This design comes from an exercise in tuning for small area on the open sky130 flow, not from production work. In this exercise RTL edits were held to simulation tests only and were not proved equivalent to the original. Not every run is shown, and edits may drop behaviour that the tests do not exercise. No activity file was given, so power comes from the tool's default toggle rates.

### Routed metal, one colour a layer, run 1

The bar under the picture is 200 um long.
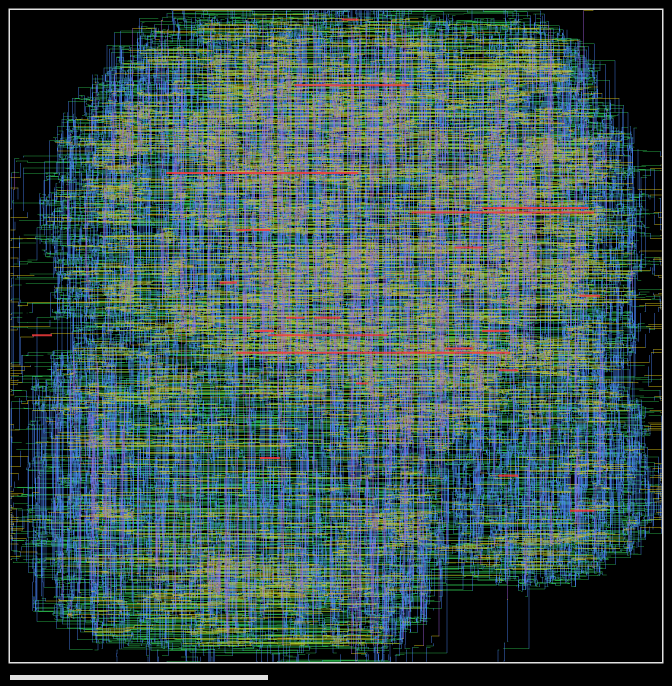
### Clock tree after CTS, run 1

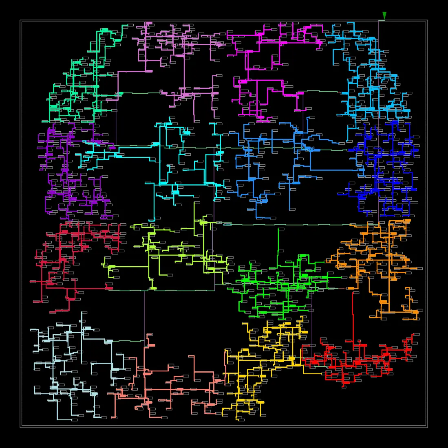
### Zoomed window, run 1

The bar under the picture is 10 um long. Region (238, 238) to (268, 268) um. Cells in grey, sequential cells in the stronger grey; small squares are vias.
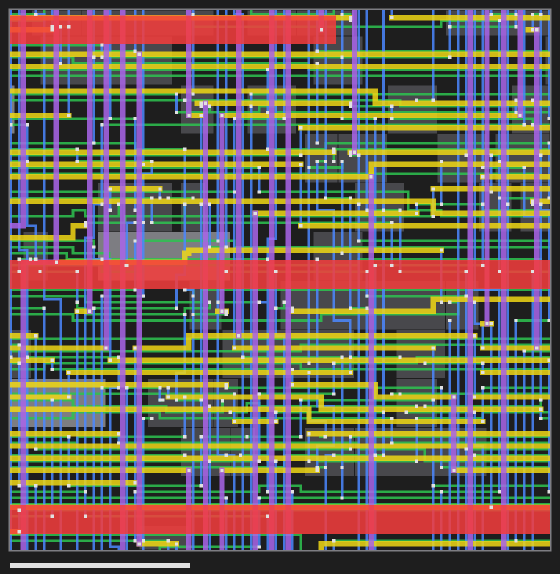
--- flow/config.mk ---
export PLATFORM = sky130hd
export DESIGN_NAME = tlb_16
export DESIGN_NICKNAME = tlb_16
export VERILOG_FILES = /design/flow/design.v
export SDC_FILE = /design/flow/constraint.sdc
export NUM_CORES = 4
export LEC_CHECK = 0
export CAP_MARGIN = 20
export CORE_MARGIN = 2
export CORE_UTILIZATION = 30
export SLEW_MARGIN = 30
--- flow/constraint.sdc ---
create_clock -name core_clock -period 10.0 [get_ports {clk}]
set_input_delay 2.0000 -clock core_clock [delete_from_list [all_inputs] [get_ports {clk}]]
set_output_delay 2.0000 -clock core_clock [all_outputs]
set_load 0.01 [all_outputs]
--- flow/design.v ---
module tlb_16(
    input clk,
    input rst,
    input   [18:0]  s0_vpn2,
    input           s0_odd_page,
    input   [ 7:0]  s0_asid,
    output          s0_found,
    output  [ 3:0]  s0_index,
    output  [19:0]  s0_pfn,
    output  [ 2:0]  s0_c,
    output          s0_d,
    output          s0_v,
    input   [18:0]  s1_vpn2,
    input           s1_odd_page,
    input   [ 7:0]  s1_asid,
    output          s1_found,
    output  [ 3:0]  s1_index,
    output  [19:0]  s1_pfn,
    output  [ 2:0]  s1_c,
    output          s1_d,
    output          s1_v,   
    input           we, 
    input   [ 3:0]  w_index,
    input   [18:0]  w_vpn2,
    input   [ 7:0]  w_asid,
    input           w_g,
    input   [19:0]  w_pfn0,
    input   [ 2:0]  w_c0,
    input           w_d0,
    input           w_v0,
    input   [19:0]  w_pfn1,
    input   [ 2:0]  w_c1,
    input           w_d1,
    input           w_v1,
    input   [ 3:0]  r_index,
    output  [18:0]  r_vpn2,
    output  [ 7:0]  r_asid,
    output          r_g,
    output  [19:0]  r_pfn0,
    output  [ 2:0]  r_c0,
    output          r_d0,
    output          r_v0,  
    output  [19:0]  r_pfn1,
    output  [ 2:0]  r_c1,
    output          r_d1,
    output          r_v1
);
    parameter TLBNUM = 16;
    (* mem2reg *)
    reg [18:0]  tlb_vpn2    [TLBNUM-1:0];
    (* mem2reg *)
    reg [ 7:0]  tlb_asid    [TLBNUM-1:0];
    (* mem2reg *)
    reg         tlb_g       [TLBNUM-1:0];
    (* mem2reg *)
    reg [19:0]  tlb_pfn0    [TLBNUM-1:0];
    (* mem2reg *)
    reg [ 2:0]  tlb_c0      [TLBNUM-1:0];
    (* mem2reg *)
    reg         tlb_d0      [TLBNUM-1:0];
    (* mem2reg *)
    reg         tlb_v0      [TLBNUM-1:0];
    (* mem2reg *)
    reg [19:0]  tlb_pfn1    [TLBNUM-1:0];
    (* mem2reg *)
    reg [ 2:0]  tlb_c1      [TLBNUM-1:0];
    (* mem2reg *)
    reg         tlb_d1      [TLBNUM-1:0];
    (* mem2reg *)
    reg         tlb_v1      [TLBNUM-1:0];
    wire [15:0]     match0 ;
    wire [15:0]     match1 ;
    integer i;
    assign match0[ 0] = (s0_vpn2==tlb_vpn2[ 0]) && ((s0_asid==tlb_asid[ 0]) || tlb_g[ 0]);
    assign match0[ 1] = (s0_vpn2==tlb_vpn2[ 1]) && ((s0_asid==tlb_asid[ 1]) || tlb_g[ 1]);
    assign match0[ 2] = (s0_vpn2==tlb_vpn2[ 2]) && ((s0_asid==tlb_asid[ 2]) || tlb_g[ 2]);
    assign match0[ 3] = (s0_vpn2==tlb_vpn2[ 3]) && ((s0_asid==tlb_asid[ 3]) || tlb_g[ 3]);
    assign match0[ 4] = (s0_vpn2==tlb_vpn2[ 4]) && ((s0_asid==tlb_asid[ 4]) || tlb_g[ 4]);
    assign match0[ 5] = (s0_vpn2==tlb_vpn2[ 5]) && ((s0_asid==tlb_asid[ 5]) || tlb_g[ 5]);
    assign match0[ 6] = (s0_vpn2==tlb_vpn2[ 6]) && ((s0_asid==tlb_asid[ 6]) || tlb_g[ 6]);
    assign match0[ 7] = (s0_vpn2==tlb_vpn2[ 7]) && ((s0_asid==tlb_asid[ 7]) || tlb_g[ 7]);
    assign match0[ 8] = (s0_vpn2==tlb_vpn2[ 8]) && ((s0_asid==tlb_asid[ 8]) || tlb_g[ 8]);
    assign match0[ 9] = (s0_vpn2==tlb_vpn2[ 9]) && ((s0_asid==tlb_asid[ 9]) || tlb_g[ 9]);
    assign match0[10] = (s0_vpn2==tlb_vpn2[10]) && ((s0_asid==tlb_asid[10]) || tlb_g[10]);
    assign match0[11] = (s0_vpn2==tlb_vpn2[11]) && ((s0_asid==tlb_asid[11]) || tlb_g[11]);
    assign match0[12] = (s0_vpn2==tlb_vpn2[12]) && ((s0_asid==tlb_asid[12]) || tlb_g[12]);
    assign match0[13] = (s0_vpn2==tlb_vpn2[13]) && ((s0_asid==tlb_asid[13]) || tlb_g[13]);
    assign match0[14] = (s0_vpn2==tlb_vpn2[14]) && ((s0_asid==tlb_asid[14]) || tlb_g[14]);
    assign match0[15] = (s0_vpn2==tlb_vpn2[15]) && ((s0_asid==tlb_asid[15]) || tlb_g[15]);
    assign match1[ 0] = (s1_vpn2==tlb_vpn2[ 0]) && ((s1_asid==tlb_asid[ 0]) || tlb_g[ 0]);
    assign match1[ 1] = (s1_vpn2==tlb_vpn2[ 1]) && ((s1_asid==tlb_asid[ 1]) || tlb_g[ 1]);
    assign match1[ 2] = (s1_vpn2==tlb_vpn2[ 2]) && ((s1_asid==tlb_asid[ 2]) || tlb_g[ 2]);
    assign match1[ 3] = (s1_vpn2==tlb_vpn2[ 3]) && ((s1_asid==tlb_asid[ 3]) || tlb_g[ 3]);
    assign match1[ 4] = (s1_vpn2==tlb_vpn2[ 4]) && ((s1_asid==tlb_asid[ 4]) || tlb_g[ 4]);
    assign match1[ 5] = (s1_vpn2==tlb_vpn2[ 5]) && ((s1_asid==tlb_asid[ 5]) || tlb_g[ 5]);
    assign match1[ 6] = (s1_vpn2==tlb_vpn2[ 6]) && ((s1_asid==tlb_asid[ 6]) || tlb_g[ 6]);
    assign match1[ 7] = (s1_vpn2==tlb_vpn2[ 7]) && ((s1_asid==tlb_asid[ 7]) || tlb_g[ 7]);
    assign match1[ 8] = (s1_vpn2==tlb_vpn2[ 8]) && ((s1_asid==tlb_asid[ 8]) || tlb_g[ 8]);
    assign match1[ 9] = (s1_vpn2==tlb_vpn2[ 9]) && ((s1_asid==tlb_asid[ 9]) || tlb_g[ 9]);
    assign match1[10] = (s1_vpn2==tlb_vpn2[10]) && ((s1_asid==tlb_asid[10]) || tlb_g[10]);
    assign match1[11] = (s1_vpn2==tlb_vpn2[11]) && ((s1_asid==tlb_asid[11]) || tlb_g[11]);
    assign match1[12] = (s1_vpn2==tlb_vpn2[12]) && ((s1_asid==tlb_asid[12]) || tlb_g[12]);
    assign match1[13] = (s1_vpn2==tlb_vpn2[13]) && ((s1_asid==tlb_asid[13]) || tlb_g[13]);
    assign match1[14] = (s1_vpn2==tlb_vpn2[14]) && ((s1_asid==tlb_asid[14]) || tlb_g[14]);
    assign match1[15] = (s1_vpn2==tlb_vpn2[15]) && ((s1_asid==tlb_asid[15]) || tlb_g[15]);
    assign s0_found =   (match0[15:0] != 16'b0);
    assign s1_found =   (match1[15:0] != 16'b0);
    assign s0_index = 
            ({4{match0[ 0]}} & 4'd0 ) | ({4{match0[ 1]}} & 4'd1 ) | ({4{match0[ 2]}} & 4'd2 ) |
            ({4{match0[ 3]}} & 4'd3 ) | ({4{match0[ 4]}} & 4'd4 ) | ({4{match0[ 5]}} & 4'd5 ) |
            ({4{match0[ 6]}} & 4'd6 ) | ({4{match0[ 7]}} & 4'd7 ) | ({4{match0[ 8]}} & 4'd8 ) |
            ({4{match0[ 9]}} & 4'd9 ) | ({4{match0[10]}} & 4'd10) | ({4{match0[11]}} & 4'd11) |
            ({4{match0[12]}} & 4'd12) | ({4{match0[13]}} & 4'd13) | ({4{match0[14]}} & 4'd14) |
            ({4{match0[15]}} & 4'd15);
    assign s1_index = 
            ({4{match1[ 0]}} & 4'd0 ) | ({4{match1[ 1]}} & 4'd1 ) | ({4{match1[ 2]}} & 4'd2 ) |
            ({4{match1[ 3]}} & 4'd3 ) | ({4{match1[ 4]}} & 4'd4 ) | ({4{match1[ 5]}} & 4'd5 ) |
            ({4{match1[ 6]}} & 4'd6 ) | ({4{match1[ 7]}} & 4'd7 ) | ({4{match1[ 8]}} & 4'd8 ) |
            ({4{match1[ 9]}} & 4'd9 ) | ({4{match1[10]}} & 4'd10) | ({4{match1[11]}} & 4'd11) |
            ({4{match1[12]}} & 4'd12) | ({4{match1[13]}} & 4'd13) | ({4{match1[14]}} & 4'd14) |
            ({4{match1[15]}} & 4'd15);
    assign s0_pfn = 
        !s0_odd_page ? 
        (
            ({20{match0[ 0]}} & tlb_pfn0[ 0] ) | ({20{match0[ 1]}} & tlb_pfn0[ 1] ) | ({20{match0[ 2]}} & tlb_pfn0[ 2] ) |
            ({20{match0[ 3]}} & tlb_pfn0[ 3] ) | ({20{match0[ 4]}} & tlb_pfn0[ 4] ) | ({20{match0[ 5]}} & tlb_pfn0[ 5] ) |
            ({20{match0[ 6]}} & tlb_pfn0[ 6] ) | ({20{match0[ 7]}} & tlb_pfn0[ 7] ) | ({20{match0[ 8]}} & tlb_pfn0[ 8] ) |
            ({20{match0[ 9]}} & tlb_pfn0[ 9] ) | ({20{match0[10]}} & tlb_pfn0[10] ) | ({20{match0[11]}} & tlb_pfn0[11] ) |
            ({20{match0[12]}} & tlb_pfn0[12] ) | ({20{match0[13]}} & tlb_pfn0[13] ) | ({20{match0[14]}} & tlb_pfn0[14] ) |
            ({20{match0[15]}} & tlb_pfn0[15])
        ) :
        (
            ({20{match0[ 0]}} & tlb_pfn1[ 0] ) | ({20{match0[ 1]}} & tlb_pfn1[ 1] ) | ({20{match0[ 2]}} & tlb_pfn1[ 2] ) |
            ({20{match0[ 3]}} & tlb_pfn1[ 3] ) | ({20{match0[ 4]}} & tlb_pfn1[ 4] ) | ({20{match0[ 5]}} & tlb_pfn1[ 5] ) |
            ({20{match0[ 6]}} & tlb_pfn1[ 6] ) | ({20{match0[ 7]}} & tlb_pfn1[ 7] ) | ({20{match0[ 8]}} & tlb_pfn1[ 8] ) |
            ({20{match0[ 9]}} & tlb_pfn1[ 9] ) | ({20{match0[10]}} & tlb_pfn1[10] ) | ({20{match0[11]}} & tlb_pfn1[11] ) |
            ({20{match0[12]}} & tlb_pfn1[12] ) | ({20{match0[13]}} & tlb_pfn1[13] ) | ({20{match0[14]}} & tlb_pfn1[14] ) |
            ({20{match0[15]}} & tlb_pfn1[15])
        );
    assign s1_pfn = 
        !s1_odd_page ? 
        (
            ({20{match1[ 0]}} & tlb_pfn0[ 0] ) | ({20{match1[ 1]}} & tlb_pfn0[ 1] ) | ({20{match1[ 2]}} & tlb_pfn0[ 2] ) |
            ({20{match1[ 3]}} & tlb_pfn0[ 3] ) | ({20{match1[ 4]}} & tlb_pfn0[ 4] ) | ({20{match1[ 5]}} & tlb_pfn0[ 5] ) |
            ({20{match1[ 6]}} & tlb_pfn0[ 6] ) | ({20{match1[ 7]}} & tlb_pfn0[ 7] ) | ({20{match1[ 8]}} & tlb_pfn0[ 8] ) |
            ({20{match1[ 9]}} & tlb_pfn0[ 9] ) | ({20{match1[10]}} & tlb_pfn0[10] ) | ({20{match1[11]}} & tlb_pfn0[11] ) |
            ({20{match1[12]}} & tlb_pfn0[12] ) | ({20{match1[13]}} & tlb_pfn0[13] ) | ({20{match1[14]}} & tlb_pfn0[14] ) |
            ({20{match1[15]}} & tlb_pfn0[15])
        ) :
        (
            ({20{match1[ 0]}} & tlb_pfn1[ 0] ) | ({20{match1[ 1]}} & tlb_pfn1[ 1] ) | ({20{match1[ 2]}} & tlb_pfn1[ 2] ) |
            ({20{match1[ 3]}} & tlb_pfn1[ 3] ) | ({20{match1[ 4]}} & tlb_pfn1[ 4] ) | ({20{match1[ 5]}} & tlb_pfn1[ 5] ) |
            ({20{match1[ 6]}} & tlb_pfn1[ 6] ) | ({20{match1[ 7]}} & tlb_pfn1[ 7] ) | ({20{match1[ 8]}} & tlb_pfn1[ 8] ) |
            ({20{match1[ 9]}} & tlb_pfn1[ 9] ) | ({20{match1[10]}} & tlb_pfn1[10] ) | ({20{match1[11]}} & tlb_pfn1[11] ) |
            ({20{match1[12]}} & tlb_pfn1[12] ) | ({20{match1[13]}} & tlb_pfn1[13] ) | ({20{match1[14]}} & tlb_pfn1[14] ) |
            ({20{match1[15]}} & tlb_pfn1[15])
        );
    assign s0_c = 
        !s0_odd_page ? 
        (
            ({3{match0[ 0]}} & tlb_c0[ 0] ) | ({3{match0[ 1]}} & tlb_c0[ 1] ) | ({3{match0[ 2]}} & tlb_c0[ 2] ) |
            ({3{match0[ 3]}} & tlb_c0[ 3] ) | ({3{match0[ 4]}} & tlb_c0[ 4] ) | ({3{match0[ 5]}} & tlb_c0[ 5] ) |
            ({3{match0[ 6]}} & tlb_c0[ 6] ) | ({3{match0[ 7]}} & tlb_c0[ 7] ) | ({3{match0[ 8]}} & tlb_c0[ 8] ) |
            ({3{match0[ 9]}} & tlb_c0[ 9] ) | ({3{match0[10]}} & tlb_c0[10] ) | ({3{match0[11]}} & tlb_c0[11] ) |
            ({3{match0[12]}} & tlb_c0[12] ) | ({3{match0[13]}} & tlb_c0[13] ) | ({3{match0[14]}} & tlb_c0[14] ) |
            ({3{match0[15]}} & tlb_c0[15])
        ) :
        (
            ({3{match0[ 0]}} & tlb_c1[ 0] ) | ({3{match0[ 1]}} & tlb_c1[ 1] ) | ({3{match0[ 2]}} & tlb_c1[ 2] ) |
            ({3{match0[ 3]}} & tlb_c1[ 3] ) | ({3{match0[ 4]}} & tlb_c1[ 4] ) | ({3{match0[ 5]}} & tlb_c1[ 5] ) |
            ({3{match0[ 6]}} & tlb_c1[ 6] ) | ({3{match0[ 7]}} & tlb_c1[ 7] ) | ({3{match0[ 8]}} & tlb_c1[ 8] ) |
            ({3{match0[ 9]}} & tlb_c1[ 9] ) | ({3{match0[10]}} & tlb_c1[10] ) | ({3{match0[11]}} & tlb_c1[11] ) |
            ({3{match0[12]}} & tlb_c1[12] ) | ({3{match0[13]}} & tlb_c1[13] ) | ({3{match0[14]}} & tlb_c1[14] ) |
            ({3{match0[15]}} & tlb_c1[15])
        );
    assign s1_c = 
        !s1_odd_page ? 
        (
            ({3{match1[ 0]}} & tlb_c0[ 0] ) | ({3{match1[ 1]}} & tlb_c0[ 1] ) | ({3{match1[ 2]}} & tlb_c0[ 2] ) |
            ({3{match1[ 3]}} & tlb_c0[ 3] ) | ({3{match1[ 4]}} & tlb_c0[ 4] ) | ({3{match1[ 5]}} & tlb_c0[ 5] ) |
            ({3{match1[ 6]}} & tlb_c0[ 6] ) | ({3{match1[ 7]}} & tlb_c0[ 7] ) | ({3{match1[ 8]}} & tlb_c0[ 8] ) |
            ({3{match1[ 9]}} & tlb_c0[ 9] ) | ({3{match1[10]}} & tlb_c0[10] ) | ({3{match1[11]}} & tlb_c0[11] ) |
            ({3{match1[12]}} & tlb_c0[12] ) | ({3{match1[13]}} & tlb_c0[13] ) | ({3{match1[14]}} & tlb_c0[14] ) |
            ({3{match1[15]}} & tlb_c0[15])
        ) :
        (
            ({3{match1[ 0]}} & tlb_c1[ 0] ) | ({3{match1[ 1]}} & tlb_c1[ 1] ) | ({3{match1[ 2]}} & tlb_c1[ 2] ) |
            ({3{match1[ 3]}} & tlb_c1[ 3] ) | ({3{match1[ 4]}} & tlb_c1[ 4] ) | ({3{match1[ 5]}} & tlb_c1[ 5] ) |
            ({3{match1[ 6]}} & tlb_c1[ 6] ) | ({3{match1[ 7]}} & tlb_c1[ 7] ) | ({3{match1[ 8]}} & tlb_c1[ 8] ) |
            ({3{match1[ 9]}} & tlb_c1[ 9] ) | ({3{match1[10]}} & tlb_c1[10] ) | ({3{match1[11]}} & tlb_c1[11] ) |
            ({3{match1[12]}} & tlb_c1[12] ) | ({3{match1[13]}} & tlb_c1[13] ) | ({3{match1[14]}} & tlb_c1[14] ) |
            ({3{match1[15]}} & tlb_c1[15])
        );
    assign s0_d = 
        !s0_odd_page ? 
        (
            ({match0[ 0]} & tlb_d0[ 0] ) | ({match0[ 1]} & tlb_d0[ 1] ) | ({match0[ 2]} & tlb_d0[ 2] ) |
            ({match0[ 3]} & tlb_d0[ 3] ) | ({match0[ 4]} & tlb_d0[ 4] ) | ({match0[ 5]} & tlb_d0[ 5] ) |
            ({match0[ 6]} & tlb_d0[ 6] ) | ({match0[ 7]} & tlb_d0[ 7] ) | ({match0[ 8]} & tlb_d0[ 8] ) |
            ({match0[ 9]} & tlb_d0[ 9] ) | ({match0[10]} & tlb_d0[10] ) | ({match0[11]} & tlb_d0[11] ) |
            ({match0[12]} & tlb_d0[12] ) | ({match0[13]} & tlb_d0[13] ) | ({match0[14]} & tlb_d0[14] ) |
            ({match0[15]} & tlb_d0[15])
        ) :
        (
            ({match0[ 0]} & tlb_d1[ 0] ) | ({match0[ 1]} & tlb_d1[ 1] ) | ({match0[ 2]} & tlb_d1[ 2] ) |
            ({match0[ 3]} & tlb_d1[ 3] ) | ({match0[ 4]} & tlb_d1[ 4] ) | ({match0[ 5]} & tlb_d1[ 5] ) |
            ({match0[ 6]} & tlb_d1[ 6] ) | ({match0[ 7]} & tlb_d1[ 7] ) | ({match0[ 8]} & tlb_d1[ 8] ) |
            ({match0[ 9]} & tlb_d1[ 9] ) | ({match0[10]} & tlb_d1[10] ) | ({match0[11]} & tlb_d1[11] ) |
            ({match0[12]} & tlb_d1[12] ) | ({match0[13]} & tlb_d1[13] ) | ({match0[14]} & tlb_d1[14] ) |
            ({match0[15]} & tlb_d1[15])
        );
    assign s1_d = 
        !s1_odd_page ? 
        (
            ({match1[ 0]} & tlb_d0[ 0] ) | ({match1[ 1]} & tlb_d0[ 1] ) | ({match1[ 2]} & tlb_d0[ 2] ) |
            ({match1[ 3]} & tlb_d0[ 3] ) | ({match1[ 4]} & tlb_d0[ 4] ) | ({match1[ 5]} & tlb_d0[ 5] ) |
            ({match1[ 6]} & tlb_d0[ 6] ) | ({match1[ 7]} & tlb_d0[ 7] ) | ({match1[ 8]} & tlb_d0[ 8] ) |
            ({match1[ 9]} & tlb_d0[ 9] ) | ({match1[10]} & tlb_d0[10] ) | ({match1[11]} & tlb_d0[11] ) |
            ({match1[12]} & tlb_d0[12] ) | ({match1[13]} & tlb_d0[13] ) | ({match1[14]} & tlb_d0[14] ) |
            ({match1[15]} & tlb_d0[15])
        ) :
        (
            ({match1[ 0]} & tlb_d1[ 0] ) | ({match1[ 1]} & tlb_d1[ 1] ) | ({match1[ 2]} & tlb_d1[ 2] ) |
            ({match1[ 3]} & tlb_d1[ 3] ) | ({match1[ 4]} & tlb_d1[ 4] ) | ({match1[ 5]} & tlb_d1[ 5] ) |
            ({match1[ 6]} & tlb_d1[ 6] ) | ({match1[ 7]} & tlb_d1[ 7] ) | ({match1[ 8]} & tlb_d1[ 8] ) |
            ({match1[ 9]} & tlb_d1[ 9] ) | ({match1[10]} & tlb_d1[10] ) | ({match1[11]} & tlb_d1[11] ) |
            ({match1[12]} & tlb_d1[12] ) | ({match1[13]} & tlb_d1[13] ) | ({match1[14]} & tlb_d1[14] ) |
            ({match1[15]} & tlb_d1[15])
        );
    assign s0_v = 
        !s0_odd_page ?
        (
            ({match0[ 0]} & tlb_v0[ 0] ) | ({match0[ 1]} & tlb_v0[ 1] ) | ({match0[ 2]} & tlb_v0[ 2] ) |
            ({match0[ 3]} & tlb_v0[ 3] ) | ({match0[ 4]} & tlb_v0[ 4] ) | ({match0[ 5]} & tlb_v0[ 5] ) |
            ({match0[ 6]} & tlb_v0[ 6] ) | ({match0[ 7]} & tlb_v0[ 7] ) | ({match0[ 8]} & tlb_v0[ 8] ) |
            ({match0[ 9]} & tlb_v0[ 9] ) | ({match0[10]} & tlb_v0[10] ) | ({match0[11]} & tlb_v0[11] ) |
            ({match0[12]} & tlb_v0[12] ) | ({match0[13]} & tlb_v0[13] ) | ({match0[14]} & tlb_v0[14] ) |
            ({match0[15]} & tlb_v0[15])
        ) :
        (
            ({match0[ 0]} & tlb_v1[ 0] ) | ({match0[ 1]} & tlb_v1[ 1] ) | ({match0[ 2]} & tlb_v1[ 2] ) |
            ({match0[ 3]} & tlb_v1[ 3] ) | ({match0[ 4]} & tlb_v1[ 4] ) | ({match0[ 5]} & tlb_v1[ 5] ) |
            ({match0[ 6]} & tlb_v1[ 6] ) | ({match0[ 7]} & tlb_v1[ 7] ) | ({match0[ 8]} & tlb_v1[ 8] ) |
            ({match0[ 9]} & tlb_v1[ 9] ) | ({match0[10]} & tlb_v1[10] ) | ({match0[11]} & tlb_v1[11] ) |
            ({match0[12]} & tlb_v1[12] ) | ({match0[13]} & tlb_v1[13] ) | ({match0[14]} & tlb_v1[14] ) |
            ({match0[15]} & tlb_v1[15])
        );
    assign s1_v = 
        !s1_odd_page ?
        (
            ({match1[ 0]} & tlb_v0[ 0] ) | ({match1[ 1]} & tlb_v0[ 1] ) | ({match1[ 2]} & tlb_v0[ 2] ) |
            ({match1[ 3]} & tlb_v0[ 3] ) | ({match1[ 4]} & tlb_v0[ 4] ) | ({match1[ 5]} & tlb_v0[ 5] ) |
            ({match1[ 6]} & tlb_v0[ 6] ) | ({match1[ 7]} & tlb_v0[ 7] ) | ({match1[ 8]} & tlb_v0[ 8] ) |
            ({match1[ 9]} & tlb_v0[ 9] ) | ({match1[10]} & tlb_v0[10] ) | ({match1[11]} & tlb_v0[11] ) |
            ({match1[12]} & tlb_v0[12] ) | ({match1[13]} & tlb_v0[13] ) | ({match1[14]} & tlb_v0[14] ) |
            ({match1[15]} & tlb_v0[15])
        ) :
        (
            ({match1[ 0]} & tlb_v1[ 0] ) | ({match1[ 1]} & tlb_v1[ 1] ) | ({match1[ 2]} & tlb_v1[ 2] ) |
            ({match1[ 3]} & tlb_v1[ 3] ) | ({match1[ 4]} & tlb_v1[ 4] ) | ({match1[ 5]} & tlb_v1[ 5] ) |
            ({match1[ 6]} & tlb_v1[ 6] ) | ({match1[ 7]} & tlb_v1[ 7] ) | ({match1[ 8]} & tlb_v1[ 8] ) |
            ({match1[ 9]} & tlb_v1[ 9] ) | ({match1[10]} & tlb_v1[10] ) | ({match1[11]} & tlb_v1[11] ) |
            ({match1[12]} & tlb_v1[12] ) | ({match1[13]} & tlb_v1[13] ) | ({match1[14]} & tlb_v1[14] ) |
            ({match1[15]} & tlb_v1[15])
        );
    always @(posedge clk) begin
        if(!rst)
            for(i=0;i<TLBNUM;i=i+1) begin
            tlb_vpn2[i] = 19'd0;
            tlb_asid[i] = 8'd0;
            tlb_g[i]    = 1'b0;
            tlb_pfn0[i] = 20'd0;
            tlb_c0[i]   = 3'd0;
            tlb_d0[i]   = 1'b0;
            tlb_v0[i]   = 1'b0;
            tlb_pfn1[i] = 20'd0;
            tlb_c1[i]   = 3'd0;
            tlb_d1[i]   = 1'b0;
            tlb_v1[i]   = 1'b0;
            end
        else if ( we )
        begin
            tlb_vpn2[w_index] = w_vpn2;
            tlb_asid[w_index] = w_asid;
            tlb_g[w_index]    = w_g;
            tlb_pfn0[w_index] = w_pfn0;
            tlb_c0[w_index]   = w_c0;
            tlb_d0[w_index]   = w_d0;
            tlb_v0[w_index]   = w_v0;
            tlb_pfn1[w_index] = w_pfn1;
            tlb_c1[w_index]   = w_c1;
            tlb_d1[w_index]   = w_d1;
            tlb_v1[w_index]   = w_v1;
        end
    end
    assign r_vpn2 = tlb_vpn2[r_index];
    assign r_asid = tlb_asid[r_index];
    assign r_g    = tlb_g[r_index];
    assign r_pfn0 = tlb_pfn0[r_index];
    assign r_c0   = tlb_c0[r_index];
    assign r_d0   = tlb_d0[r_index];
    assign r_v0   = tlb_v0[r_index];
    assign r_pfn1 = tlb_pfn1[r_index];
    assign r_c1   = tlb_c1[r_index];
    assign r_d1   = tlb_d1[r_index];
    assign r_v1   = tlb_v1[r_index];
endmodule    
module dm_tlb(
    input clk,
    input rst,
    input   [18:0]  s0_vpn2,
    input           s0_odd_page,
    input   [ 7:0]  s0_asid,
    output          s0_found,
    output  [1:0]   s0_index,
    output  [19:0]  s0_pfn,
    output  [ 2:0]  s0_c,
    output          s0_d,
    output          s0_v,
    input   [18:0]  s1_vpn2,
    input           s1_odd_page,
    input   [ 7:0]  s1_asid,
    output          s1_found,
    output  [ 1:0]  s1_index,
    output  [19:0]  s1_pfn,
    output  [ 2:0]  s1_c,
    output          s1_d,
    output          s1_v,
    input           we, 
    input   [ 1:0]  w_index,
    input   [18:0]  w_vpn2,
    input   [ 7:0]  w_asid,
    input           w_g,
    input   [19:0]  w_pfn0,
    input   [ 2:0]  w_c0,
    input           w_d0,
    input           w_v0,
    input   [19:0]  w_pfn1,
    input   [ 2:0]  w_c1,
    input           w_d1,
    input           w_v1,
    input   [ 1:0]  r_index,
    output  [18:0]  r_vpn2,
    output  [ 7:0]  r_asid,
    output          r_g,
    output  [19:0]  r_pfn0,
    output  [ 2:0]  r_c0,
    output          r_d0,
    output          r_v0,
    output  [19:0]  r_pfn1,
    output  [ 2:0]  r_c1,
    output          r_d1,
    output          r_v1
);
    parameter TLBNUM = 4;
    reg [18:0]  tlb_vpn2    [TLBNUM-1:0];
    reg [ 7:0]  tlb_asid    [TLBNUM-1:0];
    reg         tlb_g       [TLBNUM-1:0];
    reg [19:0]  tlb_pfn0    [TLBNUM-1:0];
    reg [ 2:0]  tlb_c0      [TLBNUM-1:0];
    reg         tlb_d0      [TLBNUM-1:0];
    reg         tlb_v0      [TLBNUM-1:0];
    reg [19:0]  tlb_pfn1    [TLBNUM-1:0];
    reg [ 2:0]  tlb_c1      [TLBNUM-1:0];
    reg         tlb_d1      [TLBNUM-1:0];
    reg         tlb_v1      [TLBNUM-1:0];
    assign s0_found = (s0_vpn2==tlb_vpn2[s0_vpn2[1:0]]) && ( (s0_asid==tlb_asid[s0_vpn2[1:0]]) || tlb_g[s0_vpn2[1:0]] );
    assign s0_index = s0_vpn2[1:0];
    assign s0_pfn   = !s0_odd_page ? tlb_pfn0[s0_vpn2[1:0]] : tlb_pfn1[s0_vpn2[1:0]];
    assign s0_c     = !s0_odd_page ? tlb_c0[s0_vpn2[1:0]] : tlb_c1[s0_vpn2[1:0]];
    assign s0_d     = !s0_odd_page ? tlb_d0[s0_vpn2[1:0]] : tlb_d1[s0_vpn2[1:0]];
    assign s0_v     = !s0_odd_page ? tlb_v0[s0_vpn2[1:0]] : tlb_v1[s0_vpn2[1:0]];
    assign s1_found = (s1_vpn2==tlb_vpn2[s1_vpn2[1:0]]) && ( (s1_asid==tlb_asid[s1_vpn2[1:0]]) || tlb_g[s1_vpn2[1:0]]);
    assign s1_index =  s1_vpn2[1:0];
    assign s1_pfn   = !s1_odd_page ? tlb_pfn0[s1_vpn2[1:0]] : tlb_pfn1[s1_vpn2[1:0]];
    assign s1_c     = !s1_odd_page ?   tlb_c0[s1_vpn2[1:0]] :   tlb_c1[s1_vpn2[1:0]];
    assign s1_d     = !s1_odd_page ?   tlb_d0[s1_vpn2[1:0]] :   tlb_d1[s1_vpn2[1:0]];
    assign s1_v     = !s1_odd_page ?   tlb_v0[s1_vpn2[1:0]] :   tlb_v1[s1_vpn2[1:0]];
    integer i;
    always @(posedge clk) begin
        if(!rst)
            for(i=0;i<TLBNUM;i=i+1) begin
            tlb_vpn2[i] = 19'd0;
            tlb_asid[i] = 8'd0;
            tlb_g[i]    = 1'b0;
            tlb_pfn0[i] = 20'd0;
            tlb_c0[i]   = 3'd0;
            tlb_d0[i]   = 1'b0;
            tlb_v0[i]   = 1'b0;
            tlb_pfn1[i] = 20'd0;
            tlb_c1[i]   = 3'd0;
            tlb_d1[i]   = 1'b0;
            tlb_v1[i]   = 1'b0;
            end
        else if ( we )
        begin
            tlb_vpn2[w_vpn2[1:0]] = w_vpn2;
            tlb_asid[w_vpn2[1:0]] = w_asid;
            tlb_g[w_vpn2[1:0]]    = w_g;
            tlb_pfn0[w_vpn2[1:0]] = w_pfn0;
            tlb_c0[w_vpn2[1:0]]   = w_c0;
            tlb_d0[w_vpn2[1:0]]   = w_d0;
            tlb_v0[w_vpn2[1:0]]   = w_v0;
            tlb_pfn1[w_vpn2[1:0]] = w_pfn1;
            tlb_c1[w_vpn2[1:0]]   = w_c1;
            tlb_d1[w_vpn2[1:0]]   = w_d1;
            tlb_v1[w_vpn2[1:0]]   = w_v1;
        end
    end
    assign r_vpn2 = tlb_vpn2[r_index];
    assign r_asid = tlb_asid[r_index];
    assign r_g    = tlb_g[r_index];
    assign r_pfn0 = tlb_pfn0[r_index];
    assign r_c0   = tlb_c0[r_index];
    assign r_d0   = tlb_d0[r_index];
    assign r_v0   = tlb_v0[r_index];
    assign r_pfn1 = tlb_pfn1[r_index];
    assign r_c1   = tlb_c1[r_index];
    assign r_d1   = tlb_d1[r_index];
    assign r_v1   = tlb_v1[r_index];
endmodule
module tlb_4(
    input clk,
    input rst,
    input   [18:0]  s0_vpn2,
    input           s0_odd_page,
    input   [ 7:0]  s0_asid,
    output          s0_found,
    output  [ 1:0]  s0_index,
    output  [19:0]  s0_pfn,
    output  [ 2:0]  s0_c,
    output          s0_d,
    output          s0_v,
    input   [18:0]  s1_vpn2,
    input           s1_odd_page,
    input   [ 7:0]  s1_asid,
    output          s1_found,
    output  [ 1:0]  s1_index,
    output  [19:0]  s1_pfn,
    output  [ 2:0]  s1_c,
    output          s1_d,
    output          s1_v,   
    input           we, 
    input   [ 1:0]  w_index,
    input   [18:0]  w_vpn2,
    input   [ 7:0]  w_asid,
    input           w_g,
    input   [19:0]  w_pfn0,
    input   [ 2:0]  w_c0,
    input           w_d0,
    input           w_v0,
    input   [19:0]  w_pfn1,
    input   [ 2:0]  w_c1,
    input           w_d1,
    input           w_v1,
    input   [ 1:0]  r_index,
    output  [18:0]  r_vpn2,
    output  [ 7:0]  r_asid,
    output          r_g,
    output  [19:0]  r_pfn0,
    output  [ 2:0]  r_c0,
    output          r_d0,
    output          r_v0,  
    output  [19:0]  r_pfn1,
    output  [ 2:0]  r_c1,
    output          r_d1,
    output          r_v1,
    input [3:0]     match1,
    output[3:0]     EX_match1
);
    parameter TLBNUM = 4;
    reg [18:0]  tlb_vpn2    [TLBNUM-1:0];
    reg [ 7:0]  tlb_asid    [TLBNUM-1:0];
    reg         tlb_g       [TLBNUM-1:0];
    reg [19:0]  tlb_pfn0    [TLBNUM-1:0];
    reg [ 2:0]  tlb_c0      [TLBNUM-1:0];
    reg         tlb_d0      [TLBNUM-1:0];
    reg         tlb_v0      [TLBNUM-1:0];
    reg [19:0]  tlb_pfn1    [TLBNUM-1:0];
    reg [ 2:0]  tlb_c1      [TLBNUM-1:0];
    reg         tlb_d1      [TLBNUM-1:0];
    reg         tlb_v1      [TLBNUM-1:0];
    wire [TLBNUM-1:0]     match0 ;
    integer i;
    assign match0[ 0] = (s0_vpn2==tlb_vpn2[ 0]) && ((s0_asid==tlb_asid[ 0]) || tlb_g[ 0]);
    assign match0[ 1] = (s0_vpn2==tlb_vpn2[ 1]) && ((s0_asid==tlb_asid[ 1]) || tlb_g[ 1]);
    assign match0[ 2] = (s0_vpn2==tlb_vpn2[ 2]) && ((s0_asid==tlb_asid[ 2]) || tlb_g[ 2]);
    assign match0[ 3] = (s0_vpn2==tlb_vpn2[ 3]) && ((s0_asid==tlb_asid[ 3]) || tlb_g[ 3]);
    assign EX_match1[ 0] = (s1_vpn2==tlb_vpn2[ 0]) && ((s1_asid==tlb_asid[ 0]) || tlb_g[ 0]);
    assign EX_match1[ 1] = (s1_vpn2==tlb_vpn2[ 1]) && ((s1_asid==tlb_asid[ 1]) || tlb_g[ 1]);
    assign EX_match1[ 2] = (s1_vpn2==tlb_vpn2[ 2]) && ((s1_asid==tlb_asid[ 2]) || tlb_g[ 2]);
    assign EX_match1[ 3] = (s1_vpn2==tlb_vpn2[ 3]) && ((s1_asid==tlb_asid[ 3]) || tlb_g[ 3]);
    assign s0_found =   (match0[3:0] != 16'b0);
    assign s1_found =   (match1[3:0] != 16'b0);
    assign s0_index = 
            ({2{match0[ 0]}} & 2'd0 ) | ({2{match0[ 1]}} & 2'd1 ) | ({2{match0[ 2]}} & 2'd2 ) |
            ({2{match0[ 3]}} & 2'd3 ) ;
    assign s1_index = 
            ({2{match1[ 0]}} & 2'd0 ) | ({2{match1[ 1]}} & 2'd1 ) | ({2{match1[ 2]}} & 2'd2 ) |
            ({2{match1[ 3]}} & 2'd3 ) ;
    assign s0_pfn = 
        !s0_odd_page ? 
        (
            ({20{match0[ 0]}} & tlb_pfn0[ 0] ) | ({20{match0[ 1]}} & tlb_pfn0[ 1] ) | ({20{match0[ 2]}} & tlb_pfn0[ 2] ) |
            ({20{match0[ 3]}} & tlb_pfn0[ 3] )
        ) :
        (
            ({20{match0[ 0]}} & tlb_pfn1[ 0] ) | ({20{match0[ 1]}} & tlb_pfn1[ 1] ) | ({20{match0[ 2]}} & tlb_pfn1[ 2] ) |
            ({20{match0[ 3]}} & tlb_pfn1[ 3] )
        );
    assign s1_pfn = 
        !s1_odd_page ? 
        (
            ({20{match1[ 0]}} & tlb_pfn0[ 0] ) | ({20{match1[ 1]}} & tlb_pfn0[ 1] ) | ({20{match1[ 2]}} & tlb_pfn0[ 2] ) |
            ({20{match1[ 3]}} & tlb_pfn0[ 3] )
        ) :
        (
            ({20{match1[ 0]}} & tlb_pfn1[ 0] ) | ({20{match1[ 1]}} & tlb_pfn1[ 1] ) | ({20{match1[ 2]}} & tlb_pfn1[ 2] ) |
            ({20{match1[ 3]}} & tlb_pfn1[ 3] )
        );
    assign s0_c = 
        !s0_odd_page ? 
        (
            ({3{match0[ 0]}} & tlb_c0[ 0] ) | ({3{match0[ 1]}} & tlb_c0[ 1] ) | ({3{match0[ 2]}} & tlb_c0[ 2] ) |
            ({3{match0[ 3]}} & tlb_c0[ 3] )
        ) :
        (
            ({3{match0[ 0]}} & tlb_c1[ 0] ) | ({3{match0[ 1]}} & tlb_c1[ 1] ) | ({3{match0[ 2]}} & tlb_c1[ 2] ) |
            ({3{match0[ 3]}} & tlb_c1[ 3] )
        );
    assign s1_c = 
        !s1_odd_page ? 
        (
            ({3{match1[ 0]}} & tlb_c0[ 0] ) | ({3{match1[ 1]}} & tlb_c0[ 1] ) | ({3{match1[ 2]}} & tlb_c0[ 2] ) |
            ({3{match1[ 3]}} & tlb_c0[ 3] )
        ) :
        (
            ({3{match1[ 0]}} & tlb_c1[ 0] ) | ({3{match1[ 1]}} & tlb_c1[ 1] ) | ({3{match1[ 2]}} & tlb_c1[ 2] ) |
            ({3{match1[ 3]}} & tlb_c1[ 3] )
        );
    assign s0_d = 
        !s0_odd_page ? 
        (
            ({match0[ 0]} & tlb_d0[ 0] ) | ({match0[ 1]} & tlb_d0[ 1] ) | ({match0[ 2]} & tlb_d0[ 2] ) |
            ({match0[ 3]} & tlb_d0[ 3] )
        ) :
        (
            ({match0[ 0]} & tlb_d1[ 0] ) | ({match0[ 1]} & tlb_d1[ 1] ) | ({match0[ 2]} & tlb_d1[ 2] ) |
            ({match0[ 3]} & tlb_d1[ 3] )
        );
    assign s1_d = 
        !s1_odd_page ? 
        (
            ({match1[ 0]} & tlb_d0[ 0] ) | ({match1[ 1]} & tlb_d0[ 1] ) | ({match1[ 2]} & tlb_d0[ 2] ) |
            ({match1[ 3]} & tlb_d0[ 3] )
        ) :
        (
            ({match1[ 0]} & tlb_d1[ 0] ) | ({match1[ 1]} & tlb_d1[ 1] ) | ({match1[ 2]} & tlb_d1[ 2] ) |
            ({match1[ 3]} & tlb_d1[ 3] ) 
        );
    assign s0_v = 
        !s0_odd_page ?
        (
            ({match0[ 0]} & tlb_v0[ 0] ) | ({match0[ 1]} & tlb_v0[ 1] ) | ({match0[ 2]} & tlb_v0[ 2] ) |
            ({match0[ 3]} & tlb_v0[ 3] ) 
        ) :
        (
            ({match0[ 0]} & tlb_v1[ 0] ) | ({match0[ 1]} & tlb_v1[ 1] ) | ({match0[ 2]} & tlb_v1[ 2] ) |
            ({match0[ 3]} & tlb_v1[ 3] )
        );
    assign s1_v = 
        !s1_odd_page ?
        (
            ({match1[ 0]} & tlb_v0[ 0] ) | ({match1[ 1]} & tlb_v0[ 1] ) | ({match1[ 2]} & tlb_v0[ 2] ) |
            ({match1[ 3]} & tlb_v0[ 3] )
        ) :
        (
            ({match1[ 0]} & tlb_v1[ 0] ) | ({match1[ 1]} & tlb_v1[ 1] ) | ({match1[ 2]} & tlb_v1[ 2] ) |
            ({match1[ 3]} & tlb_v1[ 3] ) 
        );
    always @(posedge clk) begin
        if(!rst)
            for(i=0;i<TLBNUM;i=i+1) begin
            tlb_vpn2[i] = 19'd0;
            tlb_asid[i] = 8'd0;
            tlb_g[i]    = 1'b0;
            tlb_pfn0[i] = 20'd0;
            tlb_c0[i]   = 3'd0;
            tlb_d0[i]   = 1'b0;
            tlb_v0[i]   = 1'b0;
            tlb_pfn1[i] = 20'd0;
            tlb_c1[i]   = 3'd0;
            tlb_d1[i]   = 1'b0;
            tlb_v1[i]   = 1'b0;
            end
        else if ( we )
        begin
            tlb_vpn2[w_index] = w_vpn2;
            tlb_asid[w_index] = w_asid;
            tlb_g[w_index]    = w_g;
            tlb_pfn0[w_index] = w_pfn0;
            tlb_c0[w_index]   = w_c0;
            tlb_d0[w_index]   = w_d0;
            tlb_v0[w_index]   = w_v0;
            tlb_pfn1[w_index] = w_pfn1;
            tlb_c1[w_index]   = w_c1;
            tlb_d1[w_index]   = w_d1;
            tlb_v1[w_index]   = w_v1;
        end
    end
    assign r_vpn2 = tlb_vpn2[r_index];
    assign r_asid = tlb_asid[r_index];
    assign r_g    = tlb_g[r_index];
    assign r_pfn0 = tlb_pfn0[r_index];
    assign r_c0   = tlb_c0[r_index];
    assign r_d0   = tlb_d0[r_index];
    assign r_v0   = tlb_v0[r_index];
    assign r_pfn1 = tlb_pfn1[r_index];
    assign r_c1   = tlb_c1[r_index];
    assign r_d1   = tlb_d1[r_index];
    assign r_v1   = tlb_v1[r_index];
endmodule   
--- flow/run.sh ---
#!/bin/bash
# synth_recipe.tcl (not shown) runs the flow's synth.tcl, then flattens the netlist and writes it again
# the make line also repeats each setting of config.mk as NAME=value (left out here)
make -C /OpenROAD-flow-scripts/flow DESIGN_CONFIG=/design/flow/config.mk WORK_HOME=/design/flow/orfs CLKGATE_MAP_FILE= SYNTH_SCRIPT=/design/flow/synth_recipe.tcl finish
==> impl_metrics.xml, run 1 <==
<?xml version="1.0" encoding="UTF-8"?>
<metrics>
  <group name="run_status">
    <metric name="run_status" unit="">complete, no violations</metric>
  </group>
  <group name="logic_synthesis">
    <metric name="netlist_top_cells_area" unit="">sky130_fd_sc_hd__dfxtp_1 33%, sky130_fd_sc_hd__nand2_1 13%, sky130_fd_sc_hd__a21boi_0 12%, sky130_fd_sc_hd__xnor2_1 6.1%, sky130_fd_sc_hd__a22oi_1 5.8%</metric>
    <metric name="syn-mean-instance-area" unit="um2">7.76</metric>
    <metric name="yosys_warnings" unit="">1</metric>
    <metric name="synth-main-ff-cell" unit="">sky130_fd_sc_hd__dfxtp_1</metric>
    <metric name="mapped_area" unit="um2">75400</metric>
    <metric name="synth-edff-count" unit="">0</metric>
    <metric name="synth-async-reset-ratio" unit="%">0</metric>
    <metric name="synth_cell_type_count" unit="">61</metric>
  </group>
  <group name="worst_setup_path">
    <metric name="critical_path.max_fanout" unit="">17</metric>
    <metric name="worstReg2RegEnd" unit="">tlb_c1[5][1]$_SDFFE_PN0P_</metric>
    <metric name="cp-start-kind" unit="">input pin</metric>
    <metric name="crit_path_buffers_inverters" unit="">6</metric>
    <metric name="critical_path.startpoint" unit="">s1_vpn2[13]</metric>
    <metric name="cp_capture_type" unit="">output pin</metric>
    <metric name="crit_chain" unit="">clkdlybuf4s50_1 &gt; buf_4 &gt; xnor2_1 &gt; nand4_1 &gt; nor4_4 &gt; buf_4 &gt; nand3_1 &gt; buf_4 &gt; o2111a_1 &gt; and4_1 &gt; a22oi_1 &gt; buf_4 &gt; clkdlybuf4s50_1</metric>
    <metric name="crit-reg2reg-launch" unit="">tlb_c1[5][1]$_SDFFE_PN0P_</metric>
    <metric name="logic_depth_of_the_worst_setup_path_including_buffers" unit="">13</metric>
  </group>
  <group name="layout">
    <metric name="nets" unit="">9808</metric>
    <metric name="drive_above_1_share" unit="%">9.79</metric>
    <metric name="layout.cells.most_common_list" unit="">2523 x sky130_fd_sc_hd__nand2_1, 1247 x sky130_fd_sc_hd__a21boi_0, 1247 x sky130_fd_sc_hd__dfxtp_1</metric>
    <metric name="layoutNonFillerInstCount" unit="">13200</metric>
    <metric name="multi_input_combinational_cell_area" unit="um2">45900</metric>
    <metric name="final_common_cell" unit="">sky130_fd_sc_hd__nand2_1</metric>
  </group>
  <group name="timing">
    <metric name="worst_slew_pin_slew" unit="ps">1270</metric>
    <metric name="max_clock_freq" unit="MHz">102</metric>
    <metric name="worst_hold_slack" unit="ps">459</metric>
    <metric name="finalClockSkew" unit="ps">0</metric>
    <metric name="timing_max_transition_violations_final" unit="">0</metric>
    <metric name="grt_setup_unrepaired" unit="">no</metric>
    <metric name="fin_tns_setup" unit="ps">0</metric>
  </group>
  <group name="power_and_ir_drop">
    <metric name="power_switching_share" unit="%">29.6</metric>
    <metric name="share_comb_of_total_power" unit="%">11.8</metric>
    <metric name="total_switching_power" unit="uW">3750</metric>
  </group>
  <group name="floorplanning">
    <metric name="floorplan.io_pins" unit="">283</metric>
    <metric name="core_region_area" unit="um2">251000</metric>
    <metric name="chipWidth" unit="um">505</metric>
  </group>
  <group name="routing">
    <metric name="drt_drc_violations_left" unit="">0</metric>
    <metric name="routed_via_density" unit="">6.93</metric>
    <metric name="detailedRoute.firstPassIterationCount" unit="">11</metric>
  </group>
  <group name="clocking">
    <metric name="clk_path_buf_depth" unit="">3</metric>
    <metric name="clock_insertion_delay_worst_skew" unit="ps">840</metric>
    <metric name="root_driver" unit="">sky130_fd_sc_hd__clkbuf_16</metric>
    <metric name="cts_buf_count" unit="">154</metric>
    <metric name="clk_pin_slew" unit="ps">60</metric>
    <metric name="hold_fix_buffers_cts" unit="">0</metric>
  </group>
  <group name="hold_path">
    <metric name="hold_path_end" unit="">tlb_pfn1[0][18]$_SDFFE_PN0P_</metric>
  </group>
  <group name="grt">
    <metric name="grt_start_max_net_pins" unit="">247</metric>
    <metric name="groute.usage.overall" unit="%">45.8</metric>
    <metric name="number_of_global_route_vias_before_repair" unit="">80800</metric>
  </group>
  <group name="placed_design">
    <metric name="placed_cells_incl_taps" unit="">12900</metric>
  </group>
</metrics>
-- 'Routed metal, one colour a layer' (at the start) --
| layer | colour | wire length |
|---|---|---|
| metal 4 | purple | 46.7 mm |
| metal 1 | green | 240 mm |
| metal 2 | blue | 233 mm |
| metal 5 | red | 1030 um |
| metal 3 | yellow | 95.9 mm |

-- 'Clock tree after CTS' (at the start) --
CTS H-Tree Depth: 4
flip-flop and latch count: 1248
CTS sink cnt: 1248

-- 'Zoomed window' (at the start) --
| layer | colour |
|---|---|
| metal 2 | blue |
| metal 3 | yellow |
| metal 5 | red |
| metal 4 | purple |
| metal 1 | green |
netlist names of flops here include: tlb_v0 (2)
sequential cells in the window: 2
most frequent: buf_4 (11), buf_12 (4)
cells with their middle in the window: 39

run 1: synthesized netlist by cell type, drive strengths merged (12+ instances only):
master,number
xor2,338
o22a,46
nand3,97
o22ai,26
inv,223
a41o,32
dfxtp,1248
o2111a,46
a221o,13
nand2,2536
nor2,112
nand4,599
a32oi,30
a221oi,60
o2111ai,70
clkbuf,738
o21ai,12
a32o,28
xnor2,526
a21boi,1248
a21oi,138
o221ai,48
a2111oi,54
a222oi,36
nor3,47
a22o,215
nor4,141
and4,35
buf,291
and3,39
a22oi,587
run 1: kinds of logic (layout without fill, tap and decap cells):
| group | count (synthesis) | count (layout) | share of synthesized area, % |
|---|---|---|---|
| AOI/OAI and AO/OA | 2722 | 2722 | 28.1 |
| xor gates and xnor gates | 864 | 864 | 10.0 |
| buffers and inverters | 1252 | 1316 | 7.14 |
| DFF | 1248 | 1248 | 33.1 |
| muxes | 2 | 2 | 0.0265 |
| other | 0 | 52 | 0 |
| and+or+nand+nor | 3632 | 3632 | 21.6 |
run 1: flip-flops by register name, indices dropped and copies added, names as in the netlist:
signal	flops
tlb_c0	48
tlb_pfn0	320
tlb_v0	16
tlb_asid	128
tlb_v1	16
tlb_pfn1	320
tlb_d0	16
tlb_vpn2	304
tlb_c1	48
tlb_g	16
tlb_d1	16
run 1: power groups by stage:
stage	Sequential (uW)	Clock, uW	Combinational (uW)
2_1_floorplan	5200	0	692
3_3_place_gp	5270	0	1410
3_5_place_dp	5270	0	1400
4_1_cts	5160	5970	1410
5_1_grt	5170	6160	1480
6_report	5180	5990	1500
run 1: cell type report:
cell class,count,share of cell area [%]
antenna,52,0.146
clock buffer,219,5.02
clock inverter,58,0.804
inverter,223,0.940
multi-input combinational,7220,51.5
sequential,1248,28.1
tap,3348,4.70
timing repair buffer,816,8.79
run 1: worst min-delay path: cells and delay by family, from the launching register on:
family          cells  cell delay (ps)
flops               1              310
simple gates        1               50
compound gates      1               50
run 1: through the flow:
stage          cell area (um2)  setup WS (ps)  power, uW
2_1_floorplan            75400           3920       5890
3_3_place_gp             83400            213       6680
3_5_place_dp             83700            301       6670
4_1_cts                  88800            278      12500
5_1_grt                  88900            501      12800
6_report                 89000            187      12700
run 1: layer usage:
layer	routed length [um]	track usage, %
met5	1030	1.75
met4	46700	27.7
met3	95900	20.9
met2	233000	60.7
met1	240000	59.5
## Run 2: files that changed since run 1, shown whole
==> flow/design.v <==
module tlb_16(
    input clk,
    input rst,
    input   [18:0]  s0_vpn2,
    input           s0_odd_page,
    input   [ 7:0]  s0_asid,
    output          s0_found,
    output  [ 3:0]  s0_index,
    output  [19:0]  s0_pfn,
    output  [ 2:0]  s0_c,
    output          s0_d,
    output          s0_v,
    input   [18:0]  s1_vpn2,
    input           s1_odd_page,
    input   [ 7:0]  s1_asid,
    output          s1_found,
    output  [ 3:0]  s1_index,
    output  [19:0]  s1_pfn,
    output  [ 2:0]  s1_c,
    output          s1_d,
    output          s1_v,   
    input           we, 
    input   [ 3:0]  w_index,
    input   [18:0]  w_vpn2,
    input   [ 7:0]  w_asid,
    input           w_g,
    input   [19:0]  w_pfn0,
    input   [ 2:0]  w_c0,
    input           w_d0,
    input           w_v0,
    input   [19:0]  w_pfn1,
    input   [ 2:0]  w_c1,
    input           w_d1,
    input           w_v1,
    input   [ 3:0]  r_index,
    output  [18:0]  r_vpn2,
    output  [ 7:0]  r_asid,
    output          r_g,
    output  [19:0]  r_pfn0,
    output  [ 2:0]  r_c0,
    output          r_d0,
    output          r_v0,  
    output  [19:0]  r_pfn1,
    output  [ 2:0]  r_c1,
    output          r_d1,
    output          r_v1
);
    localparam TLBNUM = 16;
    reg  [26:0] tagn [TLBNUM-1:0];
    reg  [50:0] dat  [TLBNUM-1:0];
    wire [77:0] wdata = {w_vpn2, w_asid, w_g, w_pfn0, w_c0, w_d0, w_v0,
                         w_pfn1, w_c1, w_d1, w_v1} & {78{rst}};
    wire [TLBNUM-1:0] match0, match1, rsel;
    wire [2*TLBNUM-1:0] psel0, psel1;
    wire [2*TLBNUM-1:0] pdata [24:0];
    wire [TLBNUM-1:0]   rdata [77:0];
    wire [24:0] s0_out, s1_out;
    wire [77:0] r_out;
    wire [26:0] key0  = {s0_vpn2, s0_asid};
    wire [26:0] key1  = {s1_vpn2, s1_asid};
    wire [26:0] key0n = ~key0;
    wire [26:0] key1n = ~key1;
    genvar i, b;
    generate
        for (i = 0; i < TLBNUM; i = i + 1) begin : g_ent
            wire        en   = !rst || (we && w_index == i);
            wire        en_n = ~en;
            wire [26:0] tag  = ~tagn[i];
            wire [77:0] ent  = {tag, dat[i]};
            wire [26:0] tnxt;
            wire [50:0] dnxt;
            for (b = 0; b < 27; b = b + 1) begin : g_htag
                tlb_holdn u_h (.q(tag[b]), .d(wdata[51+b]), .en(en), .en_n(en_n), .y(tnxt[b]));
            end
            for (b = 0; b < 51; b = b + 1) begin : g_hdat
                tlb_hold u_h (.q(dat[i][b]), .d(wdata[b]), .en(en), .en_n(en_n), .y(dnxt[b]));
            end
            always @(posedge clk) begin
                tagn[i] <= tnxt;
                dat[i]  <= dnxt;
            end
            tlb_cmp u_cmp0 (.s(key0), .sn(key0n), .t(tag), .tn(tagn[i]), .g(ent[50]), .m(match0[i]));
            tlb_cmp u_cmp1 (.s(key1), .sn(key1n), .t(tag), .tn(tagn[i]), .g(ent[50]), .m(match1[i]));
            assign rsel[i] = (r_index == i);
            assign psel0[2*i]   = match0[i] & ~s0_odd_page;
            assign psel0[2*i+1] = match0[i] &  s0_odd_page;
            assign psel1[2*i]   = match1[i] & ~s1_odd_page;
            assign psel1[2*i+1] = match1[i] &  s1_odd_page;
            for (b = 0; b < 25; b = b + 1) begin : g_pb
                assign pdata[b][2*i]   = ent[25+b];
                assign pdata[b][2*i+1] = ent[b];
            end
            for (b = 0; b < 78; b = b + 1) begin : g_rb
                assign rdata[b][i] = ent[b];
            end
        end
        for (b = 0; b < 25; b = b + 1) begin : g_sout
            tlb_andor32 u_s0 (.sel(psel0), .d(pdata[b]), .y(s0_out[b]));
            tlb_andor32 u_s1 (.sel(psel1), .d(pdata[b]), .y(s1_out[b]));
        end
        for (b = 0; b < 78; b = b + 1) begin : g_rout
            tlb_andor16 u_r (.sel(rsel), .d(rdata[b]), .y(r_out[b]));
        end
    endgenerate
    tlb_found_index u_fi0 (.m(match0), .found(s0_found), .index(s0_index));
    tlb_found_index u_fi1 (.m(match1), .found(s1_found), .index(s1_index));
    assign {s0_pfn, s0_c, s0_d, s0_v} = s0_out;
    assign {s1_pfn, s1_c, s1_d, s1_v} = s1_out;
    assign {r_vpn2, r_asid, r_g, r_pfn0, r_c0, r_d0, r_v0,
            r_pfn1, r_c1, r_d1, r_v1} = r_out;
endmodule
module tlb_cmp(
    input  [26:0] s,
    input  [26:0] sn,
    input  [26:0] t,
    input  [26:0] tn,
    input         g,
    output        m
);
    wire [26:0] eq;
    genvar k;
    generate
        for (k = 0; k < 27; k = k + 1) begin : g_eq
            tlb_eq u (s[k], t[k], sn[k], tn[k], eq[k]);
        end
    endgenerate
    tlb_cmp_and u_and (.eq(eq), .g(g), .m(m));
endmodule
module tlb_cmp_and(
    input  [26:0] eq,
    input         g,
    output        m
);
    assign m = (&eq[26:8]) & ((&eq[7:0]) | g);
endmodule
module tlb_eq(input a1, a2, b1, b2, output y);
    assign y = ~((a1 | a2) & (b1 | b2));
endmodule
module tlb_found_index(
    input  [15:0] m,
    output        found,
    output [ 3:0] index
);
    assign found = |m;
    assign index = {|m[15:8], |{m[15:12], m[7:4]},
                    |{m[15:14], m[11:10], m[7:6], m[3:2]},
                    |{m[15], m[13], m[11], m[9], m[7], m[5], m[3], m[1]}};
endmodule
module tlb_andor16(
    input  [15:0] sel,
    input  [15:0] d,
    output        y
);
    wire [5:0] n;
    wire       a;
    tlb_aoi222 u0 (sel[0],  d[0],  sel[1],  d[1],  sel[2],  d[2],  n[0]);
    tlb_aoi222 u1 (sel[3],  d[3],  sel[4],  d[4],  sel[5],  d[5],  n[1]);
    tlb_aoi222 u2 (sel[6],  d[6],  sel[7],  d[7],  sel[8],  d[8],  n[2]);
    tlb_aoi222 u3 (sel[9],  d[9],  sel[10], d[10], sel[11], d[11], n[3]);
    tlb_aoi222 u4 (sel[12], d[12], sel[13], d[13], sel[14], d[14], n[4]);
    tlb_nand2  u5 (sel[15], d[15], n[5]);
    tlb_and3   u6 (n[0], n[1], n[2], a);
    tlb_nand4  u7 (a, n[3], n[4], n[5], y);
endmodule
module tlb_andor32(
    input  [31:0] sel,
    input  [31:0] d,
    output        y
);
    wire [11:0] n;
    wire [2:0]  h;
    genvar k;
    generate
        for (k = 0; k < 10; k = k + 1) begin : g_aoi
            tlb_aoi222 u (sel[3*k], d[3*k], sel[3*k+1], d[3*k+1], sel[3*k+2], d[3*k+2], n[k]);
        end
    endgenerate
    tlb_nand2 u10 (sel[30], d[30], n[10]);
    tlb_nand2 u11 (sel[31], d[31], n[11]);
    tlb_nand4 u12 (n[0], n[1], n[2],  n[3],  h[0]);
    tlb_nand4 u13 (n[4], n[5], n[6],  n[7],  h[1]);
    tlb_nand4 u14 (n[8], n[9], n[10], n[11], h[2]);
    tlb_or3   u15 (h[0], h[1], h[2], y);
endmodule
module tlb_aoi222(input a1, a2, b1, b2, c1, c2, output y);
    assign y = ~((a1 & a2) | (b1 & b2) | (c1 & c2));
endmodule
module tlb_holdn(input q, d, en, en_n, output y);
    assign y = ~((q | en) & (d | en_n));
endmodule
module tlb_hold(input q, d, en, en_n, output y);
    assign y = (q | en) & (d | en_n);
endmodule
module tlb_nand2(input a, b, output y);
    assign y = ~(a & b);
endmodule
module tlb_nand3(input a, b, c, output y);
    assign y = ~(a & b & c);
endmodule
module tlb_nand4(input a, b, c, d, output y);
    assign y = ~(a & b & c & d);
endmodule
module tlb_and3(input a, b, c, output y);
    assign y = a & b & c;
endmodule
module tlb_or3(input a, b, c, output y);
    assign y = a | b | c;
endmodule
==> flow/config.mk <==
export PLATFORM = sky130hd
export DESIGN_NAME = tlb_16
export DESIGN_NICKNAME = tlb_16
export VERILOG_FILES = /design/flow/design.v
export SDC_FILE = /design/flow/constraint.sdc
export NUM_CORES = 4
export LEC_CHECK = 0
export CAP_MARGIN = 20
export CORE_MARGIN = 2
export CORE_UTILIZATION = 40
export SLEW_MARGIN = 30
export SYNTH_HIERARCHICAL = 1
export SYNTH_MINIMUM_KEEP_SIZE = 0
### Pin placement, run 2

The bar under the picture is 100 um long. Pins as bars across the die edge, other pins in grey.
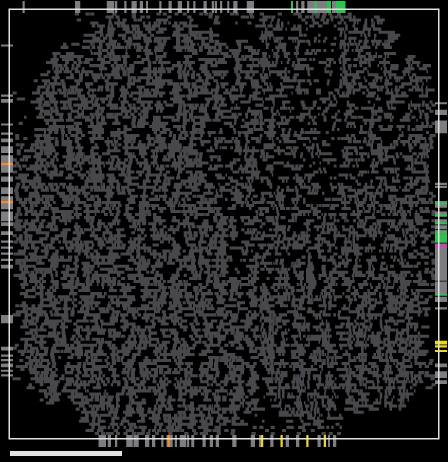
| port | colour | pins | direction | edge |
|---|---|---|---|---|
| r_asid | yellow | 8 | output | 4 bottom, 4 right |
| s1_c | orange | 3 | output | 2 left, 1 bottom |
| s0_found | magenta | 1 | output | right |
| w_vpn2 | green | 19 | input | 10 right, 9 top |
all pins by edge: 83 right, 72 top, 67 left, 61 bottom

### Routed metal, one colour a layer, run 2

The bar under the picture is 100 um long.
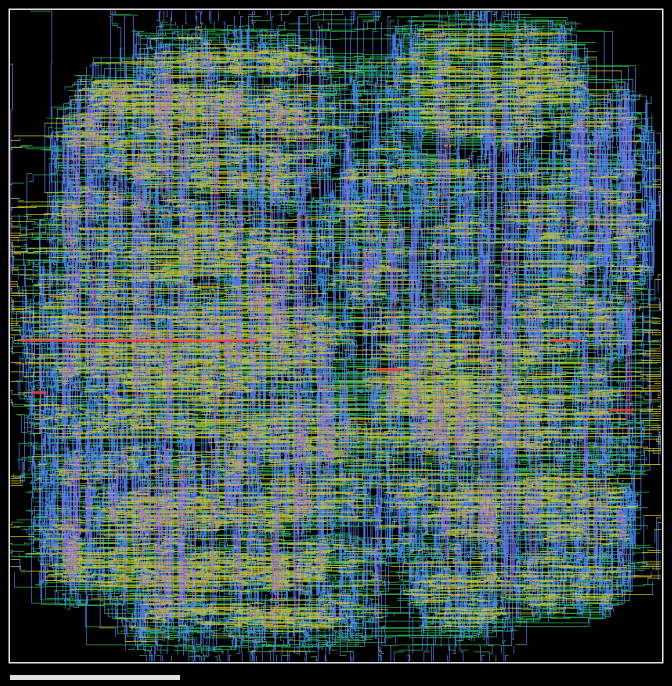
| layer | colour | wire length |
|---|---|---|
| metal 4 | purple | 28.5 mm |
| metal 1 | green | 125 mm |
| metal 5 | red | 190 um |
| metal 3 | yellow | 60.3 mm |
| metal 2 | blue | 135 mm |

==> impl_metrics.xml, run 2 <==
<?xml version="1.0" encoding="UTF-8"?>
<metrics>
  <group name="logic_synthesis">
    <metric name="synth-async-reset-ratio" unit="%">0</metric>
    <metric name="synth_cell_type_count" unit="">27</metric>
    <metric name="synth-main-ff-cell" unit="">sky130_fd_sc_hd__dfxtp_1</metric>
    <metric name="synth_top_area_share" unit="%">43.5</metric>
    <metric name="yosys_warnings" unit="">11</metric>
    <metric name="synth-edff-count" unit="">0</metric>
    <metric name="synth_top_cells_by_count" unit="">1296 x sky130_fd_sc_hd__o22ai_1, 1248 x sky130_fd_sc_hd__dfxtp_1, 890 x sky130_fd_sc_hd__a222oi_1, 816 x sky130_fd_sc_hd__o22a_1, 486 x sky130_fd_sc_hd__inv_1</metric>
    <metric name="synth.most_common_cell" unit="">sky130_fd_sc_hd__o22ai_1</metric>
    <metric name="netlist_instances" unit="">5846</metric>
    <metric name="netlist_top_cells_area" unit="">sky130_fd_sc_hd__dfxtp_1 43%, sky130_fd_sc_hd__a222oi_1 16%, sky130_fd_sc_hd__o22ai_1 14%, sky130_fd_sc_hd__o22a_1 12%, sky130_fd_sc_hd__nand4_1 4.6%</metric>
    <metric name="mapped_area" unit="um2">57400</metric>
    <metric name="syn-mean-instance-area" unit="um2">9.83</metric>
  </group>
  <group name="timing">
    <metric name="finalClockSkew" unit="ps">0</metric>
    <metric name="worst_slew_pin_slew" unit="ps">1150</metric>
    <metric name="timing_max_transition_violations_final" unit="">0</metric>
    <metric name="fin_tns_setup" unit="ps">0</metric>
    <metric name="layout_setup_ws" unit="ps">668</metric>
    <metric name="max_clock_freq" unit="MHz">107</metric>
  </group>
  <group name="layout">
    <metric name="layout.cell_area.non_filler" unit="um2">70800</metric>
    <metric name="max_flop_register" unit="">dat</metric>
    <metric name="max_ffs_per_register" unit="">816</metric>
    <metric name="layout.cells.most_common_list" unit="">1296 x sky130_fd_sc_hd__o22ai_1, 1248 x sky130_fd_sc_hd__dfxtp_1, 890 x sky130_fd_sc_hd__a222oi_1</metric>
    <metric name="nets" unit="">6677</metric>
    <metric name="multi_input_combinational_cell_area" unit="um2">31200</metric>
    <metric name="drive_above_1_share" unit="%">9.52</metric>
    <metric name="final_common_cell" unit="">sky130_fd_sc_hd__o22ai_1</metric>
  </group>
  <group name="worst_setup_path">
    <metric name="critical_path.max_fanout" unit="">17</metric>
    <metric name="crit_chain" unit="">clkdlybuf4s50_1 &gt; inv_1 &gt; o22ai_1 &gt; nand4_1 &gt; nor4_1 &gt; o211a_1 &gt; nor2b_4 &gt; buf_12 &gt; a222oi_1 &gt; nand4_1 &gt; or3_1 &gt; clkdlybuf4s50_1</metric>
    <metric name="cp-start-kind" unit="">input pin</metric>
    <metric name="cp_capture_type" unit="">output pin</metric>
  </group>
  <group name="clocking">
    <metric name="hold_fix_buffers_cts" unit="">0</metric>
    <metric name="clk_path_buf_depth" unit="">3</metric>
    <metric name="cts_htree_levels" unit="">4</metric>
    <metric name="clk_pin_slew" unit="ps">60</metric>
    <metric name="cts_sinks" unit="">1248</metric>
  </group>
  <group name="placed_design">
    <metric name="instance_area_at_placement" unit="um2">65700</metric>
    <metric name="placement.setup.worst_slack" unit="ps">1030</metric>
  </group>
  <group name="run_status">
    <metric name="run_status" unit="">complete, no violations</metric>
  </group>
  <group name="routing">
    <metric name="routed_via_density" unit="">8.32</metric>
    <metric name="drt_drc_violations_left" unit="">0</metric>
    <metric name="detailedRoute.firstPassIterationCount" unit="">22</metric>
  </group>
  <group name="grt">
    <metric name="groute.usage.overall" unit="%">45.1</metric>
    <metric name="number_of_global_route_vias_before_repair" unit="">65100</metric>
  </group>
  <group name="floorplanning">
    <metric name="core_region_area" unit="um2">143000</metric>
    <metric name="chipWidth" unit="um">383</metric>
    <metric name="floorplan.io_pins" unit="">283</metric>
  </group>
  <group name="power_and_ir_drop">
    <metric name="fin_total_pwr" unit="uW">13800</metric>
  </group>
</metrics>
### Clock tree after CTS, run 2

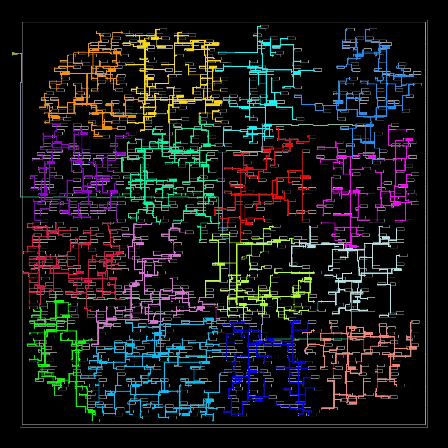
CTS Buf Count: 143
Root Driver: sky130_fd_sc_hd__clkbuf_16

### Zoomed window, run 2

The bar under the picture is 10 um long. Region (176, 176) to (206, 206) um. Cells in grey, sequential cells in the stronger grey; small squares are vias.
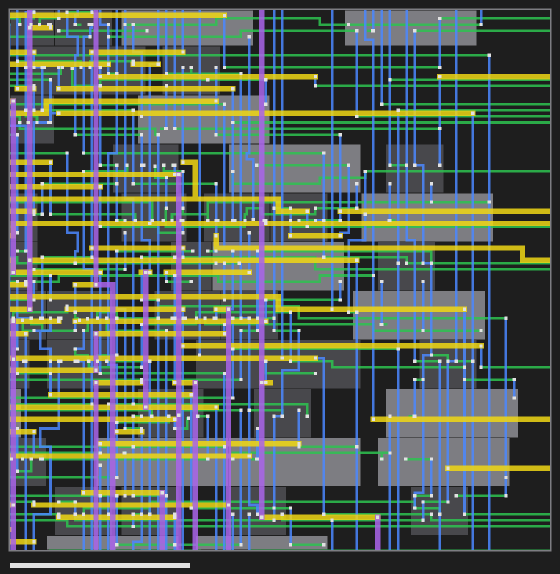
| layer | colour |
|---|---|
| metal 3 | yellow |
| metal 2 | blue |
| metal 4 | purple |
| metal 1 | green |
cells with their middle in the window: 40
most frequent: o22a_1 (12), a222oi_1 (12), dfxtp_1 (11)
sequential cells in the window: 11
netlist names of flops here include: dat (10), tagn (1)

[run 2: kinds of logic (layout without fill, tap and decap cells)]
kind of cell	count (synthesis)	in the layout	synth area share (%)
AOI/OAI and AO/OA	3066	3066	43.0
buffers and inverters	510	1311	3.36
other	0	22	0
and+or+nand+nor	1022	1022	10.1
DFF	1248	1248	43.5
[run 2: Yosys stat by module (local to each module, per instance), a selection]
| module | cell area, um2 | cells inside |
|---|---|---|
| tlb_aoi222 | 10.0 | 1 |
| tlb_16 | 28200 | 1964 |
| tlb_hold | 8.76 | 1 |
| tlb_or3 | 6.26 | 1 |
| tlb_nand4 | 6.26 | 1 |
| tlb_cmp_and | 63.8 | 10 |
| tlb_holdn | 6.26 | 1 |
| tlb_and3 | 6.26 | 1 |
| tlb_nand2 | 3.75 | 1 |
| tlb_found_index | 77.6 | 13 |
| tlb_eq | 6.26 | 1 |
[run 2: path summary, 6_finish.rpt]
check	startpoint	end	slack (ps)
worst max-delay path	s1_vpn2[0]	s1_v	670
worst max register to register	tagn[3][8]$_DFF_P_	tagn[3][8]$_DFF_P_	9150
worst min register to register	dat[1][46]$_DFF_P_	dat[1][46]$_DFF_P_	530
worst min-delay path	dat[1][46]$_DFF_P_	dat[1][46]$_DFF_P_	530
[run 2: per-stage QoR]
stage / std cells / hold slack, ps
global placement: 8285 / 500
detailed placement: 8285 / 511
global route: 8555 / 542
finish: 8572 / 527
floorplan: 5846 / 488
CTS: 8545 / 526
[run 2: power breakdown]
part	leakage, uW	switching (uW)	internal (uW)	total [uW]
logic	0.0143	1420	859	2280
clock network	0.00239	2390	3110	5510
registers	0.0105	546	5510	6050
[run 2: routing by layer]
layer	part of all wire [%]	up-vias	GRT usage, %
li1	-	27900	-
met1	36	34200	57.2
met2	39	7400	61.6
met3	17	1851	19.9
met4	8.2	10	29.0
met5	0.054	-	0.794
[run 2: area by class of cell]
cell class,count,area share (%)
Antenna cell,22,0.0778
Sequential cell,1248,35.3
Multi-Input combinational cell,4088,44.1
Tap cell,1903,3.36
Inverter,486,2.58
Clock inverter,53,1.00
Timing Repair Buffer,565,7.70
Clock buffer,207,5.92
[run 2: worst max-delay path, delay by kind of cell]
| kind | cells | cell delay [ps] |
|---|---|---|
| buffers and inverters | 4 | 2380 |
| AND/OR/NAND/NOR | 5 | 2060 |
| AO/OA/AOI/OAI | 3 | 870 |
==> run 3, diff against run 2 <==
==> flow/flow/run.sh (new file) <==
#!/bin/bash
# The standard layout, with two changes to how it is built:
#  - port buffers use the smallest buffer (buf_1) instead of the default pick;
#  - clock tree synthesis uses clkbuf_8 leaf clusters of at most 10 sinks
#    within 60 um, and inserts no dummy loads.
# The full make output goes to flow_make.log in this folder; ORFS's own
# per-step logs are under orfs/logs/.
set -euo pipefail
bash standard.sh \
  BUFFER_PORTS_ARGS="-buffer_cell sky130_fd_sc_hd__buf_1" \
  CTS_ARGS="-sink_clustering_enable -repair_clock_nets -dont_use_dummy_load -buf_list sky130_fd_sc_hd__clkbuf_8 -sink_clustering_size 10 -sink_clustering_max_diameter 60" \
  finish > flow_make.log 2>&1
==> flow/standard.sh (new file) <==
#!/bin/bash
# synth_recipe.tcl (not shown) runs the flow's synth.tcl, then flattens the netlist and writes it again
# the make line also repeats each setting of config.mk as NAME=value (left out here)
make -C /OpenROAD-flow-scripts/flow DESIGN_CONFIG=/design/flow/config.mk WORK_HOME=/design/flow/orfs CLKGATE_MAP_FILE= SYNTH_SCRIPT=/design/flow/synth_recipe.tcl "${@:-finish}"
removed: flow/run.sh
### Clock tree after CTS, run 3

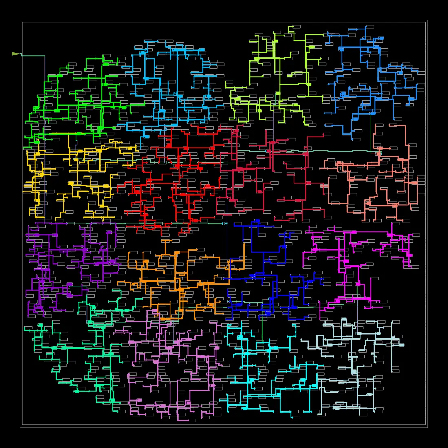
Root Driver: sky130_fd_sc_hd__clkbuf_8
CTS Buf Count: 153

### Pin placement, run 3

The bar under the picture is 100 um long. Pins as bars across the die edge, other pins in grey.
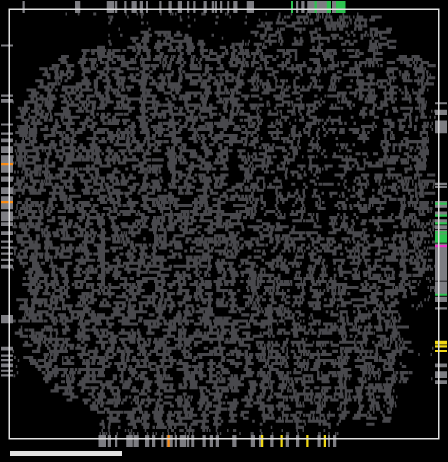
| port | colour | pins | direction | edge |
|---|---|---|---|---|
| s0_found | magenta | 1 | output | right |
| s1_c | orange | 3 | output | 2 left, 1 bottom |
| w_vpn2 | green | 19 | input | 10 right, 9 top |
| r_asid | yellow | 8 | output | 4 bottom, 4 right |
all pins by edge: 83 right, 72 top, 67 left, 61 bottom

==> impl_metrics.xml, run 3 <==
<?xml version="1.0" encoding="UTF-8"?>
<metrics>
  <group name="run_status">
    <metric name="run_status" unit="">complete, no violations</metric>
  </group>
  <group name="layout">
    <metric name="drive_above_1_share" unit="%">7.17</metric>
    <metric name="max_flop_register" unit="">dat</metric>
    <metric name="max_ffs_per_register" unit="">816</metric>
    <metric name="final_common_cell" unit="">sky130_fd_sc_hd__o22ai_1</metric>
    <metric name="layout.cells.most_common_list" unit="">1296 x sky130_fd_sc_hd__o22ai_1, 1248 x sky130_fd_sc_hd__dfxtp_1, 890 x sky130_fd_sc_hd__a222oi_1</metric>
    <metric name="multi_input_combinational_cell_area" unit="um2">31200</metric>
    <metric name="layoutNonFillerInstCount" unit="">8368</metric>
    <metric name="nets" unit="">6588</metric>
  </group>
  <group name="floorplanning">
    <metric name="floorplan.io_pins" unit="">283</metric>
    <metric name="chipWidth" unit="um">383</metric>
    <metric name="core_region_area" unit="um2">143000</metric>
  </group>
  <group name="grt">
    <metric name="grt_start_max_net_pins" unit="">79</metric>
    <metric name="groute.usage.overall" unit="%">44.0</metric>
    <metric name="number_of_global_route_vias_before_repair" unit="">64100</metric>
  </group>
  <group name="timing">
    <metric name="worst_slew_pin_slew" unit="ps">1210</metric>
    <metric name="finalClockSkew" unit="ps">0</metric>
    <metric name="grt_setup_unrepaired" unit="">no</metric>
    <metric name="timing_max_transition_violations_final" unit="">0</metric>
    <metric name="max_clock_freq" unit="MHz">108</metric>
  </group>
  <group name="logic_synthesis">
    <metric name="combinational_family_with_the_most_area_after_synthesis" unit="">compound AO/OA/AOI/OAI gates</metric>
    <metric name="synth_xor_xnor_area_share" unit="%">0</metric>
    <metric name="synth-edff-count" unit="">0</metric>
    <metric name="synth-main-ff-cell" unit="">sky130_fd_sc_hd__dfxtp_1</metric>
    <metric name="netlist_instances" unit="">5846</metric>
    <metric name="synth-async-reset-ratio" unit="%">0</metric>
    <metric name="synth_adder_area_share" unit="%">0</metric>
    <metric name="synth_top_area_share" unit="%">43.5</metric>
    <metric name="syn-mean-instance-area" unit="um2">9.83</metric>
    <metric name="yosys_warnings" unit="">11</metric>
  </group>
  <group name="routing">
    <metric name="detailedRoute.firstPassIterationCount" unit="">22</metric>
    <metric name="routed_via_density" unit="">8.41</metric>
  </group>
  <group name="clocking">
    <metric name="cts_sinks" unit="">1248</metric>
    <metric name="hold_fix_buffers_cts" unit="">0</metric>
    <metric name="clk_pin_slew" unit="ps">70</metric>
  </group>
  <group name="worst_setup_path">
    <metric name="crit_path_buffers_inverters" unit="">4</metric>
    <metric name="critical_path.max_fanout" unit="">17</metric>
    <metric name="timing.critical_path.max_delay_family" unit="">simple AND/OR/NAND/NOR gates</metric>
  </group>
</metrics>
### Gate families picked out, run 3

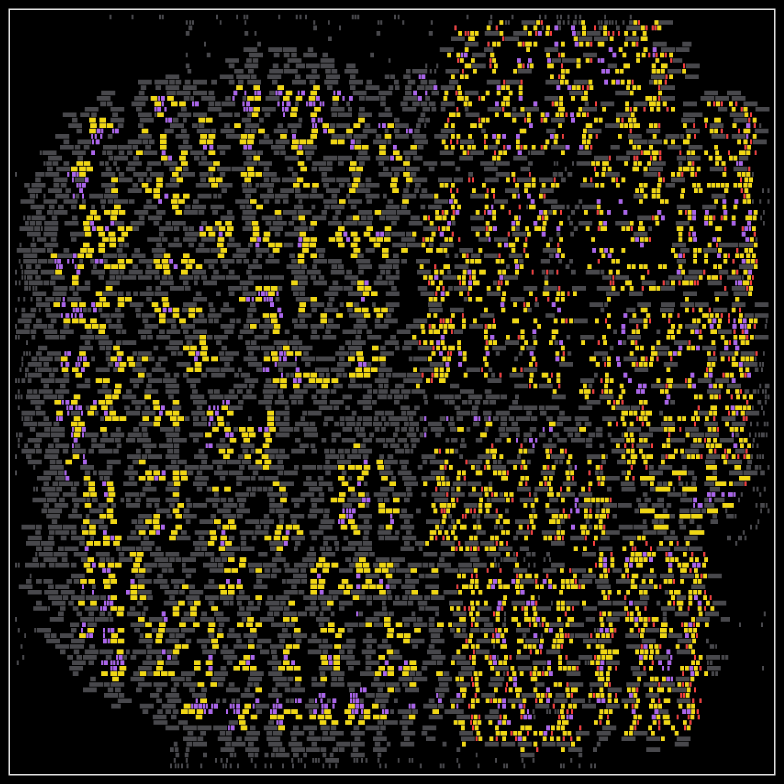
| family | colour | cells | most used |
|---|---|---|---|
| inverters | red | 486 | inv_1 |
| NAND gates | purple | 623 | nand4_1 |
| inverting AOI/OAI gates | yellow | 2202 | o22ai_1 |

### Routed metal, one colour a layer, run 3

The bar under the picture is 100 um long.
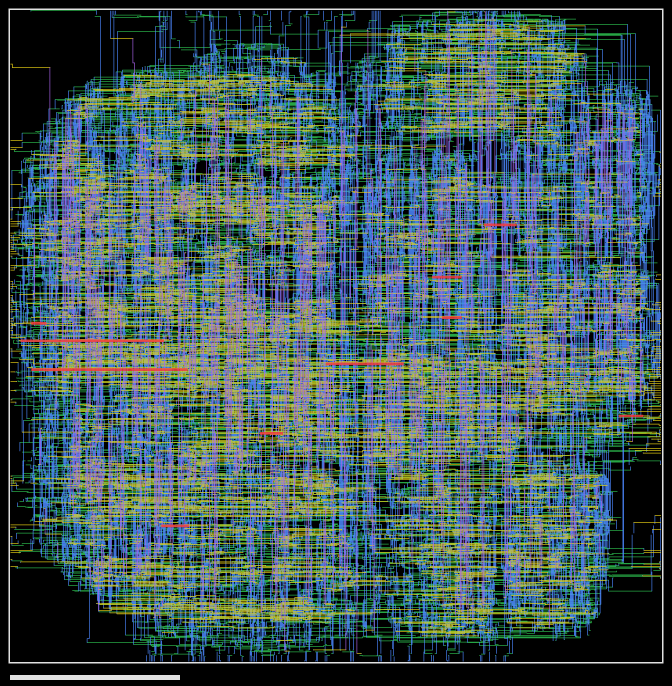
| layer | colour | wire length |
|---|---|---|
| metal 4 | purple | 31.0 mm |
| metal 1 | green | 121 mm |
| metal 3 | yellow | 55.7 mm |
| metal 2 | blue | 133 mm |
| metal 5 | red | 307 um |

run 3: cell counts after synthesis:
Identical to the previous run, type by type.
run 3: logic make-up (layout without fill, tap and decap cells):
family | after synthesis | count (layout)
DFF | 1248 | 1248
buffers and inverters | 510 | 1105
AOI/OAI and AO/OA | 3066 | 3066
other | 0 | 24
and+or+nand+nor | 1022 | 1022
run 3: worst paths after layout:
path	endpoint	slack (ps)	cells past startpoint	startpoint
worst min register to register	dat[15][32]$_DFF_P_	530	1	dat[15][32]$_DFF_P_
worst max-delay path	s0_v	700	12	s0_vpn2[17]
worst min-delay path	dat[15][32]$_DFF_P_	530	1	dat[15][32]$_DFF_P_
worst max register to register	tagn[13][12]$_DFF_P_	9180	2	tagn[13][12]$_DFF_P_
run 3: routing by layer:
metal,wire [um],GRT usage (%)
met1,121000,55.2
met2,133000,60.6
met3,55700,17.6
met4,31000,31.5
met5,307,0.959
run 3: worst register-to-register path, stage by stage (launching register included):
cell	delay (ps)
sky130_fd_sc_hd__dfxtp_1	420
sky130_fd_sc_hd__inv_1	150
sky130_fd_sc_hd__o22ai_1	170
run 3: final cells by class:
class                           instances  area share [%]
Multi-Input combinational cell       4088            47.8
Antenna cell                           24          0.0920
Inverter                              486            2.79
Tap cell                             1903            3.65
Clock buffer                          153            3.22
Timing Repair Buffer                  466            4.20
Sequential cell                      1248            38.3
run 3: stage by stage:
step | hold WS [ps] | power (uW) | cell area, um2 | worst slack [ps] | utilization [%]
floorplan | 488 | 7240 | 57500 | 1080 | -
global placement | 498 | 8090 | 62900 | 1240 | 43.9
detailed placement | 510 | 8130 | 63000 | 1280 | 44.0
CTS | 528 | 11300 | 65100 | 1270 | 45.5
global route | 542 | 11800 | 65300 | 793 | 45.6
finish | 528 | 11400 | 65300 | 703 | 45.6
run 3: power by group:
| part | switching, uW | internal [uW] | total (uW) |
|---|---|---|---|
| Sequential | 530 | 5500 | 6030 |
| Combinational | 1400 | 738 | 2140 |
| Clock | 1910 | 1350 | 3270 |
| Total | 3840 | 7600 | 11400 |
run 3: per-module statistics from Yosys (local to each module, per instance), excerpt:
| module | copies in the design | flip-flops and latches |
|---|---|---|
| tlb_and3 | 78 | 0 |
| tlb_cmp_and | 32 | 0 |
| tlb_eq | 864 | 0 |
| tlb_found_index | 2 | 0 |
| tlb_holdn | 432 | 0 |
| tlb_nand2 | 178 | 0 |
==> run 4, diff against run 3 <==
==> flow/flow/run.sh (replaced) <==
#!/bin/bash
# The standard layout, with two changes to how it is built:
#  - port buffers use the smallest buffer (buf_1) instead of the default pick;
#  - clock tree synthesis uses clkbuf_8 leaf clusters of at most 12 sinks
#    within 60 um, and inserts no dummy loads.
# The full make output goes to flow_make.log in this folder; ORFS's own
# per-step logs are under orfs/logs/.
set -euo pipefail
bash standard.sh \
  BUFFER_PORTS_ARGS="-buffer_cell sky130_fd_sc_hd__buf_1" \
  CTS_ARGS="-sink_clustering_enable -repair_clock_nets -dont_use_dummy_load -buf_list sky130_fd_sc_hd__clkbuf_8 -sink_clustering_size 12 -sink_clustering_max_diameter 60" \
  finish > flow_make.log 2>&1
### Clock tree after CTS, run 4

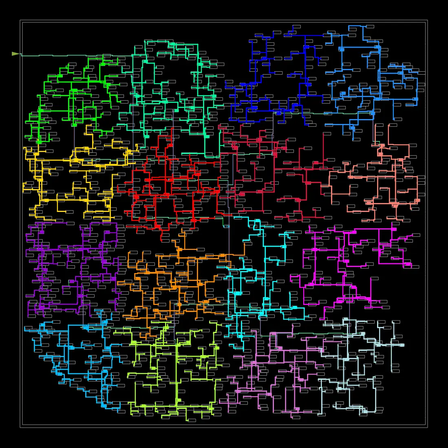
CTS Buf Count: 137

### Pin placement, run 4

The bar under the picture is 100 um long. Pins as bars across the die edge, other pins in grey.
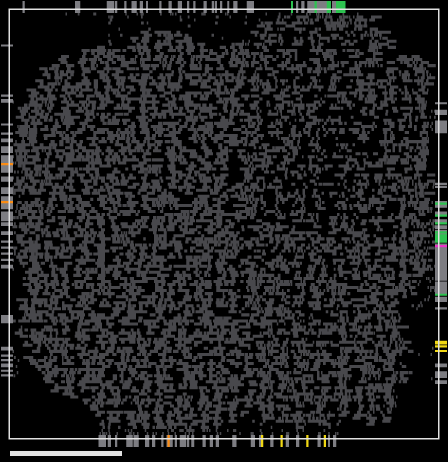
| port | colour | pins | direction | edge |
|---|---|---|---|---|
| w_vpn2 | green | 19 | input | 10 right, 9 top |
| r_asid | yellow | 8 | output | 4 bottom, 4 right |
| s1_c | orange | 3 | output | 2 left, 1 bottom |
| s0_found | magenta | 1 | output | right |

==> impl_metrics.xml, run 4 <==
<?xml version="1.0" encoding="UTF-8"?>
<metrics>
  <group name="run_status">
    <metric name="run_status" unit="">complete, no violations</metric>
  </group>
  <group name="worst_setup_path">
    <metric name="cp-start-kind" unit="">input pin</metric>
    <metric name="crit_chain" unit="">buf_1 &gt; inv_1 &gt; o22ai_1 &gt; nand4_1 &gt; nor4_1 &gt; o211a_1 &gt; nor2b_4 &gt; buf_4 &gt; a222oi_1 &gt; nand4_1 &gt; or3_1 &gt; buf_1</metric>
    <metric name="crit_path_buffers_inverters" unit="">4</metric>
    <metric name="cp_capture_type" unit="">output pin</metric>
    <metric name="timing.critical_path.max_delay_family" unit="">simple AND/OR/NAND/NOR gates</metric>
  </group>
  <group name="routing">
    <metric name="detailedRoute.firstPassIterationCount" unit="">22</metric>
    <metric name="drt_drc_violations_left" unit="">0</metric>
    <metric name="routed_via_density" unit="">8.40</metric>
  </group>
  <group name="logic_synthesis">
    <metric name="syn-mean-instance-area" unit="um2">9.83</metric>
    <metric name="synth_top_area_share" unit="%">43.5</metric>
    <metric name="synth_cell_type_count" unit="">27</metric>
    <metric name="netlist_instances" unit="">5846</metric>
    <metric name="synth-main-ff-cell" unit="">sky130_fd_sc_hd__dfxtp_1</metric>
    <metric name="synth-edff-count" unit="">0</metric>
    <metric name="yosys_warnings" unit="">11</metric>
    <metric name="synth.most_common_cell" unit="">sky130_fd_sc_hd__o22ai_1</metric>
    <metric name="synth_top_cells_by_count" unit="">1296 x sky130_fd_sc_hd__o22ai_1, 1248 x sky130_fd_sc_hd__dfxtp_1, 890 x sky130_fd_sc_hd__a222oi_1, 816 x sky130_fd_sc_hd__o22a_1, 486 x sky130_fd_sc_hd__inv_1</metric>
    <metric name="netlist_top_cells_area" unit="">sky130_fd_sc_hd__dfxtp_1 43%, sky130_fd_sc_hd__a222oi_1 16%, sky130_fd_sc_hd__o22ai_1 14%, sky130_fd_sc_hd__o22a_1 12%, sky130_fd_sc_hd__nand4_1 4.6%</metric>
    <metric name="mapped_area" unit="um2">57400</metric>
  </group>
  <group name="layout">
    <metric name="nets" unit="">6570</metric>
    <metric name="final_common_cell" unit="">sky130_fd_sc_hd__o22ai_1</metric>
    <metric name="max_flop_register" unit="">dat</metric>
  </group>
  <group name="floorplanning">
    <metric name="floorplan.io_pins" unit="">283</metric>
    <metric name="chipWidth" unit="um">383</metric>
    <metric name="core_region_area" unit="um2">143000</metric>
  </group>
  <group name="grt">
    <metric name="grt_start_max_net_pins" unit="">79</metric>
    <metric name="number_of_global_route_vias_before_repair" unit="">63900</metric>
    <metric name="groute.usage.overall" unit="%">43.9</metric>
  </group>
  <group name="clocking">
    <metric name="clk_pin_slew" unit="ps">80</metric>
    <metric name="clock_insertion_delay_worst_skew" unit="ps">920</metric>
    <metric name="cts_sinks" unit="">1248</metric>
    <metric name="hold_fix_buffers_cts" unit="">0</metric>
    <metric name="clk_path_buf_depth" unit="">3</metric>
    <metric name="root_driver" unit="">sky130_fd_sc_hd__clkbuf_8</metric>
  </group>
  <group name="timing">
    <metric name="max_clock_freq" unit="MHz">107</metric>
    <metric name="grt_setup_unrepaired" unit="">no</metric>
    <metric name="worst_hold_slack" unit="ps">528</metric>
    <metric name="finalClockSkew" unit="ps">0</metric>
    <metric name="worst_slew_pin_slew" unit="ps">1210</metric>
    <metric name="timing_max_transition_violations_final" unit="">0</metric>
  </group>
</metrics>
### Gate families picked out, run 4

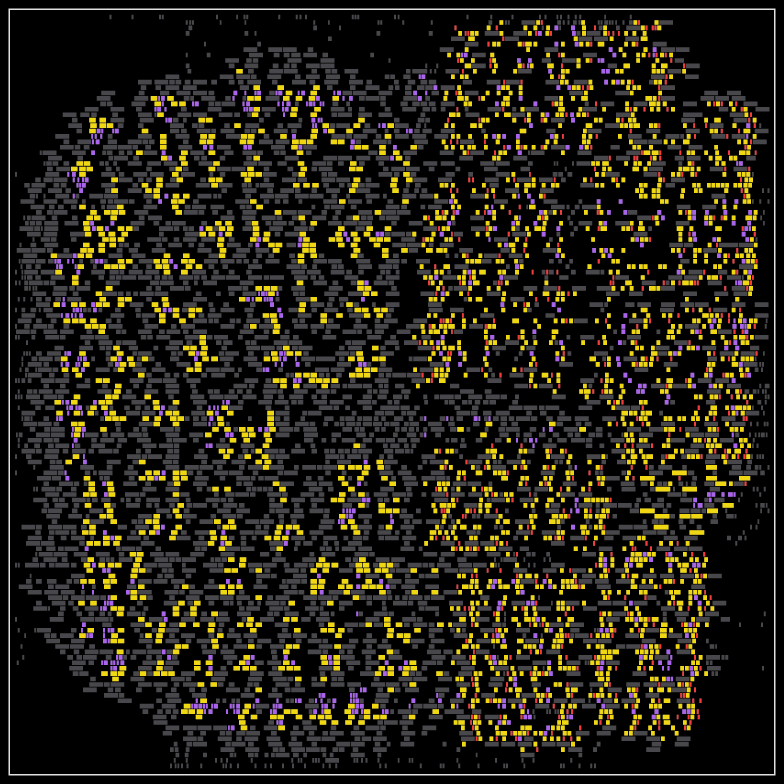
| family | colour | cells | most used |
|---|---|---|---|
| NAND gates | purple | 623 | nand4_1 |
| inverting AOI/OAI gates | yellow | 2202 | o22ai_1 |
| inverters | red | 486 | inv_1 |

### Zoomed window, run 4

The bar under the picture is 10 um long. Region (176, 176) to (206, 206) um. Cells in grey, sequential cells in the stronger grey; small squares are vias.
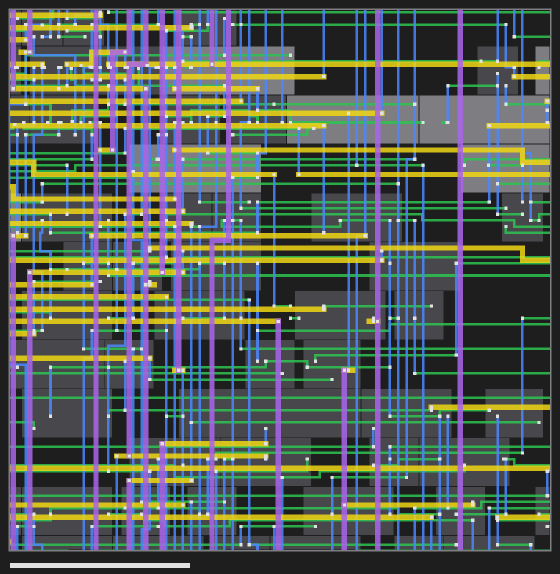
| layer | colour |
|---|---|
| metal 1 | green |
| metal 2 | blue |
| metal 3 | yellow |
| metal 4 | purple |
sequential cells in the window: 5
cells with their middle in the window: 44
netlist names of flops here include: dat (3), tagn (2)
most frequent: nor2b_4 (13), and2_2 (10), dfxtp_1 (5)

==> run 4: cell counts after synthesis <==
No cell type changed its count.
==> run 4: final timing paths <==
path	startpoint	endpoint	slack [ps]	depth (start not counted)
min	dat[15][33]$_DFF_P_	dat[15][33]$_DFF_P_	530	1
max reg2reg	tagn[13][12]$_DFF_P_	tagn[13][12]$_DFF_P_	9170	2
max	s0_vpn2[17]	s0_v	670	12
min reg2reg	dat[15][33]$_DFF_P_	dat[15][33]$_DFF_P_	530	1
==> run 4: cell type report <==
class | instances | area (um2)
Fill cell | 14100 | 78100
Multi-Input combinational cell | 4088 | 31200
Sequential cell | 1248 | 25000
Timing Repair Buffer | 464 | 2690
Tap cell | 1903 | 2380
Clock buffer | 137 | 1890
Inverter | 486 | 1820
Antenna cell | 19 | 47.5
==> run 4: cell families (layout without fill, tap and decap cells) <==
group / after synthesis / after routing / share of synthesized area (%)
AOI/OAI and AO/OA: 3066 / 3066 / 43.0
buffers and inverters: 510 / 1087 / 3.36
other: 0 / 19 / 0
and+or+nand+nor: 1022 / 1022 / 10.1
DFF: 1248 / 1248 / 43.5
==> run 4: report_power, final <==
part           leakage [uW]  internal [uW]  switching [uW]
Sequential           0.0105           5500             529
Clock              0.000985           1220            1880
Combinational        0.0131            738            1400
==> run 4: Yosys stat by module (local to each module, per instance), excerpt <==
module	copies in the design	cells	area, um2
tlb_hold	816	1	8.76
tlb_holdn	432	1	6.26
tlb_eq	864	1	6.26
tlb_found_index	2	13	77.6
tlb_16	1	1964	28200
tlb_aoi222	890	1	10.0
tlb_and3	78	1	6.26
tlb_or3	50	1	6.26
==> run 4: metal layers <==
layer / routed length, um / up-vias / GRT usage [%]
li1: - / 27500 / -
met1: 121000 / 33600 / 54.8
met2: 133000 / 7106 / 60.4
met3: 56400 / 1891 / 18.1
met4: 30100 / 26 / 31.4
met5: 336 / - / 1.16
==> run 4: metrics by stage <==
step / cells / setup slack (ps) / utilization (%) / instance area, um2 / total power (uW)
after CTS: 8323 / 1270 / 45.3 / 64900 / 11100
after floorplan: 5846 / 1080 / - / 57500 / 7240
final: 8345 / 674 / 45.4 / 65000 / 11300
after global routing: 8329 / 738 / 45.4 / 65000 / 11600
after global placement: 8182 / 1240 / 43.9 / 62900 / 8090
after detailed placement: 8186 / 1280 / 44.0 / 63000 / 8130
==> run 5, diff against run 4 <==
==> flow/flow/run.sh (replaced) <==
#!/bin/bash
# The standard layout, with two changes to how it is built:
#  - port buffers use the smallest buffer (buf_1) instead of the default pick;
#  - clock tree synthesis uses clkbuf_16 leaf clusters of at most 24 sinks
#    within 100 um, and inserts no dummy loads.
# The full make output goes to flow_make.log in this folder; ORFS's own
# per-step logs are under orfs/logs/.
set -euo pipefail
bash standard.sh \
  BUFFER_PORTS_ARGS="-buffer_cell sky130_fd_sc_hd__buf_1" \
  CTS_ARGS="-sink_clustering_enable -repair_clock_nets -dont_use_dummy_load -buf_list sky130_fd_sc_hd__clkbuf_16 -sink_clustering_size 24 -sink_clustering_max_diameter 100" \
  finish > flow_make.log 2>&1
### Gate families picked out, run 5

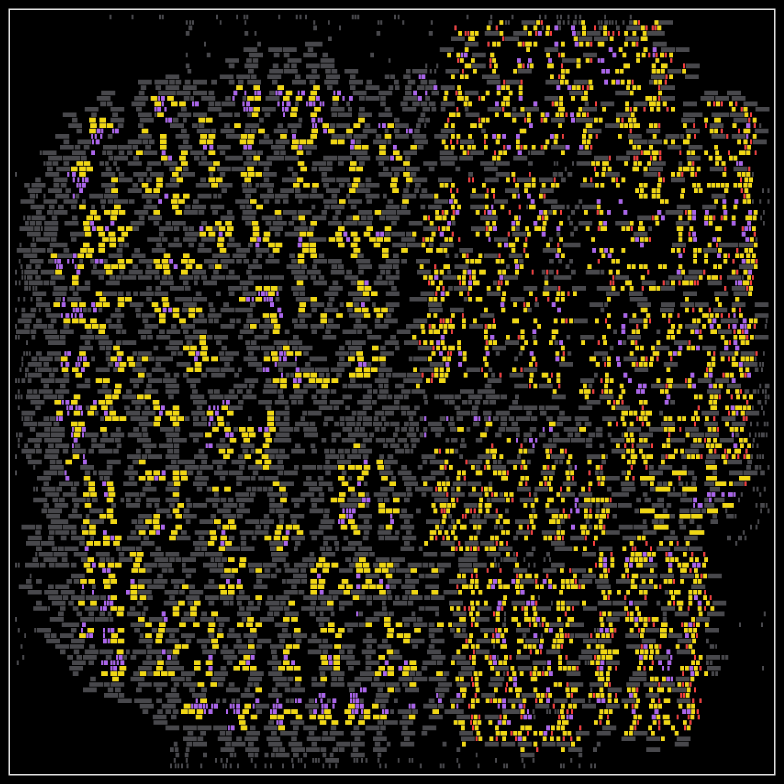
| family | colour | cells | most used |
|---|---|---|---|
| inverting AOI/OAI gates | yellow | 2202 | o22ai_1 |
| inverters | red | 486 | inv_1 |
| NAND gates | purple | 623 | nand4_1 |

### Zoomed window, run 5

The bar under the picture is 10 um long. Region (176, 176) to (206, 206) um. Cells in grey, sequential cells in the stronger grey; small squares are vias.
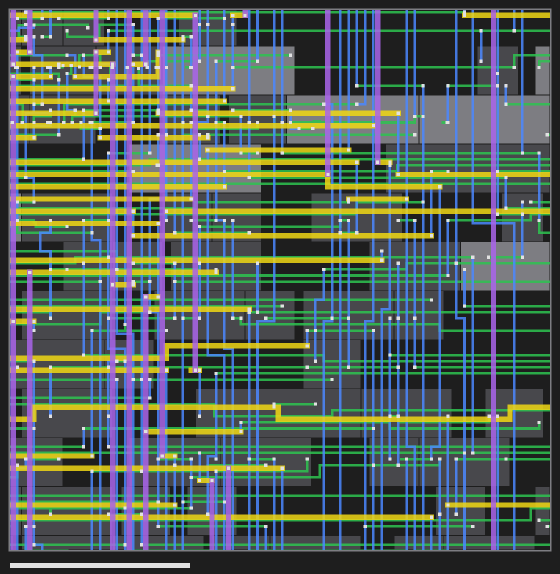
| layer | colour |
|---|---|
| metal 1 | green |
| metal 3 | yellow |
| metal 2 | blue |
| metal 4 | purple |
sequential cells in the window: 5
cells with their middle in the window: 45
netlist names of flops here include: dat (3), tagn (2)
most frequent: nor2b_4 (14), and2_2 (10), dfxtp_1 (5)

==> impl_metrics.xml, run 5 <==
<?xml version="1.0" encoding="UTF-8"?>
<metrics>
  <group name="run_status">
    <metric name="run_status" unit="">complete, no violations</metric>
  </group>
  <group name="clocking">
    <metric name="clock_insertion_delay_worst_skew" unit="ps">760</metric>
    <metric name="clk_path_buf_depth" unit="">3</metric>
    <metric name="hold_fix_buffers_cts" unit="">0</metric>
    <metric name="cts_sinks" unit="">1248</metric>
    <metric name="clk_pin_slew" unit="ps">90</metric>
    <metric name="cts_buf_count" unit="">60</metric>
    <metric name="root_driver" unit="">sky130_fd_sc_hd__clkbuf_16</metric>
    <metric name="cts_htree_levels" unit="">2</metric>
  </group>
  <group name="timing">
    <metric name="finalClockSkew" unit="ps">0</metric>
    <metric name="grt_setup_unrepaired" unit="">no</metric>
    <metric name="fin_tns_setup" unit="ps">0</metric>
    <metric name="max_clock_freq" unit="MHz">108</metric>
    <metric name="timing_max_transition_violations_final" unit="">0</metric>
  </group>
  <group name="logic_synthesis">
    <metric name="netlist_top_cells_area" unit="">sky130_fd_sc_hd__dfxtp_1 43%, sky130_fd_sc_hd__a222oi_1 16%, sky130_fd_sc_hd__o22ai_1 14%, sky130_fd_sc_hd__o22a_1 12%, sky130_fd_sc_hd__nand4_1 4.6%</metric>
    <metric name="synth-async-reset-ratio" unit="%">0</metric>
    <metric name="synth-main-ff-cell" unit="">sky130_fd_sc_hd__dfxtp_1</metric>
    <metric name="netlist_instances" unit="">5846</metric>
    <metric name="synth-edff-count" unit="">0</metric>
    <metric name="mapped_area" unit="um2">57400</metric>
    <metric name="synth_top_area_share" unit="%">43.5</metric>
    <metric name="syn-mean-instance-area" unit="um2">9.83</metric>
  </group>
  <group name="floorplanning">
    <metric name="chipWidth" unit="um">383</metric>
  </group>
  <group name="grt">
    <metric name="grt_start_max_net_pins" unit="">79</metric>
    <metric name="groute.usage.overall" unit="%">43.5</metric>
  </group>
  <group name="power_and_ir_drop">
    <metric name="pwr-share-seq" unit="%">54.9</metric>
    <metric name="total_switching_power" unit="uW">3670</metric>
    <metric name="share_comb_of_total_power" unit="%">19.5</metric>
    <metric name="power_switching_share" unit="%">33.4</metric>
    <metric name="internal-power" unit="uW">7310</metric>
    <metric name="clkPwrFrac" unit="%">25.6</metric>
  </group>
  <group name="layout">
    <metric name="multi_input_combinational_cell_area" unit="um2">31200</metric>
    <metric name="fillerInstances" unit="">14100</metric>
    <metric name="max_flop_register" unit="">dat</metric>
    <metric name="layout.cells.most_common_list" unit="">1296 x sky130_fd_sc_hd__o22ai_1, 1248 x sky130_fd_sc_hd__dfxtp_1, 890 x sky130_fd_sc_hd__a222oi_1</metric>
    <metric name="finish.utilization" unit="%">45.2</metric>
    <metric name="layout.area.seq" unit="um2">25000</metric>
    <metric name="drive_above_1_share" unit="%">5.81</metric>
    <metric name="max_ffs_per_register" unit="">816</metric>
  </group>
  <group name="worst_setup_path">
    <metric name="crit_chain" unit="">buf_1 &gt; inv_1 &gt; o22ai_1 &gt; nand4_1 &gt; nor4_1 &gt; o211a_1 &gt; nor2b_4 &gt; buf_4 &gt; a222oi_1 &gt; nand4_1 &gt; or3_1 &gt; buf_1</metric>
    <metric name="timing.reg2reg.setup_slack" unit="ps">9170</metric>
    <metric name="critical_path.max_fanout" unit="">17</metric>
    <metric name="critPathCapture" unit="">s1_pfn[8]</metric>
    <metric name="critical_path.startpoint" unit="">s1_vpn2[8]</metric>
    <metric name="cp-start-kind" unit="">input pin</metric>
    <metric name="worstReg2RegEnd" unit="">tagn[13][12]$_DFF_P_</metric>
    <metric name="crit-reg2reg-launch" unit="">tagn[13][12]$_DFF_P_</metric>
  </group>
  <group name="routing">
    <metric name="detailedRoute.firstPassIterationCount" unit="">17</metric>
    <metric name="drt_drc_violations_left" unit="">0</metric>
  </group>
  <group name="hold_path">
    <metric name="hold_path_depth" unit="">1</metric>
  </group>
</metrics>
### Routed metal, one colour a layer, run 5

The bar under the picture is 100 um long.
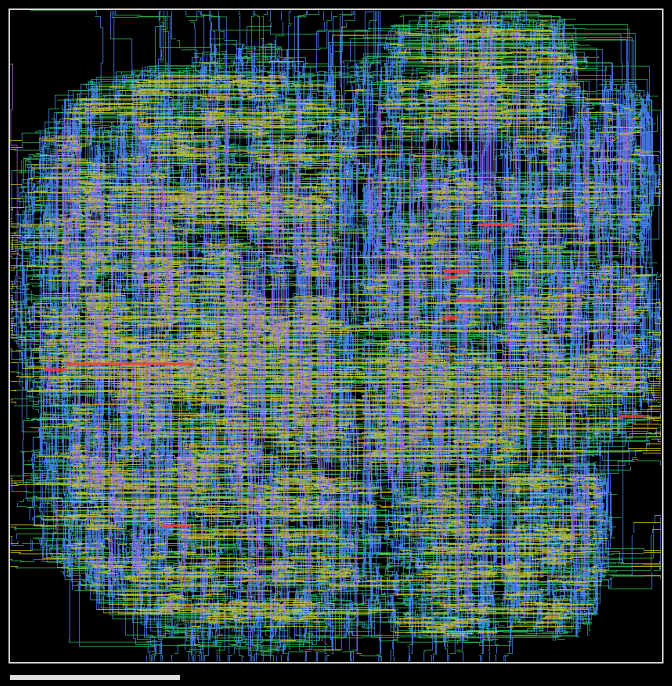
| layer | colour | wire length |
|---|---|---|
| metal 5 | red | 175 um |
| metal 4 | purple | 31.2 mm |
| metal 2 | blue | 132 mm |
| metal 1 | green | 121 mm |
| metal 3 | yellow | 54.9 mm |

### Pin placement, run 5

The bar under the picture is 100 um long. Pins as bars across the die edge, other pins in grey.
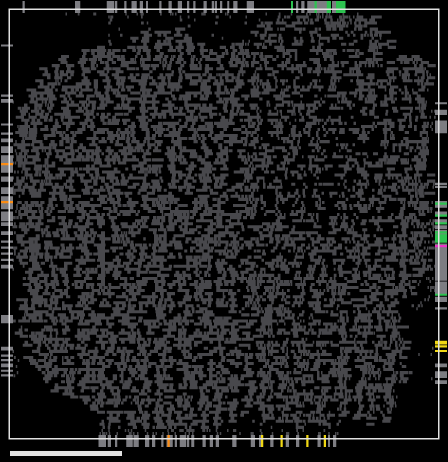
| port | colour | pins | direction | edge |
|---|---|---|---|---|
| r_asid | yellow | 8 | output | 4 bottom, 4 right |
| w_vpn2 | green | 19 | input | 10 right, 9 top |
| s0_found | magenta | 1 | output | right |
| s1_c | orange | 3 | output | 2 left, 1 bottom |

[run 5: cell counts after synthesis]
Identical to the previous run, type by type.
[run 5: per-stage QoR]
stage / setup WS (ps) / hold slack [ps] / area (um2) / cells / total power [uW]
finish: 775 / 534 / 64700 / 8262 / 11000
global route: 831 / 551 / 64600 / 8252 / 11300
CTS: 1270 / 534 / 64500 / 8246 / 10800
detailed placement: 1280 / 510 / 63000 / 8186 / 8130
global placement: 1240 / 498 / 62900 / 8182 / 8090
floorplan: 1080 / 488 / 57500 / 5846 / 7240
[run 5: critical path: cells and delay by family]
family          cells  cell delay (ps)
simple gates        5             2410
buf+inv             4             1720
compound gates      3             1060
[run 5: cell families (layout without fill, tap and decap cells)]
group | count (synthesis) | in the layout | share of synthesized area (%)
and+or+nand+nor | 1022 | 1022 | 10.1
AOI/OAI and AO/OA | 3066 | 3066 | 43.0
DFF | 1248 | 1248 | 43.5
buffers and inverters | 510 | 1011 | 3.36
other | 0 | 12 | 0
[run 5: per-module statistics from Yosys, one instance, submodules excluded, a selection]
module | area (um2) | cells inside | copies in the design
tlb_found_index | 77.6 | 13 | 2
tlb_and3 | 6.26 | 1 | 78
tlb_hold | 8.76 | 1 | 816
tlb_nand2 | 3.75 | 1 | 178
tlb_cmp_and | 63.8 | 10 | 32
tlb_eq | 6.26 | 1 | 864
tlb_nand4 | 6.26 | 1 | 228
tlb_aoi222 | 10.0 | 1 | 890
tlb_holdn | 6.26 | 1 | 432
[run 5: layer usage]
layer / GRT usage [%] / up-vias / part of all wire (%)
met1: 54.7 / 33400 / 36
li1: - / 27300 / -
met5: 0.595 / - / 0.051
met3: 16.8 / 1805 / 16
met2: 59.9 / 6918 / 39
met4: 32.0 / 18 / 9.2
[run 5: final cells by class]
| type | instances | share of cell area [%] |
|---|---|---|
| repair buffers | 465 | 4.22 |
| inverters | 486 | 2.82 |
| diodes | 12 | 0.0464 |
| clock buffers | 60 | 2.32 |
| flip-flops and latches | 1248 | 38.6 |
| well taps | 1903 | 3.68 |
| multi-input cells | 4088 | 48.3 |
[run 5: power by group through the flow]
stage	Combinational [uW]	Sequential (uW)	Clock [uW]
finish	2130	6030	2810
global route	2210	6090	2960
detailed placement	2020	6110	0
global placement	2000	6100	0
floorplan	1270	5970	0
CTS	2030	6000	2800

## separate check: timing with driven ports
No port has a modelled driver above. Below, the same layouts with a new extraction and two added sets of constraints.
Step 1, drivers: a clkbuf_16 drives clk and a buf_2 each remaining input, both assumed.
Step 2 times the ports against the registers' clock, not the clock port: input delays grow and output delays shrink by t, the midpoint of the rising clock arrivals with the driver on.
Three values: ideal, step 1, step 2; two values: the first two.
run | t, ns | setup WS [ns] | worst register clock-pin slew, ns | worst slew at a driven data input, ns | cell pins on the clock port's net
run 1 | 0.976 | 0.187 / 0.165 / 0.165 | 0.08 / 0.08 | 0.14 | 1
run 2 | 0.909 | 0.668 / 0.639 / 0.639 | 0.07 / 0.07 | 0.27 | 1
run 3 | 0.992 | 0.703 / 0.670 / 0.670 | 0.09 / 0.09 | 0.25 | 1
run 4 | 0.974 | 0.674 / 0.642 / 0.642 | 0.09 / 0.09 | 0.25 | 1
run 5 | 0.829 | 0.775 / 0.715 / 0.715 | 0.12 / 0.12 | 0.25 | 1
After both steps setup and hold are still met in every run listed. The setup slack of run 5, which loses most, moves by -0.060 ns with the drivers and by -0.060 ns with both steps.
